From an optimization exercise on the open Yosys and OpenROAD flow, aimed at small area, a short achievable clock period and few clock cycles per item; shortcuts taken in it are not production practice. Where RTL was checked, it was by simulation tests only, not by an equivalence proof against the original. Not every run is shown, and edits may drop behaviour that the tests do not exercise. Function not checked in runs 1 to 6, 8 and 15 to 17: the RTL went through the layout flow alone.

## flow/design.v in outline (module list and top-level ports)
// module filter: 1570 lines
module filter
 #(parameter DWIDTH = 16,
   parameter DDWIDTH = 2*DWIDTH,
	parameter L = 160,
	parameter L_LOG = 8,
	parameter M = 147,
	parameter M_LOG = 8,
	parameter CWIDTH = 4*L,
	parameter J = 4,
	parameter J_LOG = 2)
  (input clk,
   input rst,
	output req_in,
	input ack_in,
	input signed [0:DWIDTH-1] data_in,
	output req_out,
	input ack_out,
	output signed [0:DWIDTH-1] data_out);
  // ...
==> flow/flow/run.sh <==
#!/bin/bash
# The standard layout (standard.sh), with these changes:
#  - synthesis skips the quick ABC pass inside Yosys's synth, so the adder
#    trees reach the full-adder extraction as written (same registers);
#  - timing repair aims below the clock period (larger setup margin).
set -euo pipefail
bash standard.sh SYNTH_ARGS=-noabc SETUP_SLACK_MARGIN=7.0 finish > standard_make.log 2>&1
==> flow/standard.sh <==
#!/bin/bash
# synth_recipe.tcl (not shown) runs the flow's synth.tcl, then flattens the netlist and writes it again
# the make line also repeats each setting of config.mk as NAME=value (left out here)
make -C /OpenROAD-flow-scripts/flow DESIGN_CONFIG=/design/flow/config.mk WORK_HOME=/design/flow/orfs CLKGATE_MAP_FILE= SYNTH_SCRIPT=/design/flow/synth_recipe.tcl "${@:-finish}"
==> flow/config.mk <==
export PLATFORM = sky130hd
export DESIGN_NAME = filter
export DESIGN_NICKNAME = filter
export VERILOG_FILES = /design/flow/design.v
export SDC_FILE = /design/flow/constraint.sdc
export NUM_CORES = 4
export LEC_CHECK = 0
export CAP_MARGIN = 20
export CORE_MARGIN = 2
export CORE_UTILIZATION = 40
export SLEW_MARGIN = 20
export SYNTH_MEMORY_MAX_BITS = 16384
==> flow/constraint.sdc <==
create_clock -name core_clock -period 10.0 [get_ports {clk}]
set_input_delay 2.0000 -clock core_clock [delete_from_list [all_inputs] [get_ports {clk}]]
set_output_delay 2.0000 -clock core_clock [all_outputs]
set_load 0.01 [all_outputs]
**Run 1: routing congestion map**

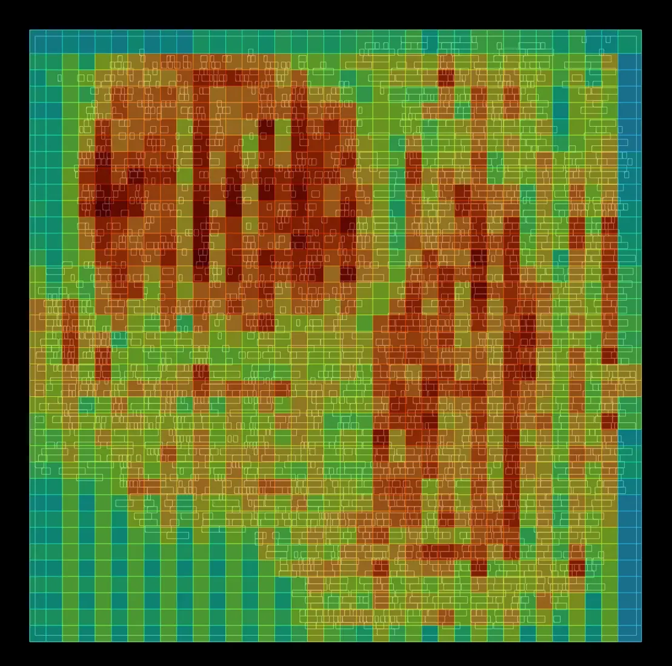
M1 GR Usage: 36.0%
Util after Layout: 45.2%

**Run 1: full-chip view from the flow's report step**

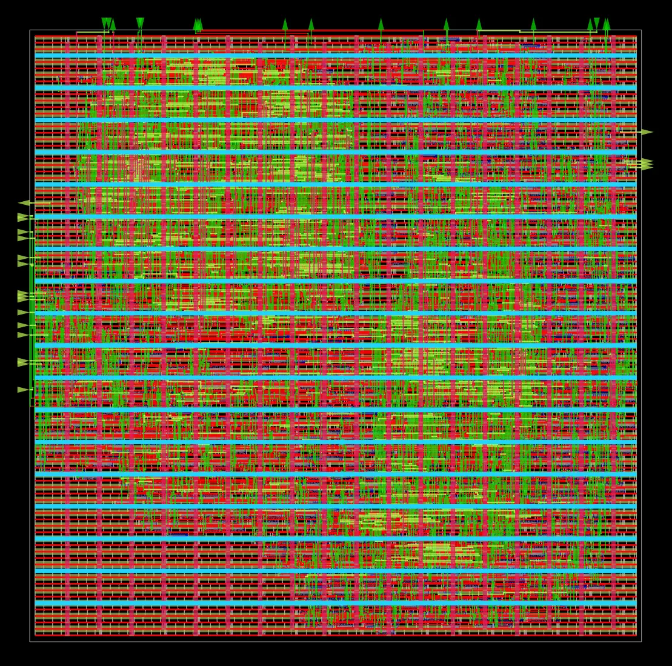
chip height: 258 um
Std-Cell Rows: 93
Post-Layout Cell Count: 3453

**Run 1: sequential cells grouped by signal name**

Other sequential cells in the stronger gray, the rest of the logic in the fainter gray.
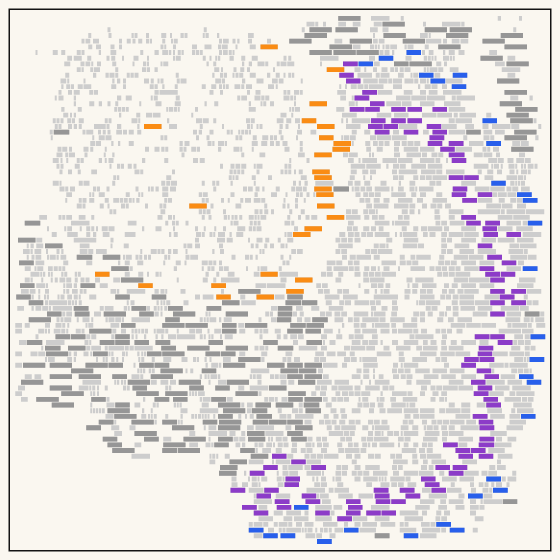
color	netlist name	sequential cells
blue	acc	31
purple	r1	111
orange	cr	27
Reg area: 0.00834 mm2
sequential cell area share: 28.7%

==> results.json, run 1 <==
{
  "synthArstFlopShare_pct": 0,
  "clock-skew-final_ps": 40.8,
  "cts_hold_buf": 0,
  "whs_ps": 404,
  "synth_compound_area_share_pct": 19.2,
  "taps": 855,
  "grt_util_met3_pct": 6.11,
  "reg2reg_slack_ps": 6720,
  "cts_root_buf": "clkbuf_16",
  "cp-end-kind": "register",
  "crit_top_cell": "fa_2",
  "rsz0062_at_grt": "yes",
  "synthSimpleGateAreaFrac_pct": 9.97,
  "wl_per_cell_um": 26.3,
  "multi_input_area_mm2": 0.0169,
  "top_layer_used": "met4",
  "bufAreaShareNonClock_pct": 3.75,
  "seq_cells": 366,
  "grt_max_degree": 79,
  "outcome": "no timing/DRC/antenna violations",
  "placedCellCount": 3340,
  "largest_register_ffs": 111,
  "synth-edff-count": 80,
  "synth_most_common_cell": "dfxtp_1",
  "worst_slew_pin_slew_ps": 1060,
  "finalCritPeriodShare_pct": 32.8,
  "clkTransAtPathRegs_ps": 60,
  "io_buffers": 37,
  "drv_cap": 0,
  "synthTopCellsByArea": "dfxtp_1 22%, fa_1 19%, edfxtp_1 9.3%, xnor2_1 7.0%, a22oi_1 6.1%",
  "core_area_mm2": 0.0642,
  "finalCriticalPeriod_ps": 3280,
  "cp_cell_sequence": "fa_2 -> fa_2 -> fa_1 -> fa_2 -> ha_4 -> fa_2 -> a21oi_2 -> nor2_1 -> nor2_2 -> nor2b_1 -> o21ai_1 -> nand2b_1",
  "antenna_cells": 4,
  "clk_latency_ps": 580,
  "slowest_delay_ps": 500,
  "vias": 20900,
  "synthMuxAreaShare_pct": 2.00,
  "wl_met2_mm": 40.2,
  "synthXorXnorAreaFrac_pct": 10.1,
  "grt_use_met2_pct": 41.9,
  "grt.busiest_layer": "met2",
  "post_cts_resized": 189,
  "htreeDepth": 2,
  "yosysSeqAreaShare_pct": 31.4,
  "final-hold-violation-count": 0,
  "nonClockBufferCount": 120,
  "fmax_mhz": 305,
  "synth_seq_cells": 366,
  "worst-path-max-fanout": 2,
  "cts.sinks": 366,
  "wl_met1_mm": 38.4,
  "grt_pass1_vias": 21300,
  "synth_top_area_share_pct": 22.1,
  "drive_gt1_share_pct": 14.7,
  "synth_adder_area_share_pct": 22.3
}
-- run 1: stage by stage --
step | worst slack (ps) | cell area, um2
3_5_place_dp | 6370 | 26800
6_report | 6720 | 29000
5_1_grt | 6570 | 29000
3_3_place_gp | 6390 | 26800
2_1_floorplan | 6840 | 26000
4_1_cts | 6680 | 28600
-- run 1: cells in the final DEF, fill, tap and decap left out, types with 19 or more instances in the layout --
cell             instances
buf_4                   62
ha_1                    65
a21oi_1                150
a22oi_1                198
clkdlybuf4s50_1         19
dfxtp_4                 46
inv_1                   63
o21ai_1                 19
nor3_1                  24
and2_1                  38
nand2_1                211
fa_2                    29
clkbuf_16               43
dfxtp_1                212
nand2b_1                43
a31oi_1                 24
edfxtp_1                80
o21ai_0                135
dfxtp_2                 28
xor2_1                  91
nor2b_1                 24
nand3_1                 24
fa_1                   211
nor2_1                 118
xnor2_1                205
mux2_2                  30
o22ai_1                 26
==> run 1 -> run 2 <==
--- a/flow/config.mk
+++ b/flow/config.mk
@@ -8,5 +8,6 @@
 export CAP_MARGIN = 20
 export CORE_MARGIN = 2
 export CORE_UTILIZATION = 40
+export CTS_BUF_LIST = sky130_fd_sc_hd__clkbuf_8
 export SLEW_MARGIN = 20
 export SYNTH_MEMORY_MAX_BITS = 16384
==> run 2 against run 1 <==
Still clean on timing, DRC and antenna. Final cell count is 1.2% higher. Clock-buffer cell count is 14 higher. Via count grew 0.72%. Worst hold slack better by 8.1 ps. Critical endpoint unchanged. Highest routed layer is now met5.
==> results.json, run 2 <==
{
  "outcome": "no timing/DRC/antenna violations",
  "clkTransAtPathRegs_ps": 60,
  "layout_commonest_cell": "dfxtp_1",
  "synthArstFlopShare_pct": 0,
  "fin_area_mm2": 0.0290,
  "placedCellCount": 3340,
  "reg2reg_slack_ps": 6710,
  "final-hold-violation-count": 0,
  "cp_cell_sequence": "fa_2 -> fa_2 -> fa_1 -> fa_2 -> ha_4 -> fa_2 -> a21oi_2 -> nor2_2 -> nor2_2 -> nor2b_1 -> o21ai_1 -> nand2b_1",
  "rsz0062_at_grt": "yes",
  "synth_seq_cells": 366,
  "slowest_delay_ps": 540,
  "placementRows": 93,
  "cts_made_buffers": 68,
  "synth_most_common_cell": "dfxtp_1",
  "worst_slew_pin_slew_ps": 1080,
  "finalCritPeriodShare_pct": 32.9,
  "area_growth_pct": 12.2,
  "pre_cts_slack_ps": 6370,
  "largest_register_ffs": 111,
  "drive_gt1_share_pct": 16.0,
  "htreeDepth": 3,
  "start_util_pct": 40.3,
  "cp-end-kind": "register",
  "synthTopCellsByArea": "dfxtp_1 22%, fa_1 19%, edfxtp_1 9.3%, xnor2_1 7.0%, a22oi_1 6.1%",
  "grt_max_degree": 79,
  "clk_latency_ps": 640,
  "final_util_pct": 45.2,
  "grt_pass1_vias": 21600,
  "setup_slack_ps": 6710,
  "crit_top_cell": "fa_2",
  "wl_per_cell_um": 26.1,
  "slew_headroom_pct": 28.3,
  "synth_top_area_share_pct": 22.1,
  "drv_cap": 0,
  "mostFrequentLayoutCells": "212 x dfxtp_1, 211 x nand2_1, 208 x fa_1",
  "cts.sinks": 366,
  "place_area_mm2": 0.0268,
  "vias": 21000
}
## run 2: logic make-up after synthesis
group,Yosys count,share of synthesized area (%)
compound gates,749,19.2
xor+xnor,298,10.1
fa+ha+maj,317,22.3
buf+inv,330,5.00
flops,366,31.4
mux,48,2.00
simple gates,551,9.97
## run 2: metal layers
metal / up-vias / GRT usage (%) / routed length (um)
met5: - / 0 / 13
met4: 2 / 12.4 / 4270
met3: 255 / 7.09 / 8500
met2: 1146 / 42.2 / 40500
met1: 10500 / 35.5 / 37800
li1: 9164 / - / -
## run 2: repair_timing
item	CTS	global route
pin swaps	52	40
hold buffers	0	0
resized for setup	208	90
setup buffers	22	11
setup endpoints to repair	89	74
cloned	2	0
## run 2: cell type report
type	count	area (um2)	share of cell area [%]
flip-flops and latches	366	8330	28.7
clock inverters	39	254	0.875
well taps	855	1070	3.68
repair buffers	122	1130	3.90
inverters	69	263	0.905
multi-input cells	1963	16900	58.2
diodes	4	10.0	0.0345
clock buffers	77	1060	3.65
**Run 2: pin placement**

Pins as bars across the die edge, other pins in gray.
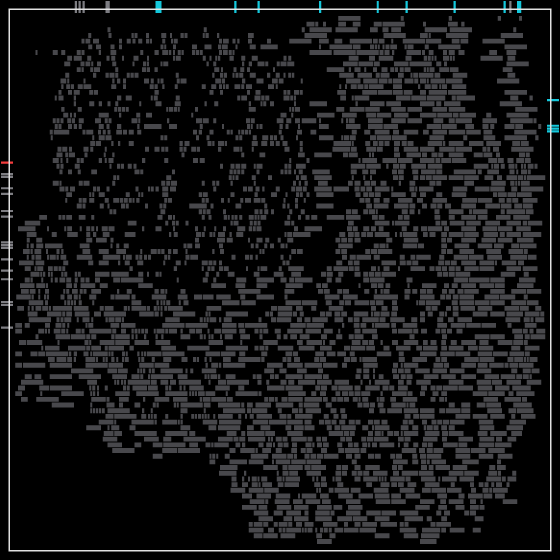
color	port	pins	direction	edge
red	req_in	1	output	west
cyan	data_out	16	output	12 north, 4 east
PortBufs: 37
Die W: 258 um

**Run 2: full-chip view from the flow's report step**

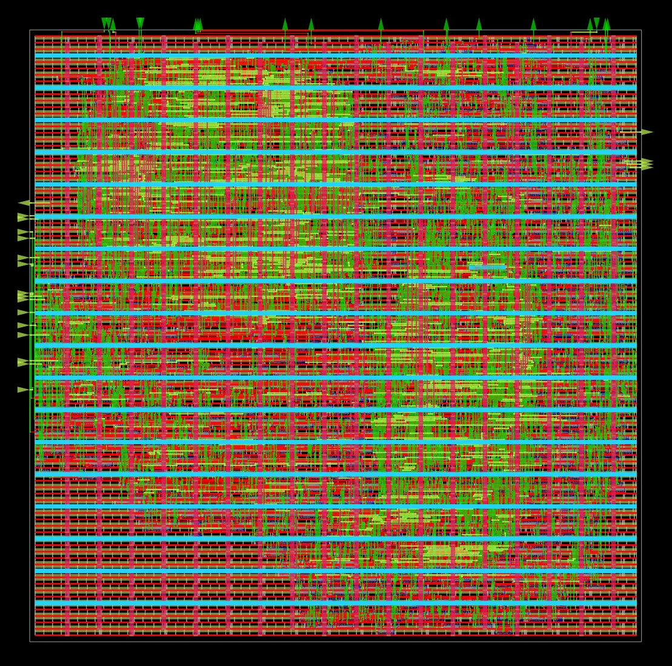
die area: 0.0667 mm2
# IOs: 38

**Run 2: cell density map**

Scale bar: 100 um. 26 x 26 tiles, from white (low) to dark blue (high), 0 to 100% covered.
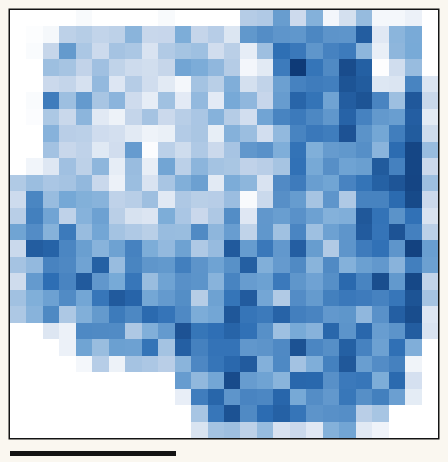
tiles over 75% full	9.9%
densest ninth of the die	east
nearly empty tiles	14%

## Run 3: large edit since run 2, in outline
flow/design.v: 1571 -> 1466 lines; modules unchanged: 0
  filter: edited, 1570 -> 1465 lines
==> flow/run.sh (new file) <==
#!/bin/bash
# synth_recipe.tcl (not shown) runs the flow's synth.tcl, then flattens the netlist and writes it again
# the make line also repeats each setting of config.mk as NAME=value (left out here)
make -C /OpenROAD-flow-scripts/flow DESIGN_CONFIG=/design/flow/config.mk WORK_HOME=/design/flow/orfs CLKGATE_MAP_FILE= SYNTH_SCRIPT=/design/flow/synth_recipe.tcl finish
--- a/flow/config.mk
+++ b/flow/config.mk
@@ -6,8 +6,9 @@
 export NUM_CORES = 4
 export LEC_CHECK = 0
+export ABC_CLOCK_PERIOD_IN_PS = 3000
 export CAP_MARGIN = 20
 export CORE_MARGIN = 2
 export CORE_UTILIZATION = 40
-export CTS_BUF_LIST = sky130_fd_sc_hd__clkbuf_8
+export SETUP_SLACK_MARGIN = 5
 export SLEW_MARGIN = 20
 export SYNTH_MEMORY_MAX_BITS = 16384
removed: flow/flow/run.sh
removed: flow/standard.sh
==> run 3 against run 2 <==
Critical path type unchanged. Worst hold slack better by 16 ps. Highest routed layer is now met4. Global-route usage down 1.7 points. Still clean on timing, DRC and antenna.
==> results.json, run 3 <==
{
  "place_area_mm2": 0.0262,
  "worst_slew_pin_slew_ps": 1100,
  "synth_compound_area_share_pct": 19.1,
  "vias": 21000,
  "synth_top_area_share_pct": 20.9,
  "synthMuxAreaShare_pct": 3.50,
  "cp-end-kind": "register",
  "final-hold-violation-count": 0,
  "cts_hold_buf": 0,
  "crit_top_cell": "fa_1",
  "layout_commonest_cell": "fa_1",
  "placementRows": 92,
  "rsz0062_at_grt": "no",
  "post_cts_resized": 0,
  "grt_use_met2_pct": 39.1,
  "mostFrequentLayoutCells": "268 x fa_1, 256 x inv_1, 210 x a22oi_1",
  "wl_met2_mm": 37.2,
  "synth_most_common_cell": "fa_1",
  "slew_headroom_pct": 26.2,
  "slowest_delay_ps": 700,
  "finalCritPeriodShare_pct": 47.9,
  "outcome": "no timing/DRC/antenna violations",
  "htreeDepth": 1
}
## run 3: cell count changes in the layout (fill, tap and decap cells not counted), sizes merged, moves of 18 or more
cell | before | now
a211oi | 14 | 43
a21oi | 161 | 91
buf | 101 | 49
clkbuf | 78 | 41
clkdlybuf4s50 | 19 | 37
dfxtp | 286 | 208
fa | 240 | 268
inv | 86 | 263
nand2 | 213 | 194
nand3 | 24 | 48
o21ai | 154 | 107
xnor2 | 207 | 157
xor2 | 91 | 121
## run 3: stage by stage
stage	std cells	hold slack (ps)	utilization, %	setup WS [ps]
3_3_place_gp	3423	409	41.5	5350
2_1_floorplan	2746	404	-	5660
3_5_place_dp	3423	415	41.5	5240
5_1_grt	3476	443	43.0	5010
6_report	3476	428	43.0	5210
4_1_cts	3476	430	43.0	5230
## run 3: cell type report
type                    count  area [um2]
inverters                 264         991
multi-input cells        1955       17300
fillers                  6071       36000
well taps                 846        1060
clock inverters            12         154
flip-flops and latches    272        6100
clock buffers              41         821
repair buffers             86         738
## run 3: kinds of logic after synthesis
family	count (synthesis)
AOI/OAI and AO/OA	689
xor gates and xnor gates	278
adders and majority gates	343
buffers and inverters	519
DFF	272
muxes	69
and+or+nand+nor	576
**Run 3: pin placement**

Pins as bars across the die edge, other pins in gray.
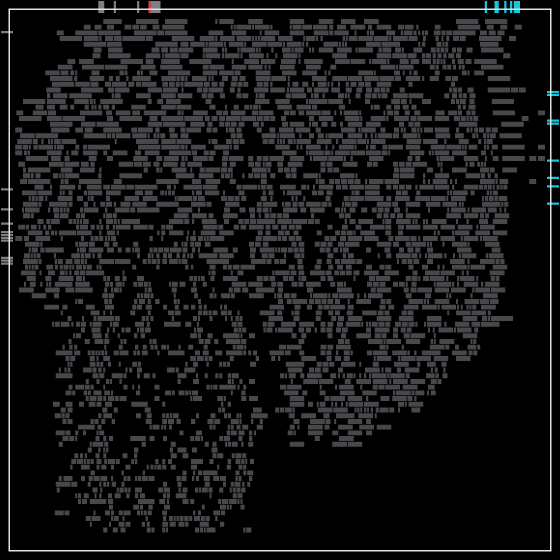
color	port	pins	direction	edge
red	req_in	1	output	north
cyan	data_out	16	output	8 north, 8 east
all pins by edge	19 north, 11 west, 8 east
chip height: 257 um
Die W: 257 um

**Run 3: full-chip view from the flow's report step**

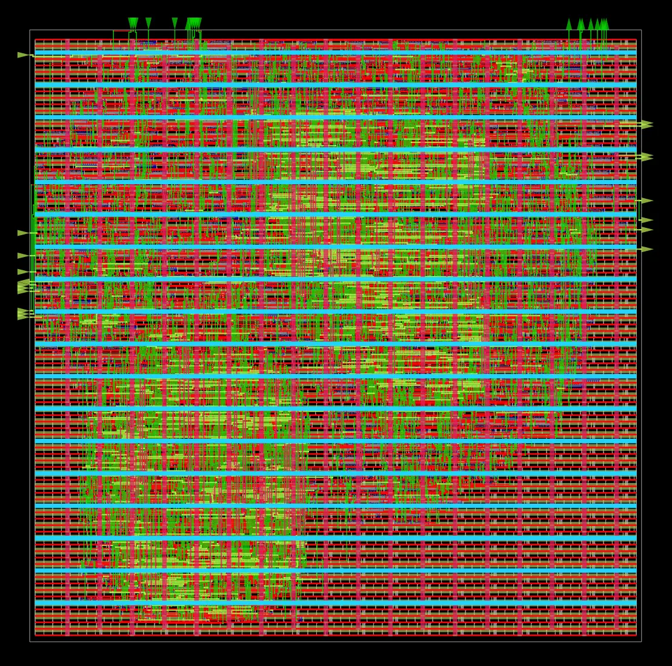
Final Cell Area: 0.0272 mm2
die area: 0.0661 mm2
routed wire length: 85.0 mm
Post-Layout Cell Count: 3476

**Run 3: routing congestion map**

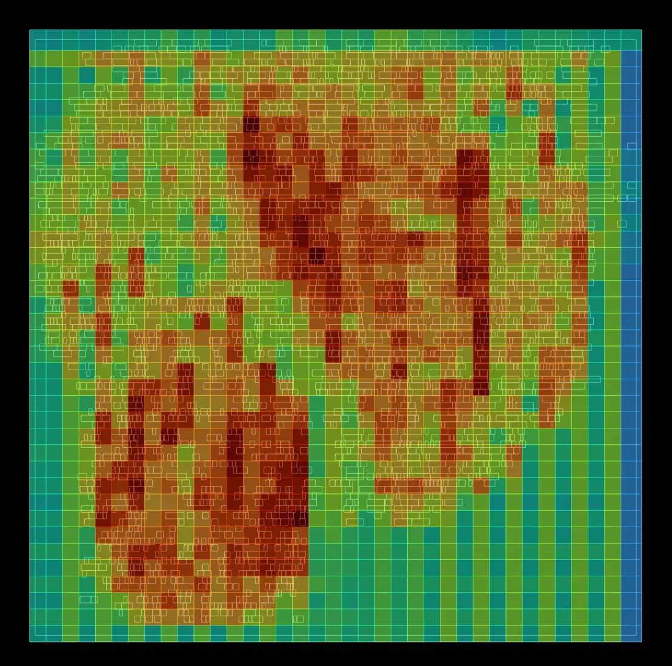
drt wl/cell: 24.5 um
most crowded layer after global routing: met2

==> run 3 -> run 4 <==
--- a/flow/config.mk
+++ b/flow/config.mk
@@ -5,7 +5,6 @@
 export SDC_FILE = /design/flow/constraint.sdc
 export NUM_CORES = 4
 export LEC_CHECK = 0
-export ABC_CLOCK_PERIOD_IN_PS = 3000
 export CAP_MARGIN = 20
 export CORE_MARGIN = 2
 export CORE_UTILIZATION = 40
==> run 4 against run 3 <==
Clock-buffer cell count unchanged. Core utilization unchanged. First-iteration DRC count unchanged. Design area unchanged. Global-route usage unchanged. Synthesized cell count unchanged. Register-to-register slack about the same. Worst hold slack unchanged. Clock skew unchanged. Highest routed layer unchanged.
==> results.json, run 4 <==
{
  "rsz0062_at_grt": "no",
  "mostFrequentLayoutCells": "268 x fa_1, 256 x inv_1, 210 x a22oi_1",
  "crit_top_cell": "fa_1",
  "htreeDepth": 1,
  "worst_slew_pin_slew_ps": 1100,
  "cp-end-kind": "register",
  "placementRows": 92,
  "grt_max_degree": 86,
  "slew_headroom_pct": 26.2,
  "final-hold-violation-count": 0,
  "grt_use_met2_pct": 39.1,
  "first_iter_violations": 2661,
  "whs_ps": 428,
  "setup_slack_ps": 5210,
  "post_cts_resized": 0,
  "finalCritPeriodShare_pct": 47.9,
  "dieWidth_um": 257,
  "area_growth_pct": 6.20,
  "die_h_um": 257,
  "synthTopCellsByArea": "fa_1 21%, dfxtp_1 16%, edfxtp_1 7.5%, a22oi_1 6.2%, xnor2_1 5.4%",
  "vias": 21000,
  "synthFlopType": "dfxtp_1",
  "syn_area_mm2": 0.0256,
  "cp.buffers_inverters": 4,
  "register_area_mm2": 0.00610,
  "drv_cap": 0,
  "top_layer_used": "met4",
  "critPathLaunchType": "register",
  "dr.pass1.iters": 9,
  "routed-wl-met3_mm": 8.10,
  "grt.busiest_layer": "met2",
  "cts_tree": "built",
  "synth_common_cells": "268 x fa_1, 256 x inv_1, 210 x a22oi_1",
  "cts_made_buffers": 29,
  "cts_hold_buf": 0,
  "floorplan.die_area_mm2": 0.0661,
  "synth_most_common_cell": "fa_1",
  "grt_pass1_wl_mm": 131,
  "worst-path-max-fanout": 13,
  "route.detailed.drc": 0,
  "layout_commonest_cell": "fa_1",
  "outcome": "no timing/DRC/antenna violations",
  "pre_cts_slack_ps": 5240,
  "r2r_cells": 12,
  "wl_met2_mm": 37.2,
  "synth_top_area_share_pct": 20.9,
  "synthArstFlopShare_pct": 0,
  "hold_path_class": "reg -> reg",
  "wl_per_cell_um": 24.5,
  "ys.warnings.count": 1,
  "wirelength_mm": 85.0,
  "io_pins": 38,
  "multi_input_area_mm2": 0.0173,
  "slowest_delay_ps": 700,
  "synth_seq_cells": 272,
  "fill_cells": 6071
}
==> run 4: cell counts in the layout (fill, tap and decap cells not counted) <==
Identical to the previous run, type by type.
==> run 4: cell type report <==
class	count	share of cell area (%)
flip-flops and latches	272	22.4
inverters	264	3.64
clock inverters	12	0.566
clock buffers	41	3.02
multi-input cells	1955	63.7
well taps	846	3.89
repair buffers	86	2.71
==> run 4: kinds of logic (layout without fill, tap and decap cells) <==
family	after synthesis	count (layout)	share of synthesized area (%)
buf+inv	519	403	8.60
xor+xnor	278	278	9.51
compound gates	689	689	19.1
flops	272	272	23.8
simple gates	576	576	10.9
mux	69	69	3.50
fa+ha+maj	343	343	24.6
==> run 4: per-stage QoR <==
stage	cells	area (um2)
2_1_floorplan	2746	25600
3_3_place_gp	3423	26200
3_5_place_dp	3423	26200
4_1_cts	3476	27200
5_1_grt	3476	27200
6_report	3476	27200
**Run 4: layout detail**

Scale bar: 10 um. Window x 114 to 144, y 165 to 195 um. Cells in gray, sequential cells in the stronger gray; small squares are vias.
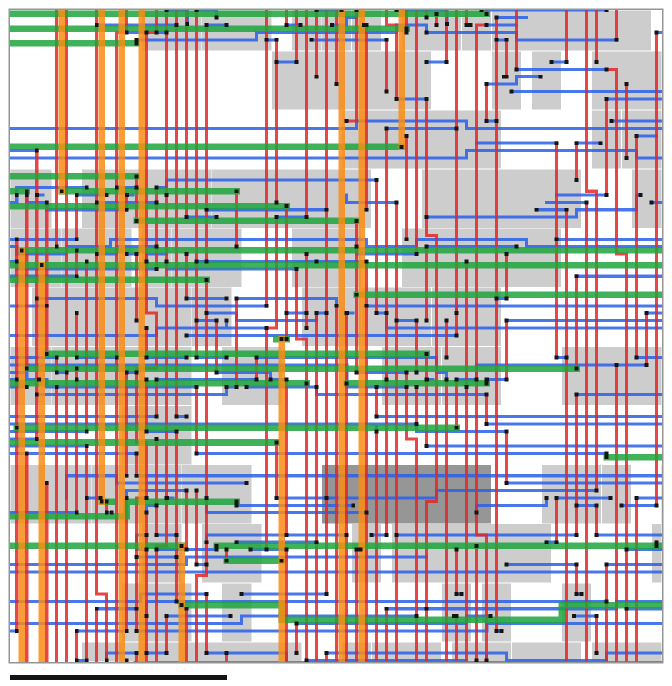
color	layer
blue	met1
green	met3
orange	met4
red	met2
sequential cells in the window	1
cells with their middle in the window	54
most frequent	inv_1 (15), a22oi_1 (11), fa_1 (10)

**Run 4: cell density map**

Scale bar: 100 um. 26 x 26 tiles, from white (low) to dark blue (high), 0 to 100% covered.
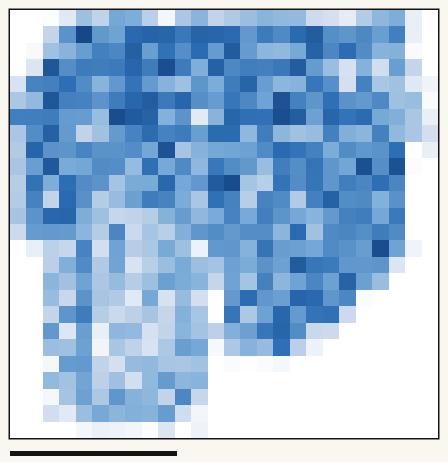
mean over tiles	40%
fullest tile	90%
densest ninth of the die	north
emptiest ninth of the die	south-east
tiles over 75% full	8.9%
total core area: 0.0632 mm2
Initial Utilization: 40.5%
Util after Layout: 43.0%

**Run 4: metal 1**

Supply wires on this layer in gray.
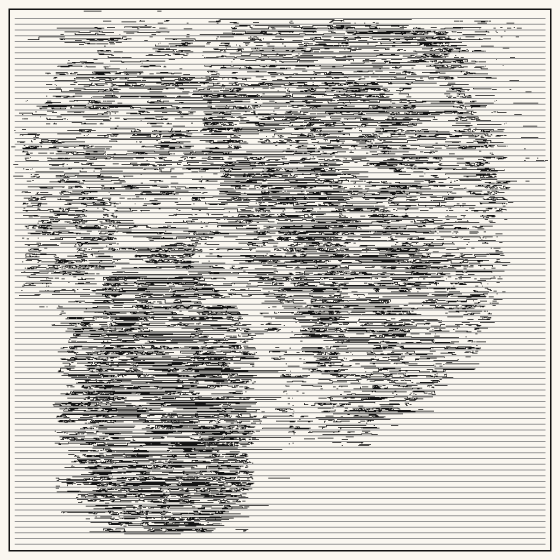
nets with wire on the layer	2764
wire length on this layer	35.8 mm
share of all routed wire	42%
main direction	horizontal
longest straight run	80.0 um

==> run 4 -> run 5 <==
==> flow/flow/run.sh (new file) <==
#!/bin/bash
# Standard layout, with timing repair aiming below the clock period.
set -euo pipefail
bash standard.sh SETUP_SLACK_MARGIN=6.5 finish > standard_make.log 2>&1
==> flow/standard.sh (new file) <==
#!/bin/bash
# synth_recipe.tcl (not shown) runs the flow's synth.tcl, then flattens the netlist and writes it again
# the make line also repeats each setting of config.mk as NAME=value (left out here)
make -C /OpenROAD-flow-scripts/flow DESIGN_CONFIG=/design/flow/config.mk WORK_HOME=/design/flow/orfs CLKGATE_MAP_FILE= SYNTH_SCRIPT=/design/flow/synth_recipe.tcl "${@:-finish}"
--- a/flow/config.mk
+++ b/flow/config.mk
@@ -8,6 +8,5 @@
 export CAP_MARGIN = 20
 export CORE_MARGIN = 2
 export CORE_UTILIZATION = 40
-export SETUP_SLACK_MARGIN = 5
 export SLEW_MARGIN = 20
 export SYNTH_MEMORY_MAX_BITS = 16384
removed: flow/run.sh
==> run 5 against run 4 <==
Critical endpoint is now pc[19]$_DFF_P_. Critical path depth decreased by 2. Sequential share of layout area decreased by 0.61 points. Synthesized area unchanged. Via count increased by 0.46%. Flip-flop and latch count unchanged. Maximum frequency increased by 17%. Register-to-register slack improved by 680 ps. Final cell count increased by 1.3%. Core utilization increased by 2.7 points.
==> results.json, run 5 <==
{
  "ys.warnings.count": 1,
  "outcome": "no timing/DRC/antenna violations",
  "core_area_mm2": 0.0632,
  "whs_ps": 424,
  "area_growth_pct": 12.8,
  "setup_slack_ps": 5890,
  "pre_cts_slack_ps": 5330,
  "bufAreaShareNonClock_pct": 4.83,
  "start_util_pct": 40.5,
  "first_iter_violations": 2583,
  "cp.buffers_inverters": 3,
  "instances_no_fill": 3520,
  "wl_per_cell_um": 24.5,
  "synthTopCellsByArea": "fa_1 21%, dfxtp_1 16%, edfxtp_1 7.5%, a22oi_1 6.2%, xnor2_1 5.4%",
  "register_area_mm2": 0.00630,
  "place_area_mm2": 0.0264,
  "dieWidth_um": 257,
  "seq_cells": 272,
  "synthFlopType": "dfxtp_1",
  "largestClassByArea": "multi-input combinational cells",
  "worst_slew_pin_slew_ps": 1070,
  "multi_input_area_mm2": 0.0181,
  "critPathLaunchType": "register",
  "r2r_cells": 10,
  "mostFrequentLayoutCells": "202 x inv_1, 198 x a22oi_1, 178 x fa_1"
}
run 5: cell types whose count changed in the layout (fill, tap and decap cells not counted), sizes merged:
cell / change
buf: +43
bufinv: +1
clkbuf: -6
clkdlybuf4s50: -10
clkinv: -2
clkinvlp: +6
dlygate4sd2: +4
dlymetal6s2s: +6
inv: +1
or2: +1
run 5: layer usage:
layer | wire length [um] | part of all wire [%] | vias up | GRT usage [%]
li1 | - | - | 9237 | -
met2 | 38300 | 44 | 1188 | 40.6
met1 | 36100 | 42 | 10400 | 35.5
met3 | 8090 | 9.4 | 240 | 4.63
met5 | 0 | 0 | - | 0
met4 | 3750 | 4.3 | 0 | 8.88
run 5: cell families (layout without fill, tap and decap cells):
family | after synthesis | after routing | synth area share, %
AOI/OAI and AO/OA | 689 | 689 | 19.1
xor gates and xnor gates | 278 | 278 | 9.51
adders and majority gates | 343 | 343 | 24.6
buffers and inverters | 519 | 446 | 8.60
DFF | 272 | 272 | 23.8
muxes | 69 | 69 | 3.50
and+or+nand+nor | 576 | 577 | 10.9
**Run 5: pin placement**

Pins as bars across the die edge, other pins in gray.
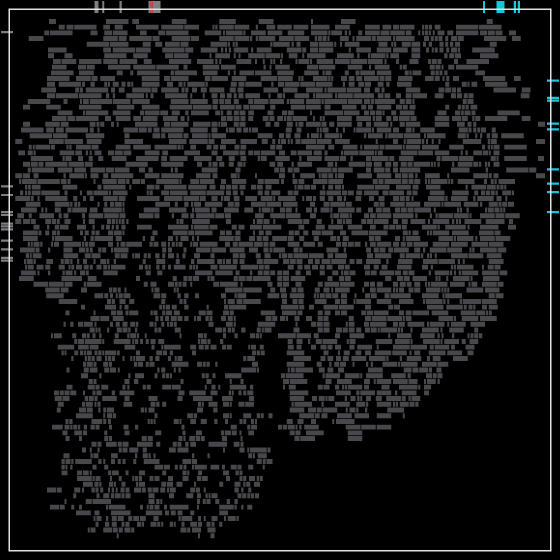
color	port	pins	direction	edge
cyan	data_out	16	output	9 east, 7 north
red	req_in	1	output	north
all pins by edge	17 north, 12 west, 9 east

**Run 5: routing congestion map**

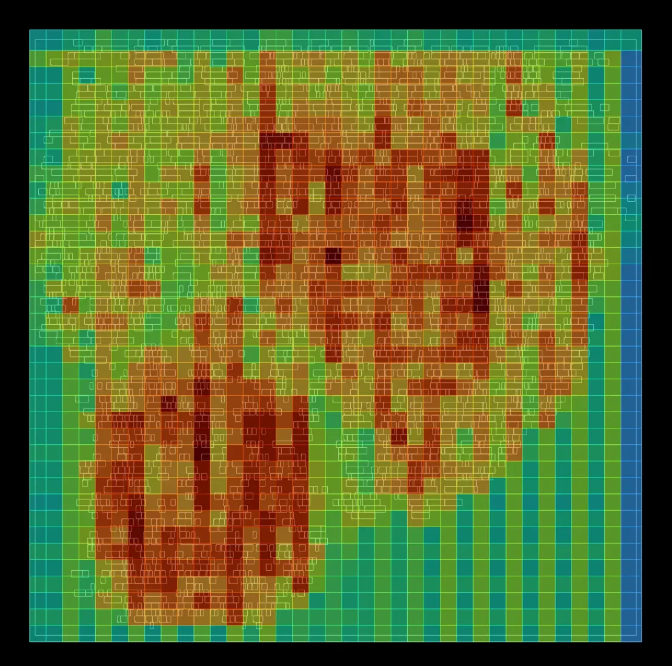
gr usage total: 25.7%
M1 GR Usage: 35.5%

**Run 5: cell density map**

Scale bar: 100 um. 26 x 26 tiles, from white (low) to dark blue (high), 0 to 100% covered.
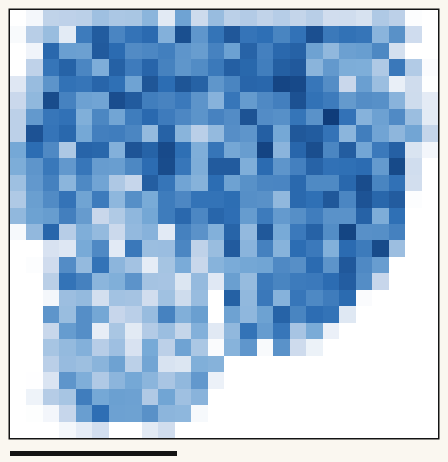
densest ninth of the die	north
tiles over 75% full	13%
fullest tile	95%
Util after Layout: 45.7%

==> run 5 -> run 6 <==
==> flow/flow/run.sh (replaced) <==
#!/bin/bash
# Standard layout, with timing repair aiming below the clock period.
set -euo pipefail
bash standard.sh SETUP_SLACK_MARGIN=6.0 finish > standard_make.log 2>&1
==> run 6 against run 5 <==
Final cell count down 0.48%. Worst hold slack worse by 0.51 ps. Worst setup slack better by 92 ps.
==> results.json, run 6 <==
{
  "synthSimpleGateAreaFrac_pct": 10.9,
  "outcome": "no timing/DRC/antenna violations",
  "wl_met2_mm": 37.5,
  "synth_adder_area_share_pct": 24.6,
  "start_util_pct": 40.5,
  "wl_per_cell_um": 24.4,
  "seq_cells": 272,
  "area_growth_pct": 8.47,
  "largestClassByArea": "multi-input combinational cells",
  "core_area_mm2": 0.0632,
  "synthTopCellsByArea": "fa_1 21%, dfxtp_1 16%, edfxtp_1 7.5%, a22oi_1 6.2%, xnor2_1 5.4%",
  "worst_slew_pin_slew_ps": 1130,
  "first_iter_violations": 2837,
  "synthXorXnorAreaFrac_pct": 9.51,
  "r2r_cells": 12,
  "ys.warnings.count": 1,
  "bufAreaShareNonClock_pct": 3.64,
  "synthMuxAreaShare_pct": 3.50,
  "routed-wl-met3_mm": 8.95,
  "whs_ps": 423,
  "register_area_mm2": 0.00626
}
run 6: cell counts after synthesis:
No cell type changed its count.
run 6: metal layers:
layer,up-vias,global-route usage (%)
met5,-,0
li1,9185,-
met3,297,5.43
met4,0,11.4
met2,1355,38.4
met1,10400,34.5
run 6: stage by stage:
| step | setup WS, ps | instance area, um2 | cells |
|---|---|---|---|
| finish | 5990 | 27800 | 3503 |
| global route | 5870 | 27800 | 3503 |
| CTS | 5950 | 27500 | 3497 |
| detailed placement | 5210 | 26300 | 3429 |
| global placement | 5340 | 26300 | 3429 |
| floorplan | 5950 | 25700 | 2746 |
run 6: repair_timing:
item                       in CTS  in global routing
setup endpoints to repair      68                 33
pin swaps                       1                  9
buffers inserted               12                  6
gates resized for setup        76                 75
run 6: worst max-delay path: stages, from the launching register on:
cell     delay, ps
dfxtp_4        430
buf_8          160
nand2_2         70
fa_1           570
fa_1           430
fa_1           490
inv_1           50
fa_2           330
fa_1           490
inv_1           50
fa_1           350
inv_1           70
fa_1           390
**Run 6: pin placement**

Pins as bars across the die edge, other pins in gray.
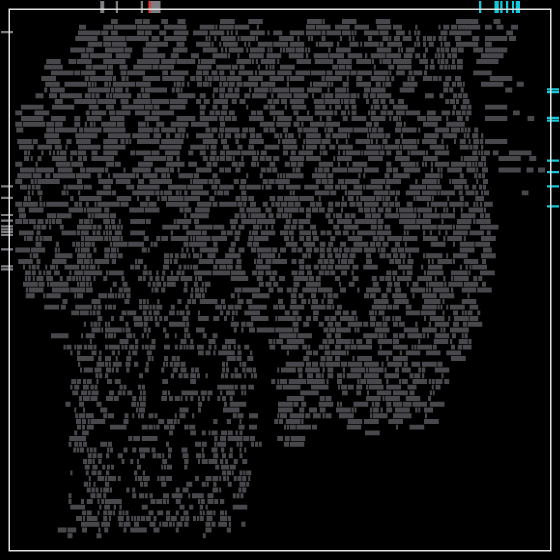
color	port	pins	direction	edge
cyan	data_out	16	output	8 north, 8 east
red	req_in	1	output	north
all pins by edge	18 north, 12 west, 8 east

**Run 6: full-chip view from the flow's report step**

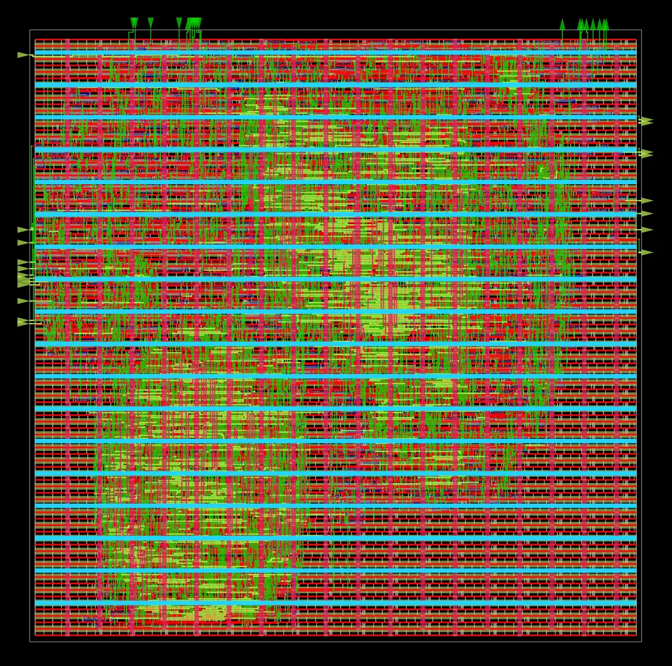
Final Cell Area: 0.0278 mm2
Util after Layout: 44.0%
routed wire length: 85.5 mm

**Run 6: cell density map**

Scale bar: 100 um. 26 x 26 tiles, from white (low) to dark blue (high), 0 to 100% covered.
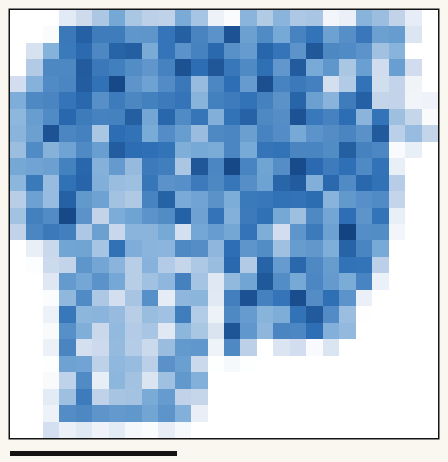
tiles over 75% full	8.9%
fullest tile	92%
nearly empty tiles	22%
emptiest ninth of the die	south-east
mean over tiles	40%

## Run 7: large edit since run 6, in outline
flow/design.v: 1466 -> 962 lines; modules unchanged: 0
  filter: edited, 1465 -> 961 lines
==> flow/run.sh (new file) <==
#!/bin/bash
# synth_recipe.tcl (not shown) runs the flow's synth.tcl, then flattens the netlist and writes it again
# the make line also repeats each setting of config.mk as NAME=value (left out here)
make -C /OpenROAD-flow-scripts/flow DESIGN_CONFIG=/design/flow/config.mk WORK_HOME=/design/flow/orfs CLKGATE_MAP_FILE= SYNTH_SCRIPT=/design/flow/synth_recipe.tcl finish
removed: flow/flow/run.sh
removed: flow/standard.sh
==> run 7 against run 6 <==
Critical path depth grew 2. Flip-flop and latch count shrank 9. Clock skew grew 13 ps. Final cell count shrank 4.3%. Via count grew 1.3%. Core utilization is essentially flat. Global-route usage grew 5.9 points. Critical endpoint is now rom[1]$_DFF_P_. Sequential share of layout area grew 0.85 points. First-iteration DRC count grew 0.78%.
==> results.json, run 7 <==
{
  "wl_per_cell_um": 29.6,
  "grt.busiest_layer": "met2",
  "arrival_ps": 6480,
  "cts.sinks": 263,
  "r2r_cells": 14,
  "path_depth": 14,
  "drive_gt1_share_pct": 6.61,
  "worst_slew_pin_slew_ps": 1190,
  "post_cts_resized": 0,
  "wl_met2_mm": 41.1,
  "synth_seq_cells": 263,
  "ys.warnings.count": 1,
  "crit_slowest_cell": "ha_1",
  "synthArstFlopShare_pct": 0,
  "grt_util_met3_pct": 10.2,
  "whs_path_depth": 0,
  "antenna_found_initial": 4,
  "grt_use_met2_pct": 44.8,
  "io_buffers": 37,
  "cp.buffers_inverters": 2,
  "synth-edff-count": 96,
  "core_area_mm2": 0.0606,
  "start_util_pct": 40.6,
  "critical_path.top_delay_family": "compound AO/OA/AOI/OAI gates",
  "avgSynthCellArea_um2": 9.26,
  "register_area_mm2": 0.00623,
  "synthTopCellsByArea": "fa_1 22%, dfxtp_1 14%, edfxtp_1 12%, a22oi_1 6.4%, xnor2_1 5.5%",
  "cp_cell_sequence": "ha_1 -> o31ai_2 -> o211ai_2 -> o21ai_1 -> nand3_1 -> inv_2 -> ha_1 -> a21oi_1 -> buf_4 -> nor2_1 -> a211oi_1 -> a2111oi_0 -> a211oi_1 -> nand3_1",
  "area_growth_pct": 8.40,
  "gp_congestion": 1.03,
  "cp-end-kind": "register",
  "outcome": "no timing/DRC/antenna violations",
  "synth_common_cells": "266 x fa_1, 260 x inv_1, 211 x a22oi_1",
  "post-cts-setup-buffers": 0,
  "wl_met1_mm": 40.7,
  "first_iter_violations": 2859,
  "routed-wl-met3_mm": 12.0,
  "synth_most_common_cell": "fa_1",
  "netlist_instances": 2653,
  "slowest_delay_ps": 810,
  "placementRows": 90
}
Testbench counts for the RTL of run 7, summed over its fixed seeds: cycles 10,272, items 5,120.
[run 7: cell type report]
class                   instances  area share [%]
inverters                     267            3.77
clock inverters                20           0.939
clock buffers                  42            3.42
repair buffers                101            3.22
flip-flops and latches        263            23.4
multi-input cells            1878            61.6
well taps                     782            3.67
[run 7: cell families (layout without fill, tap and decap cells)]
logic type	count (synthesis)	in the layout	share of synthesized area, %
AOI/OAI and AO/OA	793	793	22.6
muxes	12	12	0.555
and+or+nand+nor	476	476	9.02
adders and majority gates	327	327	24.8
DFF	263	263	25.3
xor gates and xnor gates	270	270	9.62
buffers and inverters	512	430	8.11
[run 7: metrics by stage]
step	hold WS, ps	worst slack (ps)	cell area, um2	cells
finish	364	4010	26600	3353
global route	372	4020	26600	3353
CTS	367	4330	26600	3353
detailed placement	359	3770	25500	3291
global placement	353	3700	25500	3290
floorplan	331	2860	24600	2653
[run 7: worst register-to-register path, delay by kind of cell, from the launching register on]
family                   cells  cell delay [ps]
adder cells (fa/ha/maj)      2             1060
AO/OA/AOI/OAI                7             2140
flip-flops                   1              380
AND/OR/NAND/NOR              3             1650
buffers and inverters        2              670
**Run 7: routing congestion map**

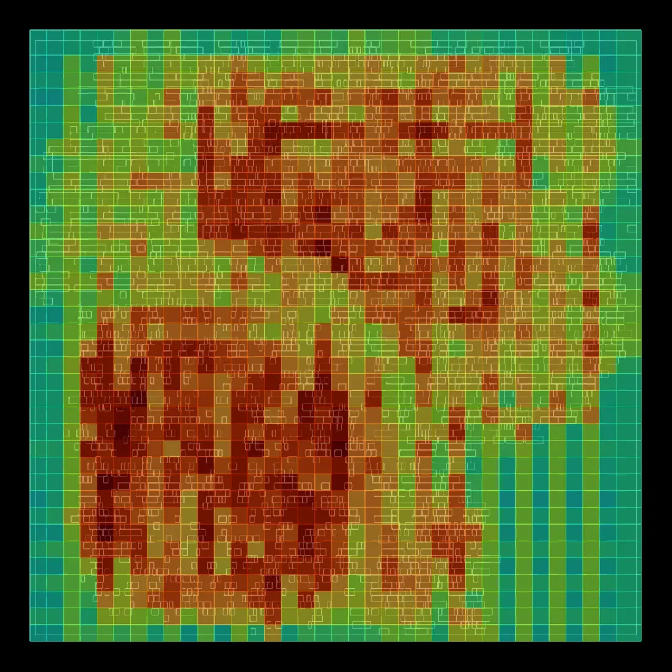
gr usage total: 31.2%
M1 GR Usage: 42.4%
Util after Layout: 44.0%

**Run 7: full-chip view from the flow's report step**

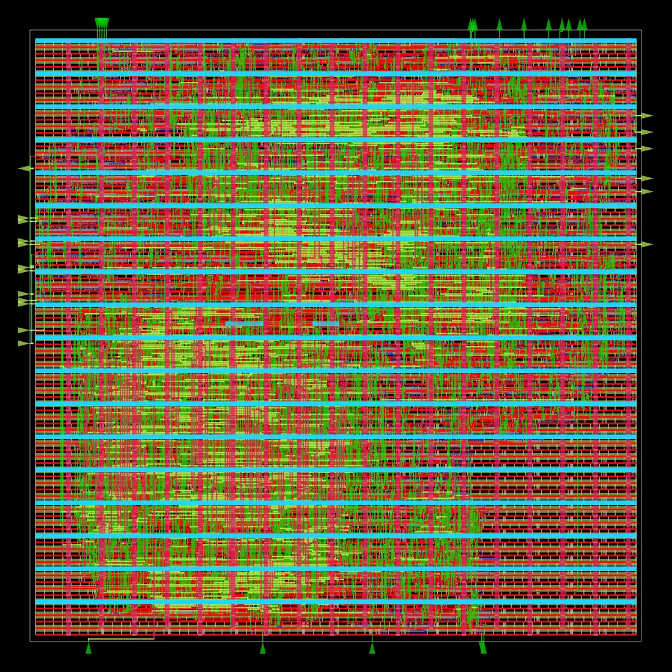
Die W: 252 um
Final Cell Area: 0.0266 mm2
routed wire length: 99.1 mm
die area: 0.0634 mm2

**Run 7: pin placement**

Pins as bars across the die edge, other pins in gray.
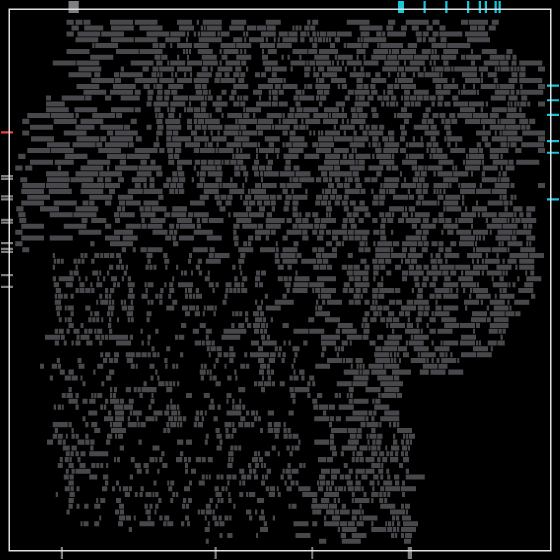
color	port	pins	direction	edge
cyan	data_out	16	output	10 north, 6 east
red	req_in	1	output	west
chip height: 252 um

--- run 8: outline of the changes from run 7 ---
flow/design.v: 962 -> 1577 lines; modules unchanged: 0
  filter: edited, 961 -> 1576 lines
==> flow/flow/run.sh (new file) <==
#!/bin/bash
# The standard layout (standard.sh), with these changes:
#  - synthesis skips the quick ABC pass inside Yosys's synth, so the adder
#    trees reach the full-adder extraction as written (same registers);
#  - timing repair aims below the clock period (larger setup margin).
set -euo pipefail
bash standard.sh SYNTH_ARGS=-noabc SETUP_SLACK_MARGIN=7.0 finish > standard_make.log 2>&1
==> flow/standard.sh (new file) <==
#!/bin/bash
# synth_recipe.tcl (not shown) runs the flow's synth.tcl, then flattens the netlist and writes it again
# the make line also repeats each setting of config.mk as NAME=value (left out here)
make -C /OpenROAD-flow-scripts/flow DESIGN_CONFIG=/design/flow/config.mk WORK_HOME=/design/flow/orfs CLKGATE_MAP_FILE= SYNTH_SCRIPT=/design/flow/synth_recipe.tcl "${@:-finish}"
removed: flow/run.sh
==> run 8 against run 7 <==
Still clean on timing, DRC and antenna. Via count fell by 5.8%. Clock skew grew 15 ps. Global-route usage down 6.7 points. Non-clock buffer count increased by 12. Register-to-register slack improved by 2900 ps. Highest routed layer unchanged.
==> results.json, run 8 <==
{
  "wirelength_mm": 83.0,
  "grt.busiest_layer": "met2",
  "place_area_mm2": 0.0266,
  "arrival_ps": 3570,
  "synth_most_common_cell": "dfxtp_1",
  "dieWidth_um": 259,
  "cts.sinks": 369,
  "setup_slack_ps": 6880,
  "placementRows": 93,
  "use_met1_pct": 33.1,
  "synthTopCellsByArea": "dfxtp_1 22%, fa_1 19%, edfxtp_1 9.3%, xnor2_1 7.5%, a22oi_1 6.2%",
  "synth_compound_area_share_pct": 19.8,
  "outcome": "no timing/DRC/antenna violations",
  "synth_seq_cells": 369,
  "synth_common_cells": "289 x dfxtp_1, 240 x fa_1, 221 x xnor2_1",
  "floorplan.die_area_mm2": 0.0669,
  "cp.buffers_inverters": 0,
  "area_growth_pct": 10.5,
  "wl_met2_mm": 36.5,
  "die_h_um": 259,
  "synth_adder_area_share_pct": 22.2,
  "path_depth": 10,
  "whs_ps": 431,
  "ys.warnings.count": 1,
  "grt_use_met2_pct": 37.5,
  "netlist_instances": 2569,
  "cp-end-kind": "register",
  "antenna_found_initial": 3,
  "final_util_pct": 44.6,
  "instances_no_fill": 3360,
  "critical_path.top_delay_family": "adder cells",
  "crit_slowest_cell": "fa_1",
  "synthMuxAreaShare_pct": 2.17,
  "cp_cell_sequence": "fa_1 -> fa_1 -> fa_1 -> ha_2 -> fa_2 -> a21o_1 -> a21oi_2 -> nor2b_1 -> o21ai_1 -> nand2b_1",
  "fin_area_mm2": 0.0287,
  "start_util_pct": 40.4,
  "track_usage_pct": 24.5,
  "grt_util_met3_pct": 5.16,
  "pre_cts_slack_ps": 6140,
  "synthXorXnorAreaFrac_pct": 10.2,
  "r2r_cells": 10
}
[run 8: cell types whose count changed in the layout (fill, tap and decap cells not counted), moves of 27 or more]
cell	delta
nor3_1	-27
mux2_2	+34
dfxtp_1	+63
nand2_1	-28
dfxtp_4	+37
fa_1	-36
xnor2_1	+62
xor2_1	-35
inv_1	-209
[run 8: kinds of logic (layout without fill, tap and decap cells)]
group | Yosys count | in the layout
XOR/XNOR | 303 | 303
AO/OA/AOI/OAI | 747 | 747
adder cells (fa/ha/maj) | 317 | 317
AND/OR/NAND/NOR | 468 | 468
multiplexers | 48 | 48
other | 0 | 1
flip-flops | 369 | 369
buffers and inverters | 317 | 252
[run 8: final cells by class]
type / instances / area, um2 / area share, %
clock inverter: 17 / 161 / 0.563
multi-input combinational: 1883 / 16600 / 58.1
sequential: 369 / 8360 / 29.1
antenna: 1 / 2.50 / 0.00873
tap: 855 / 1070 / 3.73
inverter: 61 / 251 / 0.877
clock buffer: 61 / 1210 / 4.21
timing repair buffer: 113 / 970 / 3.38
[run 8: timing repair]
action                     CTS  global route
buffers inserted            24            15
setup endpoints to repair  116            85
pin swaps                   21            25
gates resized for setup    168            76
hold endpoints to repair     0             0
hold buffers                 0             0
**Run 8: pin placement**

Pins as bars across the die edge, other pins in gray.
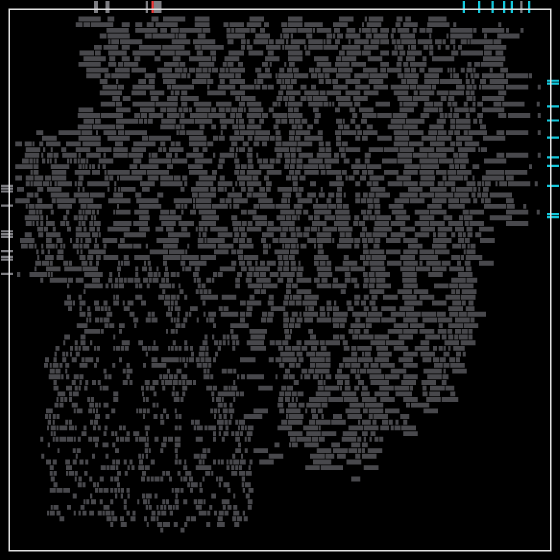
color	port	pins	direction	edge
red	req_in	1	output	north
cyan	data_out	16	output	10 east, 6 north

**Run 8: metal 1**

Supply wires on this layer in gray.
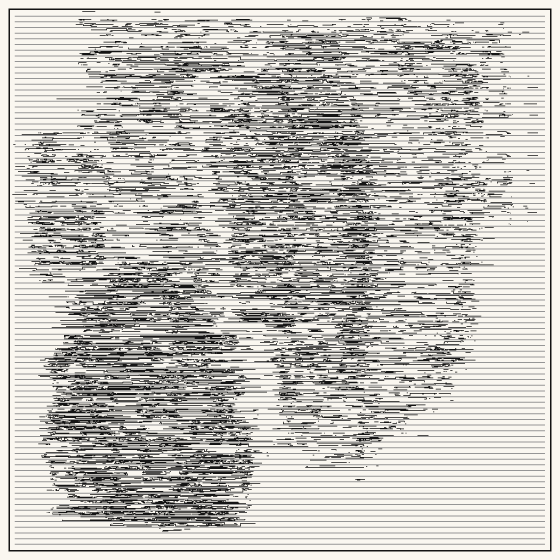
wire length on this layer	34.2 mm
main direction	horizontal

**Run 8: sequential cells grouped by signal name**

Other sequential cells in the stronger gray, the rest of the logic in the fainter gray.
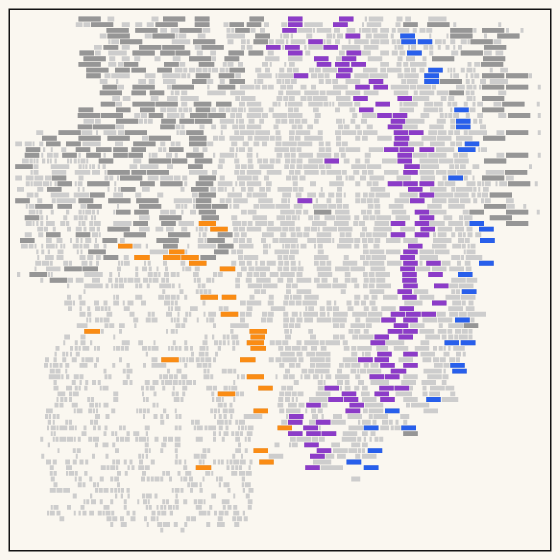
color	netlist name	sequential cells
purple	r1	114
orange	cr	27
blue	acc	31

## Run 9: large edit since run 8, in outline
flow/design.v: 1577 -> 1584 lines; modules unchanged: 0
  filter: edited, 1576 -> 1583 lines
--- a/flow/config.mk
+++ b/flow/config.mk
@@ -9,4 +9,6 @@
 export CORE_MARGIN = 2
 export CORE_UTILIZATION = 40
+export CTS_CLUSTER_DIAMETER = 100
+export CTS_CLUSTER_SIZE = 25
 export SLEW_MARGIN = 20
 export SYNTH_MEMORY_MAX_BITS = 16384
==> run 9 against run 8 <==
First-iteration DRC count is 2.3% lower. Non-clock buffer count increased by 5. Worst hold slack improved by 8.7 ps. Still clean. Highest routed layer is now met4. Core utilization is 0.75 points lower. Synthesized area up 0.41%. Critical path type is now reg -> out.
==> results.json, run 9 <==
{
  "outcome": "no timing/DRC/antenna violations",
  "area_growth_pct": 8.62,
  "synth_adder_area_share_pct": 22.7,
  "cp.buffers_inverters": 1,
  "synth_compound_area_share_pct": 19.4,
  "synthXorXnorAreaFrac_pct": 9.79,
  "track_usage_pct": 24.1,
  "wl_met2_mm": 36.5,
  "synth_most_common_cell": "dfxtp_1",
  "path_depth": 1,
  "instances_no_fill": 3384,
  "setup_slack_ps": 6890,
  "start_util_pct": 40.4,
  "cp_cell_sequence": "buf_2",
  "antenna_found_initial": 0,
  "cp-end-kind": "output pin",
  "grt_use_met2_pct": 37.1,
  "use_met1_pct": 33.0,
  "cts_hold_buf": 0,
  "whs_ps": 440,
  "floorplan.die_area_mm2": 0.0672,
  "place_area_mm2": 0.0267,
  "synth_seq_cells": 371
}
Testbench counts for the RTL of run 9, summed over its fixed seeds: cycles 10,280, items 5,120.
## run 9: cell types whose count changed after synthesis, sizes merged, moves of 12 or more
cell,change
mux2,-14
nand2,+89
a22o,-14
clkbuf,+17
buf,-13
a21o,+12
## run 9: repair_timing
| item | 4_1_cts | 5_1_grt |
|---|---|---|
| gates resized for setup | 162 | 82 |
| endpoints found under the hold margin | 0 | 0 |
| endpoints found under the setup margin | 154 | 66 |
| gates cloned | 0 | 2 |
| setup buffers | 17 | 26 |
| pin swaps | 2 | 11 |
## run 9: layout make-up
cell class	instances	area (um2)	share of cell area, %
Inverter	54	225	0.796
Multi-Input combinational cell	1945	16700	59.2
Timing Repair Buffer	118	1050	3.70
Tap cell	855	1070	3.78
Clock buffer	31	616	2.18
Clock inverter	10	171	0.606
Sequential cell	371	8410	29.7
## run 9: cells by family after synthesis
logic type / Yosys count
AO/OA/AOI/OAI: 734
XOR/XNOR: 291
adder cells (fa/ha/maj): 326
buffers and inverters: 314
flip-flops: 371
multiplexers: 43
AND/OR/NAND/NOR: 550
## run 9: worst register-to-register path, cell delays in order (launching register included)
cell and delay [ps]:
dfxtp_2 560, a22oi_2 130, xor2_2 170, fa_2 560
fa_2 440, fa_1 540, fa_2 470
**Run 9: sequential cells grouped by signal name**

Other sequential cells in the stronger gray, the rest of the logic in the fainter gray.
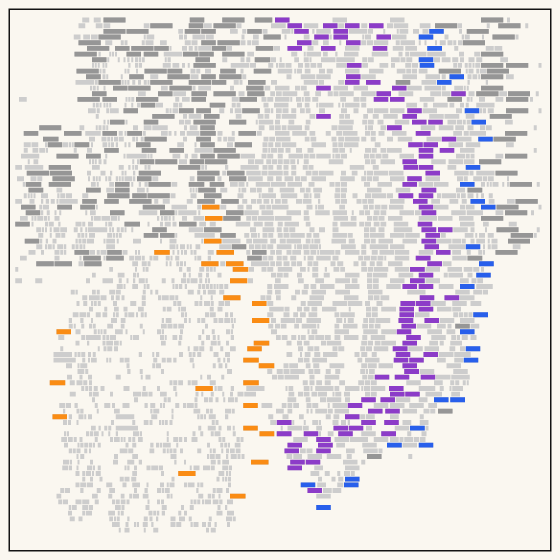
color	netlist name	sequential cells
orange	cr	27
blue	acc	31
purple	r1	114
not colored	199
sequential cell area share: 29.7%
Reg area: 0.00841 mm2

**Run 9: pin placement**

Pins as bars across the die edge, other pins in gray.
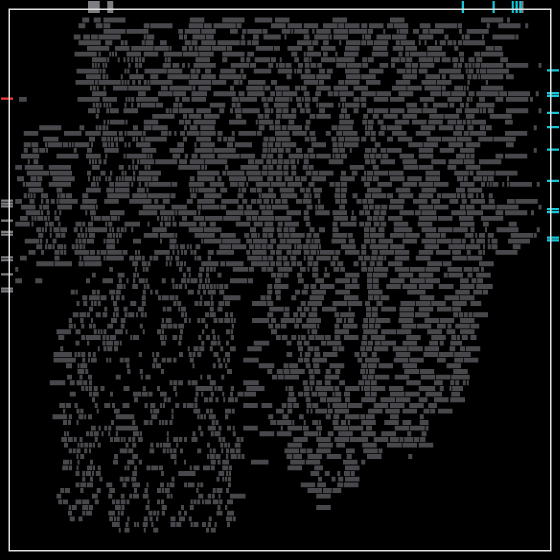
color	port	pins	direction	edge
cyan	data_out	16	output	11 east, 5 north
red	req_in	1	output	west
all pins by edge	15 north, 12 west, 11 east
Die W: 259 um
chip height: 259 um

**Run 9: routing congestion map**

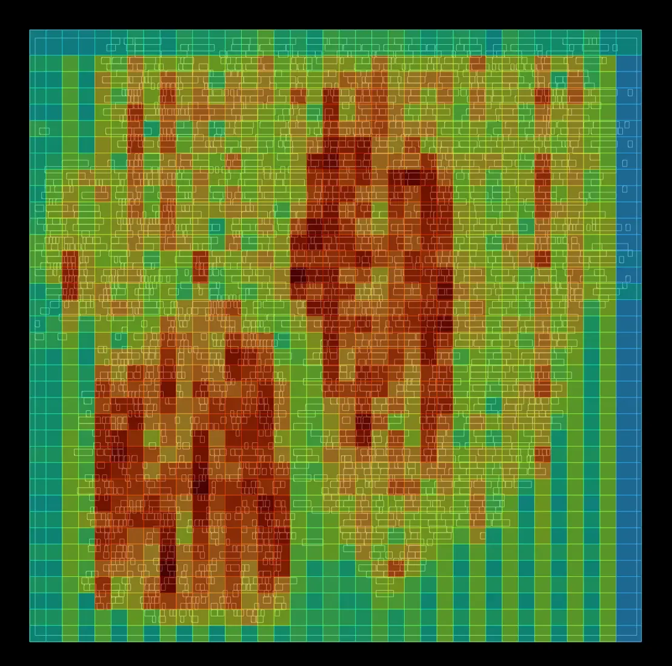
drt wl/cell: 24.3 um
GRT met3 Usage: 4.36%

==> run 9 -> run 10 <==
==> flow/flow/run.sh (replaced) <==
#!/bin/bash
# The standard layout (standard.sh), with these changes:
#  - synthesis skips the quick ABC pass inside Yosys's synth, so the adder
#    trees reach the full-adder extraction as written (same registers);
#  - timing repair aims below the clock period (larger setup margin).
set -euo pipefail
bash standard.sh SYNTH_ARGS=-noabc SETUP_SLACK_MARGIN=6.9 finish > standard_make.log 2>&1
--- a/flow/config.mk
+++ b/flow/config.mk
@@ -5,6 +5,7 @@
 export SDC_FILE = /design/flow/constraint.sdc
 export NUM_CORES = 4
 export LEC_CHECK = 0
+export ABC_AREA = 1
 export CAP_MARGIN = 20
 export CORE_MARGIN = 2
 export CORE_UTILIZATION = 40
==> run 10 against run 9 <==
Clock-buffer cell count fell by 1. Wire length rose by 14%. Register-to-register slack got worse by 50 ps. Worst setup slack got worse by 64 ps. Critical path type unchanged. Critical endpoint is now req_in. Die area fell by 1.6%. Highest routed layer is now met5.
==> results.json, run 10 <==
{
  "cp.buffers_inverters": 2,
  "floorplan.die_area_mm2": 0.0661,
  "whs_ps": 438,
  "slowest_delay_ps": 360,
  "drive_gt1_share_pct": 10.2,
  "cts_made_buffers": 20,
  "nets": 3292,
  "antenna_found_initial": 4,
  "wl_met2_mm": 39.2,
  "outcome": "no timing/DRC/antenna violations",
  "path_depth": 2,
  "setup_tns_ps": 0,
  "post-cts-setup-buffers": 32,
  "start_util_pct": 40.5,
  "route.detailed.drc": 0,
  "antenna_left": 0,
  "synth_seq_cells": 371,
  "synth_most_common_cell": "nand2_1",
  "instances_no_fill": 3807,
  "finalCriticalPeriod_ps": 3170,
  "grt_util_met3_pct": 7.63,
  "grt_pass1_wl_mm": 139,
  "use_met1_pct": 40.7,
  "grt_use_met2_pct": 40.6,
  "post_cts_resized": 104,
  "io_buffers": 37,
  "multi_input_area_mm2": 0.0156,
  "cts_hold_buf": 0,
  "area_growth_pct": 10.1,
  "setup_slack_ps": 6830,
  "place_area_mm2": 0.0266,
  "synth_cell_types": 59,
  "register_area_mm2": 0.00828,
  "track_usage_pct": 27.8,
  "wl_per_cell_um": 24.7
}
## run 10: changes by cell type after synthesis, moves of 112 or more
cell and change:
a22oi_1 -214, inv_1 +278, nand2_1 +345, nand3_1 +112, o22ai_1 +193, xnor2_1 -215, xor2_1 +198
## run 10: cell type report
class,instances,area share [%]
multi-input combinational,2050,55.2
sequential,371,29.3
inverter,340,4.94
timing repair buffer,164,4.52
tap,846,3.75
clock buffer,30,1.98
clock inverter,4,0.217
timing repair inverter,1,0.0177
antenna,1,0.00887
## run 10: logic make-up (layout without fill, tap and decap cells)
family	after synthesis	count (layout)	synth area share [%]
compound gates	551	551	13.4
xor+xnor	274	274	9.37
fa+ha+maj	324	324	23.0
buf+inv	494	539	7.57
flops	371	371	32.1
other cells	0	1	0
simple gates	901	901	14.5
**Run 10: sequential cells grouped by signal name**

Other sequential cells in the stronger gray, the rest of the logic in the fainter gray.
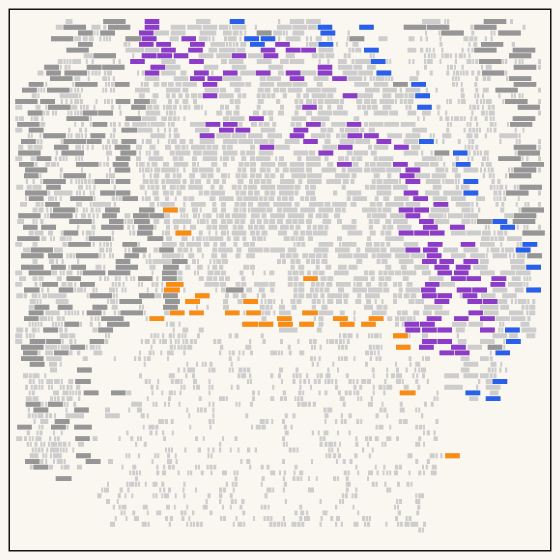
color	netlist name	sequential cells
purple	r1	114
blue	acc	31
orange	cr	27
not colored	199

**Run 10: cell density map**

Scale bar: 100 um. 26 x 26 tiles, from white (low) to dark blue (high), 0 to 100% covered.
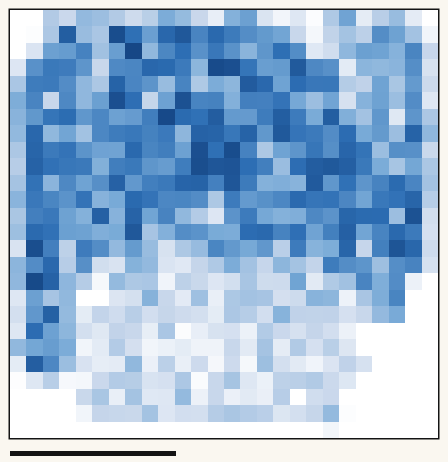
nearly empty tiles	12%
mean over tiles	41%
emptiest ninth of the die	south-east

**Run 10: pin placement**

Pins as bars across the die edge, other pins in gray.
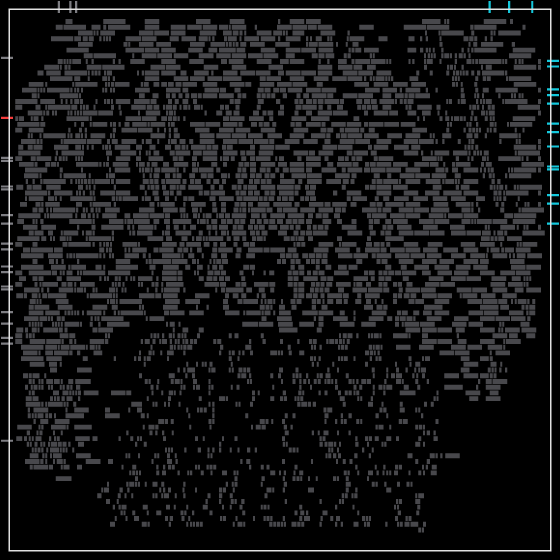
color	port	pins	direction	edge
cyan	data_out	16	output	13 east, 3 north
red	req_in	1	output	west
all pins by edge	19 west, 13 east, 6 north
Die W: 257 um
chip height: 257 um

==> run 10 -> run 11 <==
--- a/flow/config.mk
+++ b/flow/config.mk
@@ -5,7 +5,6 @@
 export SDC_FILE = /design/flow/constraint.sdc
 export NUM_CORES = 4
 export LEC_CHECK = 0
-export ABC_AREA = 1
 export CAP_MARGIN = 20
 export CORE_MARGIN = 2
 export CORE_UTILIZATION = 40
==> run 11 against run 10 <==
Clock skew shrank 1.1 ps. Worst setup slack improved by 99 ps. Critical path depth is 1 lower. Final cell count shrank 12%. Clock-buffer cell count is the same. Die area up 1.6%. Via count is 6.4% lower. Worst hold slack got worse by 3.0 ps. Synthesized area increased by 1.6%. Core utilization shrank 1.7 points. Critical endpoint is now data_out[12].
==> results.json, run 11 <==
{
  "outcome": "no timing/DRC/antenna violations",
  "avgSynthCellArea_um2": 9.90,
  "placementRows": 93,
  "route.detailed.drc": 0,
  "drive_gt1_share_pct": 9.71,
  "synth_top_area_share_pct": 22.4,
  "antenna_left": 0,
  "post_cts_resized": 124,
  "io_buffers": 37,
  "slowest_delay_ps": 370,
  "start_util_pct": 40.4,
  "fmax_mhz": 325,
  "critical_path.top_delay_family": "flip-flops",
  "die_h_um": 259,
  "setup_slack_ps": 6920,
  "whs_ps": 435,
  "nets": 2823,
  "synth_cell_types": 82,
  "grt_pass1_vias": 20300,
  "cts_hold_buf": 0,
  "dieWidth_um": 259,
  "synthFlopType": "dfxtp_1",
  "synth_seq_cells": 371,
  "antenna_cells": 0,
  "instances_no_fill": 3347,
  "place_area_mm2": 0.0267,
  "grt_pass1_wl_mm": 125,
  "worst-path-max-fanout": 1,
  "path_depth": 1,
  "critPathLaunchType": "register",
  "gr-total-overflow": 0,
  "area_growth_pct": 6.17,
  "setup_violations": 0,
  "mostFrequentLayoutCells": "246 x fa_1, 237 x dfxtp_1, 226 x nand2_1",
  "final-hold-violation-count": 0,
  "cts_made_buffers": 21,
  "slew_viol_final": 0,
  "routed_via_density": 6.03,
  "synth_common_cells": "291 x dfxtp_1, 246 x fa_1, 227 x nand2_1",
  "setup_tns_ps": 0,
  "antenna_found_initial": 0,
  "finalCriticalPeriod_ps": 3080,
  "wl_per_cell_um": 24.3,
  "fin_area_mm2": 0.0276,
  "io_pins": 38,
  "post-cts-setup-buffers": 9,
  "synth_most_common_cell": "dfxtp_1",
  "worstSetupPathType": "reg -> out",
  "floorplan.die_area_mm2": 0.0672,
  "cp.buffers_inverters": 1
}
run 11: logic make-up (layout without fill, tap and decap cells):
kind of cell               after synthesis  in the layout  share of synthesized area, %
adders and majority gates              326            326                          22.7
buffers and inverters                  314            176                          4.83
xor gates and xnor gates               291            291                          9.79
AOI/OAI and AO/OA                      734            734                          19.4
and+or+nand+nor                        550            551                          9.82
DFF                                    371            371                          31.6
muxes                                   43             43                          1.80
run 11: final cells by class:
class                      count  area, um2  share of cell area, %
clock buffer                  30        569                   2.06
clock inverter                 6        103                  0.371
inverter                      54        223                  0.806
multi-input combinational   1945      16600                   60.2
sequential                   371       8350                   30.2
tap                          855       1070                   3.87
timing repair buffer          86        704                   2.55
run 11: layer usage:
metal | share of wire (%) | track usage (%) | vias up | wire length, um
met4 | 4.7 | 10.1 | 0 | 3790
met5 | 0 | 0 | - | 0
met1 | 43 | 32.5 | 9889 | 34700
li1 | - | - | 8914 | -
met2 | 44 | 36.8 | 1124 | 35300
met3 | 9.1 | 5.09 | 247 | 7370
run 11: worst reg2reg max path, delay by kind of cell, from the launching register on:
family          cells  cell delay, ps
compound gates      3             750
buf+inv             2             980
flops               1             630
mux                 1             350
simple gates        2             250
**Run 11: routing congestion map**

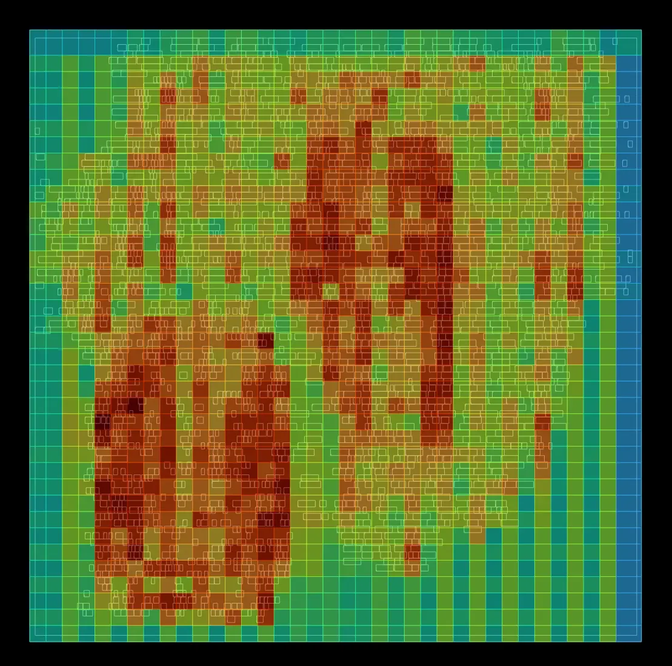
Util after Layout: 42.9%
M1 GR Usage: 32.5%
met2 Usage GRT: 36.8%
gr usage total: 23.9%

**Run 11: pin placement**

Pins as bars across the die edge, other pins in gray.
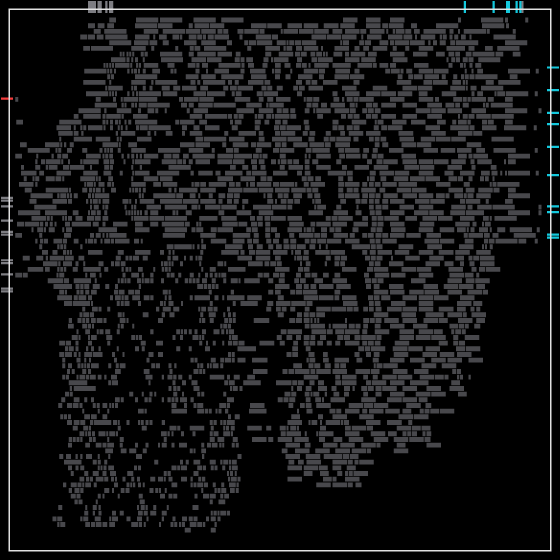
color	port	pins	direction	edge
cyan	data_out	16	output	10 east, 6 north
red	req_in	1	output	west

**Run 11: metal 1**

Supply wires on this layer in gray.
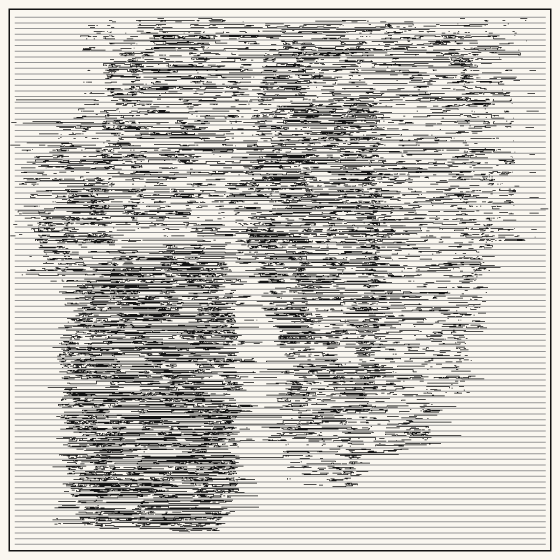
main direction	horizontal
nets with wire on the layer	2624
routed wire length: 81.2 mm
via count: 20200

==> run 11 -> run 12 <==
==> flow/flow/run.sh (replaced) <==
#!/bin/bash
# The standard layout (standard.sh), with these changes:
#  - synthesis skips the quick ABC pass inside Yosys's synth, so the adder
#    trees reach the full-adder extraction as written (same registers);
#  - timing repair aims below the clock period (larger setup margin).
set -euo pipefail
bash standard.sh SYNTH_ARGS=-noabc SETUP_SLACK_MARGIN=6.95 finish > standard_make.log 2>&1
==> run 12 against run 11 <==
Still clean. Die area unchanged. Critical path depth is the same. Clock-buffer cell count did not move. Worst setup slack lost 15 ps. Wire length rose by 1.4%. Worst hold slack improved by 1.8 ps. Synthesized area unchanged. Maximum frequency is 0.49% lower. Critical endpoint is now data_out[4]. Largest cell class unchanged.
==> results.json, run 12 <==
{
  "path_depth": 1,
  "grt_pass1_wl_mm": 126,
  "synthXorXnorAreaFrac_pct": 9.79,
  "synthMuxAreaShare_pct": 1.80,
  "synth_top_area_share_pct": 22.4,
  "wl_per_cell_um": 24.6,
  "slew_viol_final": 0,
  "vias": 20200,
  "synth_adder_area_share_pct": 22.7,
  "place_area_mm2": 0.0267,
  "dieWidth_um": 259,
  "synth_compound_area_share_pct": 19.4,
  "route.detailed.drc": 0,
  "io_pins": 38,
  "critical_path.top_delay_family": "flip-flops",
  "worst-path-max-fanout": 1,
  "avgSynthCellArea_um2": 9.90,
  "placementRows": 93,
  "cp.buffers_inverters": 1,
  "area_growth_pct": 6.41,
  "synth_common_cells": "291 x dfxtp_1, 246 x fa_1, 227 x nand2_1",
  "routed_via_density": 6.04,
  "antenna_left": 0,
  "wirelength_mm": 82.4,
  "synth_seq_cells": 371,
  "outcome": "no timing/DRC/antenna violations",
  "critPathLaunchType": "register",
  "synth_top_family_by_area": "adder cells",
  "final-hold-violation-count": 0
}
==> run 12: cell counts after synthesis <==
No cell type changed its count.
==> run 12: timing repair <==
item	in CTS	in global routing
resized for setup	130	40
hold endpoints to repair	0	0
setup endpoints to repair	133	74
pin swaps	2	0
setup buffers	11	4
gates cloned	0	1
==> run 12: final cells by class <==
type | count | area (um2)
fillers | 6235 | 36800
clock inverters | 7 | 123
multi-input cells | 1945 | 16600
inverters | 54 | 221
clock buffers | 30 | 602
repair buffers | 90 | 744
flip-flops and latches | 371 | 8340
well taps | 855 | 1070
==> run 12: through the flow <==
| step | utilization (%) | hold WS [ps] | instances | worst slack, ps |
|---|---|---|---|---|
| after floorplan | - | 374 | 2629 | 6950 |
| after global placement | 41.5 | 410 | 3299 | 6180 |
| after detailed placement | 41.5 | 415 | 3299 | 6010 |
| after CTS | 42.8 | 440 | 3347 | 6810 |
| after global routing | 43.0 | 445 | 3352 | 6850 |
| final | 43.0 | 437 | 3352 | 6910 |
==> run 12: metal layers <==
layer	wire length [um]	up-vias	global-route usage [%]
met2	36300	1051	37.2
li1	-	8904	-
met4	3740	0	10.2
met5	0	-	0
met3	6990	232	4.25
met1	35400	10100	33.3
**Run 12: cell density map**

Scale bar: 100 um. 26 x 26 tiles, from white (low) to dark blue (high), 0 to 100% covered.
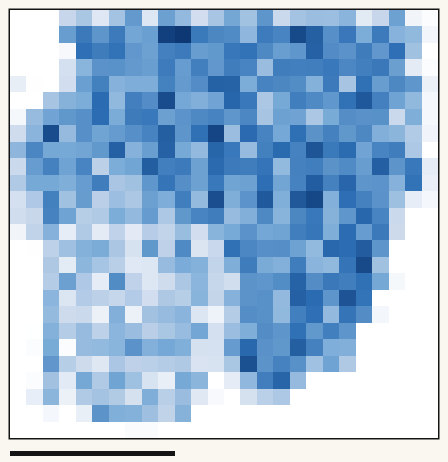
emptiest ninth of the die	south-east
mean over tiles	40%
fullest tile	97%
tiles over 75% full	6.7%
densest ninth of the die	north

**Run 12: sequential cells grouped by signal name**

Other sequential cells in the stronger gray, the rest of the logic in the fainter gray.
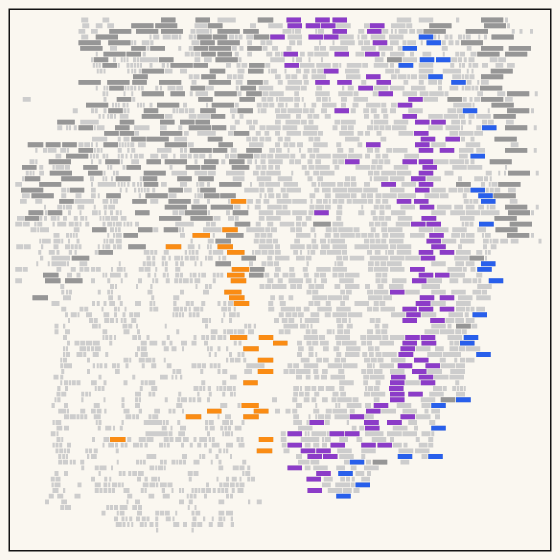
color	netlist name	sequential cells
purple	r1	114
blue	acc	31
orange	cr	27

**Run 12: pin placement**

Pins as bars across the die edge, other pins in gray.
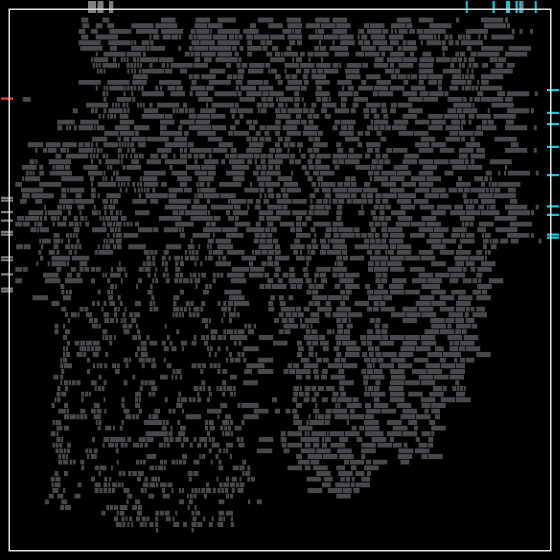
color	port	pins	direction	edge
cyan	data_out	16	output	9 east, 7 north
red	req_in	1	output	west
all pins by edge	17 north, 12 west, 9 east

==> run 12 -> run 13 <==
==> flow/flow/run.sh (replaced) <==
#!/bin/bash
# The standard layout (standard.sh), with these changes:
#  - synthesis skips the quick ABC pass inside Yosys's synth, so the adder
#    trees reach the full-adder extraction as written (same registers);
#  - timing repair aims below the clock period (larger setup margin).
set -euo pipefail
bash standard.sh SYNTH_ARGS=-noabc SETUP_SLACK_MARGIN=6.8 finish > standard_make.log 2>&1
==> run 13 against run 12 <==
Still clean. First-iteration DRC count decreased by 4.7%. Register-to-register slack worse by 130 ps.
==> results.json, run 13 <==
{
  "outcome": "no timing/DRC/antenna violations",
  "grt_pass1_wl_mm": 124,
  "dieWidth_um": 259,
  "synth_top_family_by_area": "adder cells",
  "path_depth": 6,
  "synth_compound_area_share_pct": 19.4,
  "setup_slack_ps": 6790,
  "synth_adder_area_share_pct": 22.7,
  "synth_seq_cells": 371,
  "worst-path-max-fanout": 12,
  "wirelength_mm": 80.7,
  "synth_common_cells": "291 x dfxtp_1, 246 x fa_1, 227 x nand2_1",
  "slew_viol_final": 0,
  "final-hold-violation-count": 0,
  "whs_ps": 435,
  "placedCellCount": 3297,
  "area_growth_pct": 6.19,
  "fill_cells": 6136,
  "critical_path.top_delay_family": "adder cells",
  "critPathLaunchType": "register",
  "cp.buffers_inverters": 0,
  "placementRows": 93,
  "vias": 20100,
  "instances_no_fill": 3348,
  "antenna_left": 0
}
## run 13: metal layers
metal	vias to the layer above	wire (um)	track usage [%]
met4	0	4160	10.8
met1	9851	34000	32.6
li1	8910	-	-
met3	273	7100	4.41
met5	-	0	0
met2	1098	35500	36.5
## run 13: timing repair
| action | CTS | global route |
|---|---|---|
| endpoints found under the hold margin | 0 | 0 |
| setup buffers | 8 | 2 |
| setup endpoints to repair | 67 | 49 |
| gates resized for setup | 95 | 37 |
| pin swaps | 0 | 2 |
## run 13: final cells by class
cell class | instances | area, um2 | area share (%)
flip-flops and latches | 371 | 8310 | 30.0
clock buffers | 28 | 616 | 2.23
well taps | 855 | 1070 | 3.87
inverters | 54 | 214 | 0.774
multi-input cells | 1944 | 16600 | 60.0
clock inverters | 12 | 174 | 0.629
repair buffers | 83 | 683 | 2.47
diodes | 1 | 2.50 | 0.00905
**Run 13: sequential cells grouped by signal name**

Other sequential cells in the stronger gray, the rest of the logic in the fainter gray.
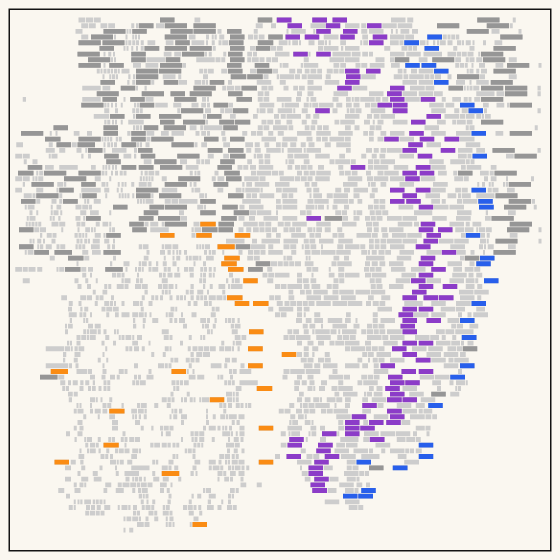
color	netlist name	sequential cells
blue	acc	31
purple	r1	114
orange	cr	27
not colored	199

**Run 13: routing congestion map**

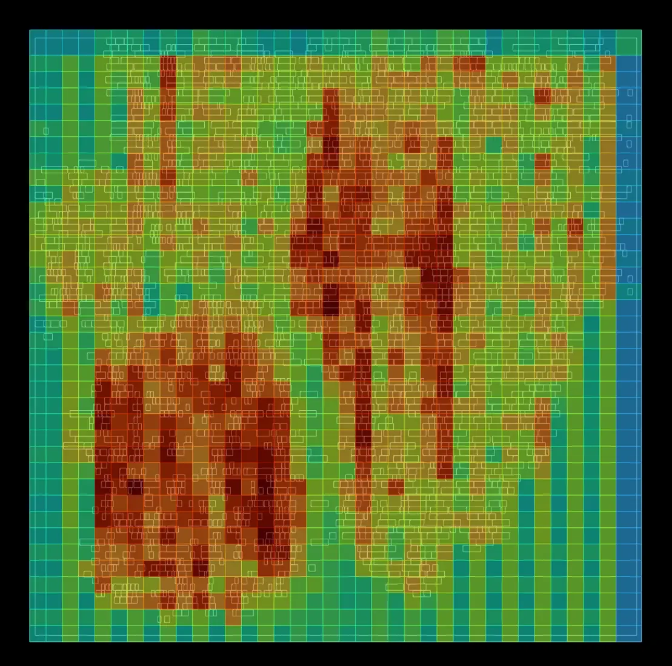
gr usage total: 23.8%
met2 Usage GRT: 36.5%
drt wl/cell: 24.1 um
GRT met3 Usage: 4.41%
Util after Layout: 42.9%

**Run 13: pin placement**

Pins as bars across the die edge, other pins in gray.
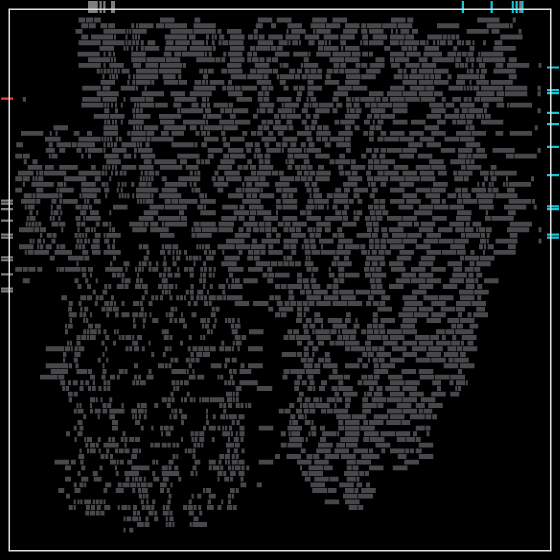
color	port	pins	direction	edge
red	req_in	1	output	west
cyan	data_out	16	output	11 east, 5 north
all pins by edge	15 north, 12 west, 11 east

==> run 13 -> run 14 <==
==> flow/flow/run.sh (replaced) <==
#!/bin/bash
# The standard layout (standard.sh), with these changes:
#  - synthesis skips the quick ABC pass inside Yosys's synth, so the adder
#    trees reach the full-adder extraction as written (same registers);
#  - timing repair aims below the clock period (larger setup margin).
set -euo pipefail
bash standard.sh SYNTH_ARGS=-noabc SETUP_SLACK_MARGIN=6.9 MATCH_CELL_FOOTPRINT=0 finish > standard_make.log 2>&1
==> run 14 against run 13 <==
Clock-buffer cell count grew 1. Die area is the same. Highest routed layer is now met5. Maximum frequency grew 2.9%.
==> results.json, run 14 <==
{
  "path_depth": 8,
  "outcome": "no timing/DRC/antenna violations",
  "drv_cap": 0,
  "slew_viol_final": 0,
  "vias": 19900,
  "critical_path.top_delay_family": "compound AO/OA/AOI/OAI gates",
  "antenna_left": 0,
  "dieWidth_um": 259,
  "worst-path-max-fanout": 54,
  "syn_area_mm2": 0.0260,
  "fill_cells": 6211,
  "whs_path_depth": 0,
  "track_usage_pct": 23.8,
  "cp.buffers_inverters": 2,
  "final_util_pct": 42.9,
  "area_growth_pct": 6.32,
  "reg2reg_slack_ps": 6880,
  "synth_common_cells": "291 x dfxtp_1, 246 x fa_1, 227 x nand2_1",
  "cts_tree": "built",
  "grt_pass1_wl_mm": 125,
  "instances_no_fill": 3352,
  "synth_top_area_share_pct": 22.4,
  "setup_violations": 0,
  "synthArstFlopShare_pct": 0,
  "placedCellCount": 3299,
  "whs_ps": 426,
  "cts_root_buf": "clkbuf_16",
  "synth_seq_cells": 371,
  "setup_slack_ps": 6880,
  "placementRows": 93,
  "critPathLaunchType": "register",
  "wirelength_mm": 80.6
}
[run 14: kinds of logic after synthesis]
family,after synthesis,share of synthesized area (%)
buffers and inverters,314,4.83
muxes,43,1.80
DFF,371,31.6
adders and majority gates,326,22.7
xor gates and xnor gates,291,9.79
AOI/OAI and AO/OA,734,19.4
and+or+nand+nor,550,9.82
[run 14: area by class of cell]
type / count / area, um2 / share of cell area, %
clock buffers: 29 / 598 / 2.16
repair buffers: 89 / 746 / 2.69
clock inverters: 9 / 134 / 0.484
diodes: 1 / 2.50 / 0.00904
well taps: 855 / 1070 / 3.86
multi-input cells: 1944 / 16600 / 60.0
inverters: 54 / 214 / 0.773
flip-flops and latches: 371 / 8320 / 30.1
[run 14: timing repair]
action,in CTS,in global routing
pin swaps,1,0
resized for setup,82,34
hold buffers,0,0
buffers inserted,11,2
endpoints found under the setup margin,86,69
[run 14: per-layer routing]
metal  track usage [%]  wire, um
met2              36.4     35700
met3              4.38      6990
met4              10.8      3690
met5                 0         9
met1              32.8     34300
**Run 14: sequential cells grouped by signal name**

Other sequential cells in the stronger gray, the rest of the logic in the fainter gray.
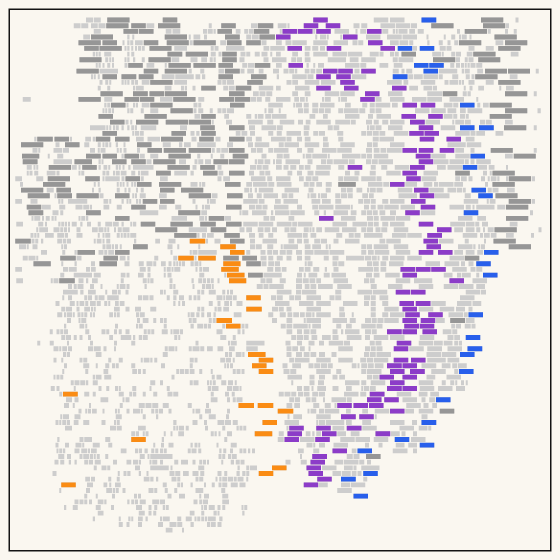
color	netlist name	sequential cells
purple	r1	114
blue	acc	31
orange	cr	27
not colored	199

**Run 14: pin placement**

Pins as bars across the die edge, other pins in gray.
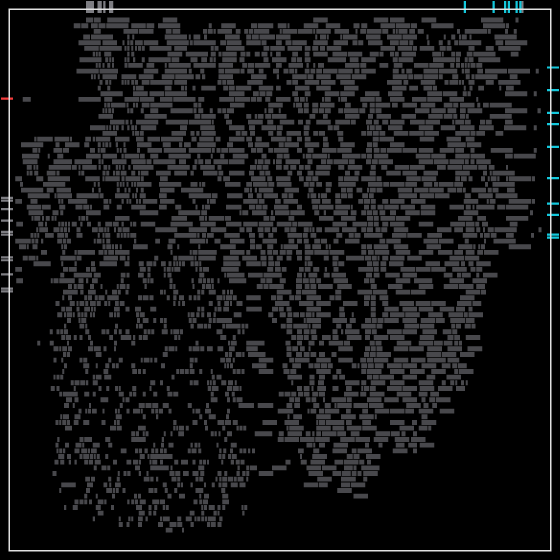
color	port	pins	direction	edge
red	req_in	1	output	west
cyan	data_out	16	output	10 east, 6 north
all pins by edge	16 north, 12 west, 10 east

**Run 14: routing congestion map**

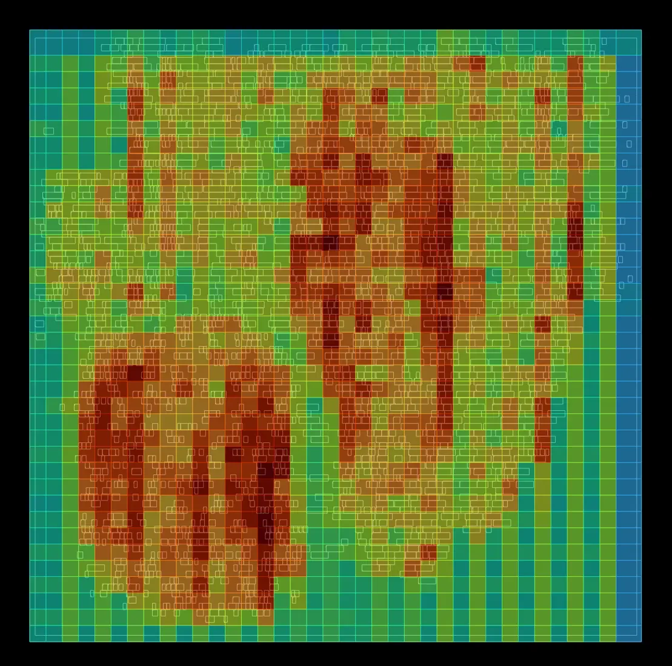
M1 GR Usage: 32.8%
drt wl/cell: 24.1 um

## Run 15: large edit since run 14, in outline
flow/design.v: 1584 -> 1573 lines; modules unchanged: 0
  filter: edited, 1583 -> 1572 lines
--- a/flow/flow/run.sh
+++ b/flow/flow/run.sh
@@ -5,3 +5,3 @@
 #  - timing repair aims below the clock period (larger setup margin).
 set -euo pipefail
-bash standard.sh SYNTH_ARGS=-noabc SETUP_SLACK_MARGIN=6.9 MATCH_CELL_FOOTPRINT=0 finish > standard_make.log 2>&1
+bash standard.sh SYNTH_ARGS=-noabc SETUP_SLACK_MARGIN=6.9 finish > standard_make.log 2>&1
==> run 15 against run 14 <==
Final cell count is 0.42% higher. Sequential share of layout area is 0.53 points lower. Critical path type unchanged. Still clean. Worst setup slack worse by 50 ps.
==> results.json, run 15 <==
{
  "wirelength_mm": 87.7,
  "outcome": "no timing/DRC/antenna violations",
  "cts_root_buf": "clkbuf_16",
  "antenna_cells": 0,
  "critPathLaunchType": "register",
  "reg2reg_slack_ps": 6830,
  "dieWidth_um": 258,
  "placedCellCount": 3315,
  "antenna_left": 0,
  "area_growth_pct": 7.21,
  "cts_tree": "built",
  "track_usage_pct": 26.2,
  "setup_slack_ps": 6830,
  "critical_path.top_delay_family": "simple AND/OR/NAND/NOR gates",
  "synthArstFlopShare_pct": 0,
  "clock-skew-final_ps": 50.0,
  "cp.buffers_inverters": 1,
  "vias": 20400,
  "grt_pass1_wl_mm": 133,
  "yosysSeqAreaShare_pct": 31.2,
  "register_area_mm2": 0.00817,
  "fill_cells": 6226,
  "worst-path-max-fanout": 44,
  "path_depth": 7,
  "synth_top_area_share_pct": 21.9,
  "whs_ps": 424,
  "syn_area_mm2": 0.0258,
  "whs_path_depth": 0,
  "slew_viol_final": 0,
  "synth_seq_cells": 362
}
## run 15: kinds of logic (layout without fill, tap and decap cells)
kind of cell             after synthesis  in the layout  share of synthesized area (%)
flip-flops                           362            362                           31.2
XOR/XNOR                             289            289                           9.81
buffers and inverters                316            206                           4.82
multiplexers                          45             45                           1.83
adder cells (fa/ha/maj)              324            324                           22.9
AND/OR/NAND/NOR                      569            570                           10.4
AO/OA/AOI/OAI                        715            715                           19.1
## run 15: area by class of cell
type / count / area share, %
clock inverters: 9 / 0.619
clock buffers: 30 / 2.22
repair buffers: 98 / 2.86
inverters: 69 / 0.977
flip-flops and latches: 362 / 29.5
multi-input cells: 1943 / 59.9
well taps: 855 / 3.87
## run 15: what timing repair did
item	4_1_cts	5_1_grt
buffers inserted	10	1
cloned	0	1
hold buffers	0	0
endpoints found under the setup margin	81	69
pin swaps	0	1
gates resized for setup	129	47
## run 15: routing by layer
metal	part of all wire [%]	wire length [um]	vias up	track usage, %
met3	8.3	7230	215	4.00
li1	-	-	8911	-
met5	0	0	-	0
met4	4.5	3900	0	11.1
met1	42	36900	10200	35.7
met2	45	39600	1062	41.4
**Run 15: routing congestion map**

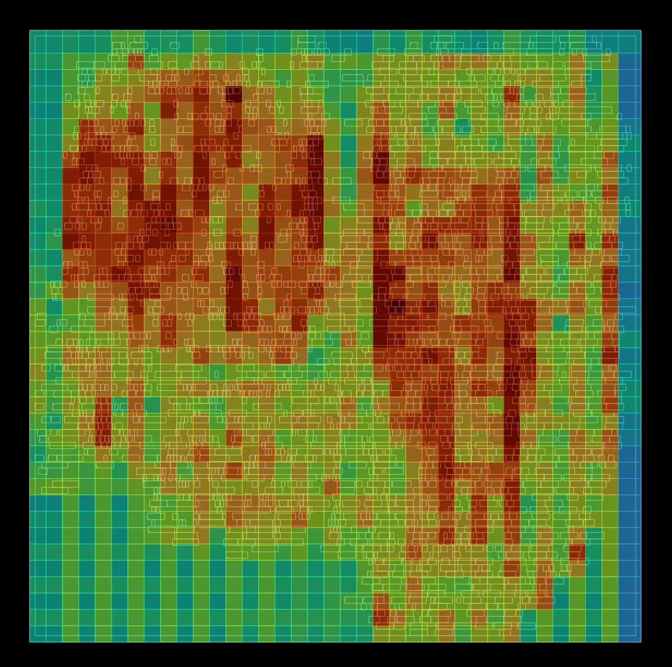
Util after Layout: 43.2%
met2 Usage GRT: 41.4%
M1 GR Usage: 35.7%
drt wl/cell: 26.0 um

**Run 15: metal 1**

Supply wires on this layer in gray.
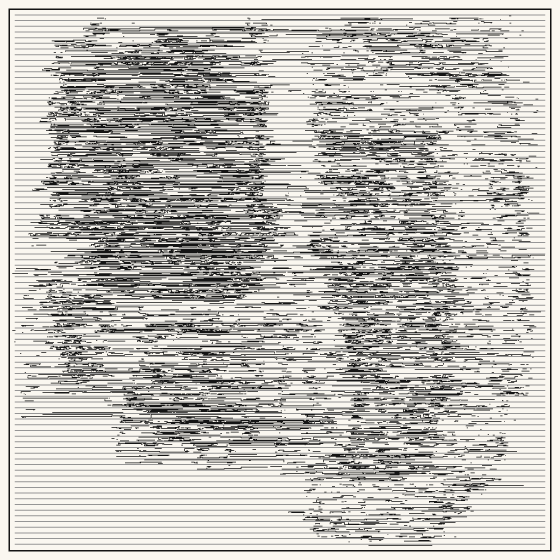
nets with wire on the layer	2644
wire length on this layer	36.9 mm

**Run 15: cell density map**

Scale bar: 100 um. 26 x 26 tiles, from white (low) to dark blue (high), 0 to 100% covered.
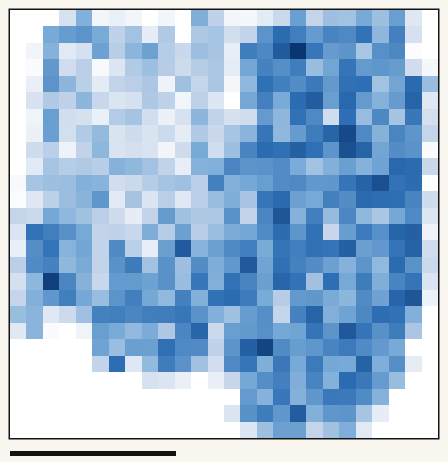
emptiest ninth of the die	south-west
mean over tiles	40%
fullest tile	98%
nearly empty tiles	15%
total core area: 0.0641 mm2
Initial Utilization: 40.3%

==> run 15 -> run 16 <==
--- a/flow/design.v
+++ b/flow/design.v
@@ -29,7 +29,7 @@
   reg [7:0] p;                      
   reg [7:0] a;                      
   reg opb;                          
-  reg a1, a2;                       
+  reg a1;                           
   reg b1, b2;                       
   reg fb_en;                        
   reg [1:0] nfl;                    
@@ -1520,16 +1520,16 @@
     if (shift) begin
       x0 <= xb; x1 <= x0; x2 <= x1; x3 <= x2;
     end
-    if (ld_d) dout <= spv ? sp : res[30:15];
     if (ld_s) sp <= res[30:15];
     if (rst) begin
+      dout <= 16'd0;
       req_in_r <= 1'b1;
       xbv <= 1'b0;
       v0 <= 1'b0; v1 <= 1'b0; v2 <= 1'b0; v3 <= 1'b0;
       p <= 8'd0;
       a <= 8'd0;
       opb <= 1'b0;
-      a1 <= 1'b0; a2 <= 1'b0; b1 <= 1'b0; b2 <= 1'b0;
+      a1 <= 1'b0; b1 <= 1'b0; b2 <= 1'b0;
       fb_en <= 1'b1;
       nfl <= 2'd0;
       full <= 1'b0;
@@ -1537,6 +1537,7 @@
       pend <= 1'b0;
       req_out_r <= 1'b0;
     end else begin
+      if (ld_d) dout <= spv ? sp : res[30:15];
       if (req_in_r & ack_in) req_in_r <= 1'b0;
       else if (!req_in_r & !ack_in & (!xbv | shift)) req_in_r <= 1'b1;
       if (req_in_r & ack_in) xbv <= 1'b1;
@@ -1554,7 +1555,6 @@
       end
       a1 <= start;
       b1 <= opb;
-      a2 <= a1;
       b2 <= b1;
       fb_en <= !a1;
       nfl <= nfl + {1'b0, start} - {1'b0, take};
==> flow/flow/run.sh (replaced) <==
#!/bin/bash
# The standard layout (standard.sh), with these changes:
#  - synthesis skips the quick ABC pass inside Yosys's synth, so the adder
#    trees reach the full-adder extraction as written (same registers);
#  - timing repair aims below the clock period (larger setup margin).
set -euo pipefail
bash standard.sh SYNTH_ARGS=-noabc SETUP_SLACK_MARGIN=6.95 finish > standard_make.log 2>&1
==> run 16 against run 15 <==
Clock-buffer cell count fell by 1. Core utilization rose by 0.45 points. Global-route usage fell by 1.2 points. Register-to-register slack improved by 90 ps. Via count rose by 3.2%.
==> results.json, run 16 <==
{
  "outcome": "no timing/DRC/antenna violations",
  "synthArstFlopShare_pct": 0,
  "antenna_left": 0,
  "cts_hold_buf": 0,
  "synth_top_area_share_pct": 23.1,
  "area_growth_pct": 8.44,
  "reg2reg_slack_ps": 6920,
  "whs_path_depth": 0,
  "critical_path.top_delay_family": "flip-flops",
  "fill_cells": 6105,
  "core_area_mm2": 0.0641,
  "synth_compound_area_share_pct": 20.4,
  "synth_seq_cells": 362,
  "path_depth": 2,
  "synth_adder_area_share_pct": 22.9,
  "synthXorXnorAreaFrac_pct": 9.89,
  "worst-path-max-fanout": 2,
  "critPathLaunchType": "register",
  "setup_slack_ps": 6870,
  "clock-skew-final_ps": 21.5,
  "cp.buffers_inverters": 2,
  "grt_pass1_wl_mm": 130,
  "synth_top_family_by_area": "adder cells",
  "syn_area_mm2": 0.0258,
  "slew_viol_final": 0,
  "post_cts_resized": 179,
  "synthMuxAreaShare_pct": 1.13,
  "vias": 21000,
  "crit_slowest_cell": "dfxtp_2"
}
## run 16: per-layer routing
layer  vias to the layer above  global-route usage [%]  part of all wire [%]
li1                       9141                       -                     -
met1                     10500                    35.2                    43
met2                      1195                    38.1                    44
met3                       210                    5.47                    10
met4                         4                    8.38                   3.7
met5                         -                       0                 0.034
## run 16: cell families after synthesis
family	count (synthesis)
compound gates	775
xor+xnor	291
fa+ha+maj	324
buf+inv	344
flops	362
mux	28
simple gates	561
## run 16: layout make-up
type,instances,area [um2],share of cell area [%]
clock buffer,29,544,1.95
multi-input combinational,1979,16700,59.7
clock inverter,6,85.1,0.304
inverter,81,325,1.16
sequential,362,8060,28.8
tap,855,1070,3.83
timing repair buffer,122,1180,4.22
## run 16: worst reg2reg max path: stages, from the launching register on
cell       delay (ps)
dfxtp_4           640
buf_6             440
nand2b_1          170
buf_4             320
o21ai_0           140
o21ai_0           160
a31oi_1           230
a2111oi_1         610
o32ai_1           200
**Run 16: routing congestion map**

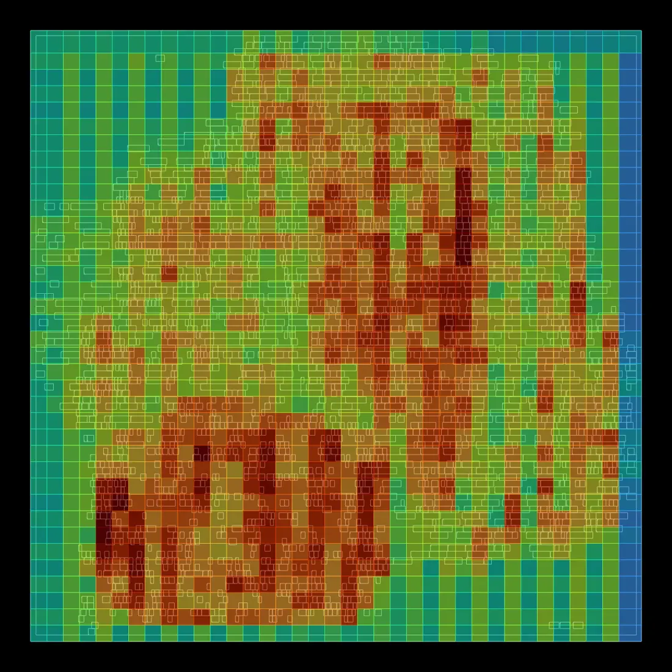
M1 GR Usage: 35.2%
met2 Usage GRT: 38.1%
GRT met3 Usage: 5.47%
gr usage total: 25.0%

**Run 16: full-chip view from the flow's report step**

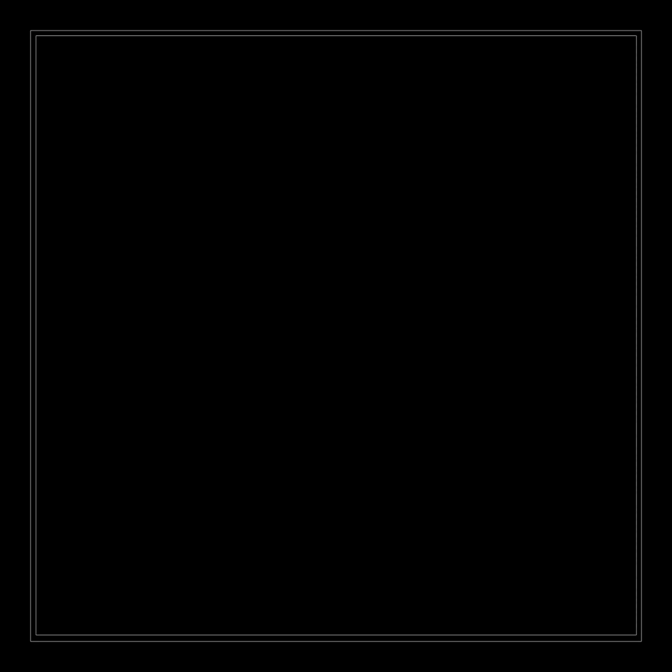
routed wire length: 85.6 mm
Die W: 258 um
chip height: 258 um
Util after Layout: 43.6%
Post-Layout Cell Count: 3434

**Run 16: cell density map**

Scale bar: 100 um. 26 x 26 tiles, from white (low) to dark blue (high), 0 to 100% covered.
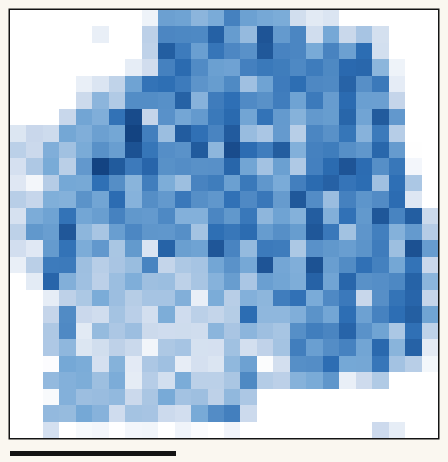
mean over tiles	40%
fullest tile	93%
emptiest ninth of the die	north-west
tiles over 75% full	9.0%
nearly empty tiles	19%

==> run 16 -> run 17 <==
--- a/flow/design.v
+++ b/flow/design.v
@@ -1516,7 +1516,7 @@
   wire ld_d = dfree & (spv | full);
   wire ld_s = full & (dfree ? spv : !spv);
   always @(posedge clk) begin
-    if (req_in_r) xb <= din;
+    if (!xbv) xb <= din;                   
     if (shift) begin
       x0 <= xb; x1 <= x0; x2 <= x1; x3 <= x2;
     end
==> run 17 against run 16 <==
Highest routed layer is now met4. Clock skew up 6.0 ps. Wire length fell by 1.9%. Worst hold slack better by 0.81 ps. Synthesized area increased by 1.3%. Final cell count grew 0.35%.
==> results.json, run 17 <==
{
  "worst-path-max-fanout": 3,
  "critPathLaunchType": "register",
  "cp.buffers_inverters": 1,
  "final_util_pct": 43.4,
  "area_growth_pct": 7.26,
  "instances_no_fill": 3446,
  "register_area_mm2": 0.00805,
  "outcome": "no timing/DRC/antenna violations",
  "synth_seq_cells": 362,
  "syn_area_mm2": 0.0261,
  "crit_slowest_cell": "dfxtp_4",
  "critical_path.top_delay_family": "flip-flops",
  "fill_cells": 6235,
  "grt_pass1_wl_mm": 128,
  "core_area_mm2": 0.0645,
  "antenna_left": 0,
  "synth_top_area_share_pct": 22.8,
  "whs_path_depth": 0,
  "clock-skew-final_ps": 27.4,
  "path_depth": 1,
  "synthArstFlopShare_pct": 0,
  "multi_input_area_mm2": 0.0170,
  "dieWidth_um": 259,
  "track_usage_pct": 24.4,
  "vias": 20900
}
-- run 17: layer usage --
metal	part of all wire [%]	wire, um	track usage, %	vias up
met5	0	0	0	-
met4	5.3	4470	11.1	0
met3	8.5	7110	4.61	305
met2	44	37100	37.7	1173
met1	42	35300	33.1	10200
li1	-	-	-	9229
-- run 17: layout make-up --
type	instances	area share [%]
clock inverter	6	0.366
clock buffer	29	1.98
inverter	62	0.943
tap	855	3.82
sequential	362	28.8
multi-input combinational	2023	60.6
timing repair buffer	109	3.49
-- run 17: logic make-up after synthesis --
family	synth area share (%)
fa+ha+maj	22.6
buf+inv	4.98
compound gates	19.9
mux	1.66
flops	30.2
simple gates	10.8
xor+xnor	9.80
-- run 17: timing repair --
item	in CTS	in global routing
setup buffers	14	10
cloned	1	0
resized for setup	176	41
endpoints found under the hold margin	0	0
endpoints found under the setup margin	140	51
**Run 17: cell density map**

Scale bar: 100 um. 26 x 26 tiles, from white (low) to dark blue (high), 0 to 100% covered.
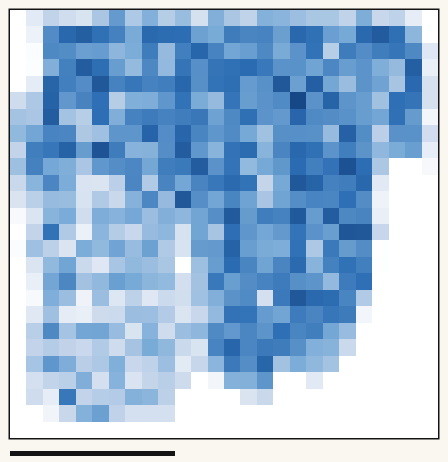
densest ninth of the die	north
mean over tiles	40%
tiles over 75% full	8.0%
emptiest ninth of the die	south-east
fullest tile	90%
nearly empty tiles	20%

**Run 17: metal 1**

Supply wires on this layer in gray.
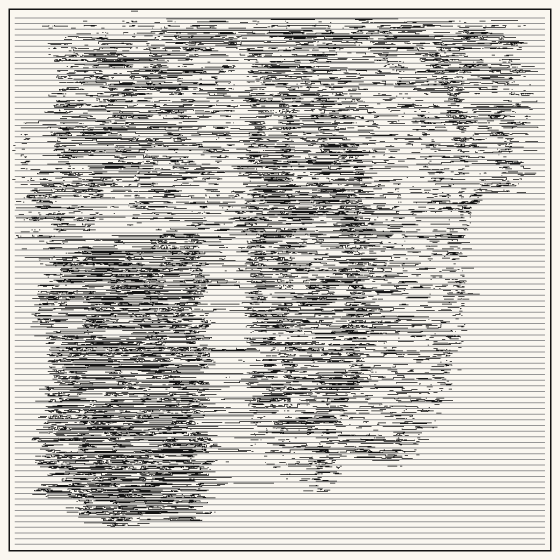
wire length on this layer	35.3 mm
share of all routed wire	42%
main direction	horizontal

**Run 17: sequential cells grouped by signal name**

Other sequential cells in the stronger gray, the rest of the logic in the fainter gray.
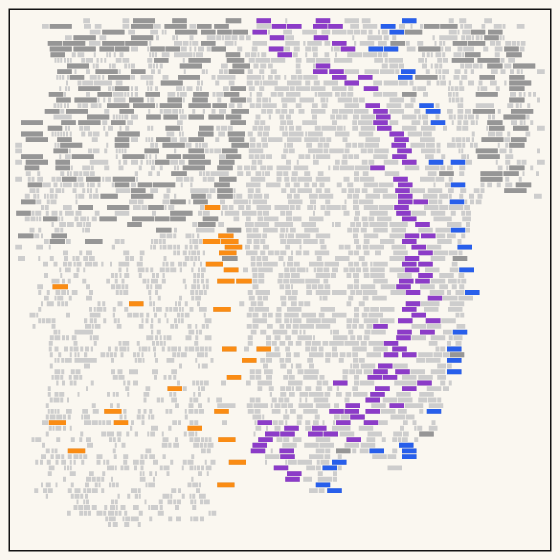
color	netlist name	sequential cells
orange	cr	27
purple	r1	105
blue	acc	31
sequential cell area share: 28.8%


==> gallery <==
Full-chip view from the flow's report step.
panel A
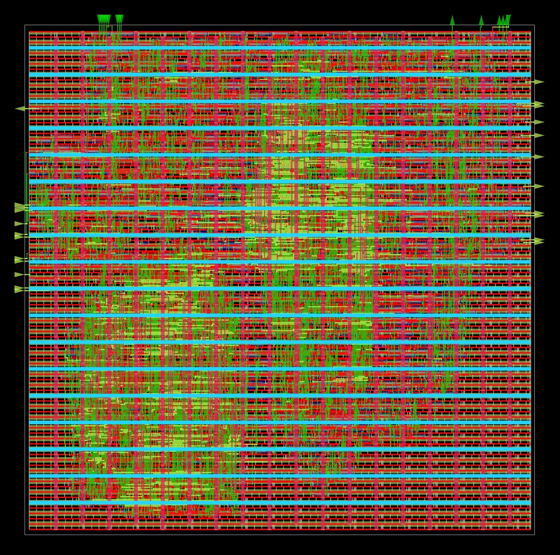
panel B
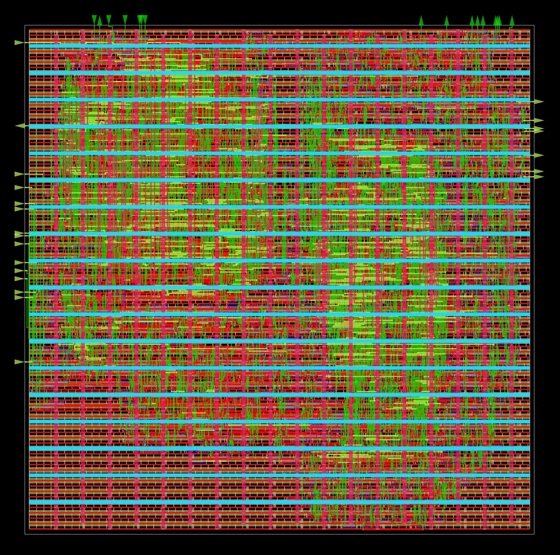
panel C
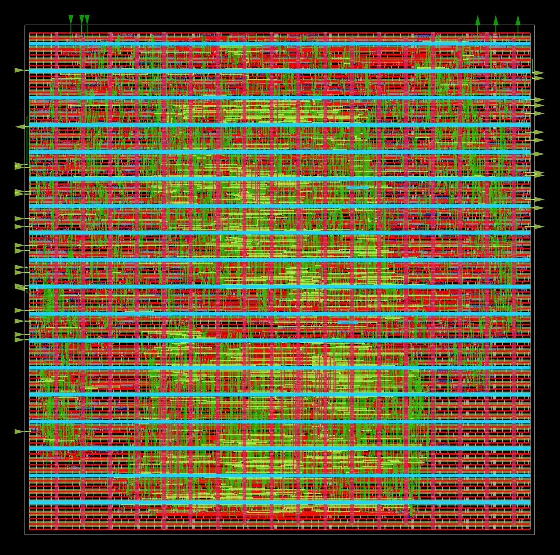
run 9 -> panel A
run 10 -> panel C
run 15 -> panel B

==> afterwards: timing with drivers on the ports <==
The flow's constraints put no driver on any port. The routed layouts listed below were extracted and timed again, unchanged, in two steps. Step 1 sets driving cells, clkbuf_16 on the clock port and buf_2 on the other inputs (assumed; they add their load-dependent delay and slew). Step 2, shift: input delay + t, output delay - t, t = (earliest + latest rising clock arrival at the registers) / 2. This alone moves slack from input paths to output paths. a / b / c = ideal ports / drivers / drivers and shift; a / b = the first two.
| run | t, ns | slack for setup (ns) | worst hold slack (ns) | clock arrival spread, ns | pins driven straight from the clock port |
|---|---|---|---|---|---|
| run 1 | 0.619 | 6.720 / 6.720 / 6.495 | 0.404 / 0.404 / 0.404 | 0.043 / 0.044 | 1 |
| run 2 | 0.685 | 6.712 / 6.712 / 6.458 | 0.413 / 0.413 / 0.413 | 0.041 / 0.041 | 1 |
| run 3 | 0.641 | 5.210 / 5.210 / 5.210 | 0.428 / 0.428 / 0.428 | 0.050 / 0.049 | 1 |
| run 4 | 0.641 | 5.210 / 5.210 / 5.210 | 0.428 / 0.428 / 0.428 | 0.050 / 0.049 | 1 |
| run 5 | 0.643 | 5.894 / 5.894 / 5.894 | 0.424 / 0.424 / 0.424 | 0.048 / 0.048 | 1 |
| run 6 | 0.638 | 5.986 / 5.986 / 5.680 | 0.423 / 0.423 / 0.423 | 0.018 / 0.018 | 1 |
| run 7 | 0.635 | 4.013 / 4.013 / 3.448 | 0.364 / 0.364 / 0.364 | 0.031 / 0.031 | 1 |
| run 8 | 0.623 | 6.884 / 6.863 / 6.554 | 0.431 / 0.431 / 0.431 | 0.046 / 0.047 | 1 |
| run 9 | 0.641 | 6.889 / 6.824 / 6.480 | 0.440 / 0.440 / 0.440 | 0.031 / 0.031 | 1 |
| run 10 | 0.610 | 6.826 / 6.768 / 6.397 | 0.438 / 0.438 / 0.438 | 0.026 / 0.026 | 1 |
| run 11 | 0.615 | 6.925 / 6.863 / 6.421 | 0.435 / 0.435 / 0.435 | 0.025 / 0.025 | 1 |
| run 12 | 0.619 | 6.910 / 6.848 / 6.440 | 0.437 / 0.437 / 0.437 | 0.031 / 0.031 | 1 |
| run 13 | 0.639 | 6.789 / 6.789 / 6.401 | 0.435 / 0.435 / 0.435 | 0.039 / 0.039 | 1 |
| run 14 | 0.621 | 6.881 / 6.836 / 6.407 | 0.426 / 0.426 / 0.426 | 0.029 / 0.029 | 1 |
| run 15 | 0.643 | 6.831 / 6.823 / 6.558 | 0.424 / 0.424 / 0.424 | 0.051 / 0.051 | 1 |
| run 16 | 0.605 | 6.871 / 6.816 / 6.419 | 0.438 / 0.438 / 0.438 | 0.022 / 0.022 | 1 |
| run 17 | 0.607 | 6.917 / 6.855 / 6.406 | 0.439 / 0.439 / 0.439 | 0.031 / 0.031 | 1 |
After both steps setup and hold are still met in every run listed. For run 7, which loses most, drivers alone change the setup slack by 0.000 ns; drivers and shift together by -0.565 ns.
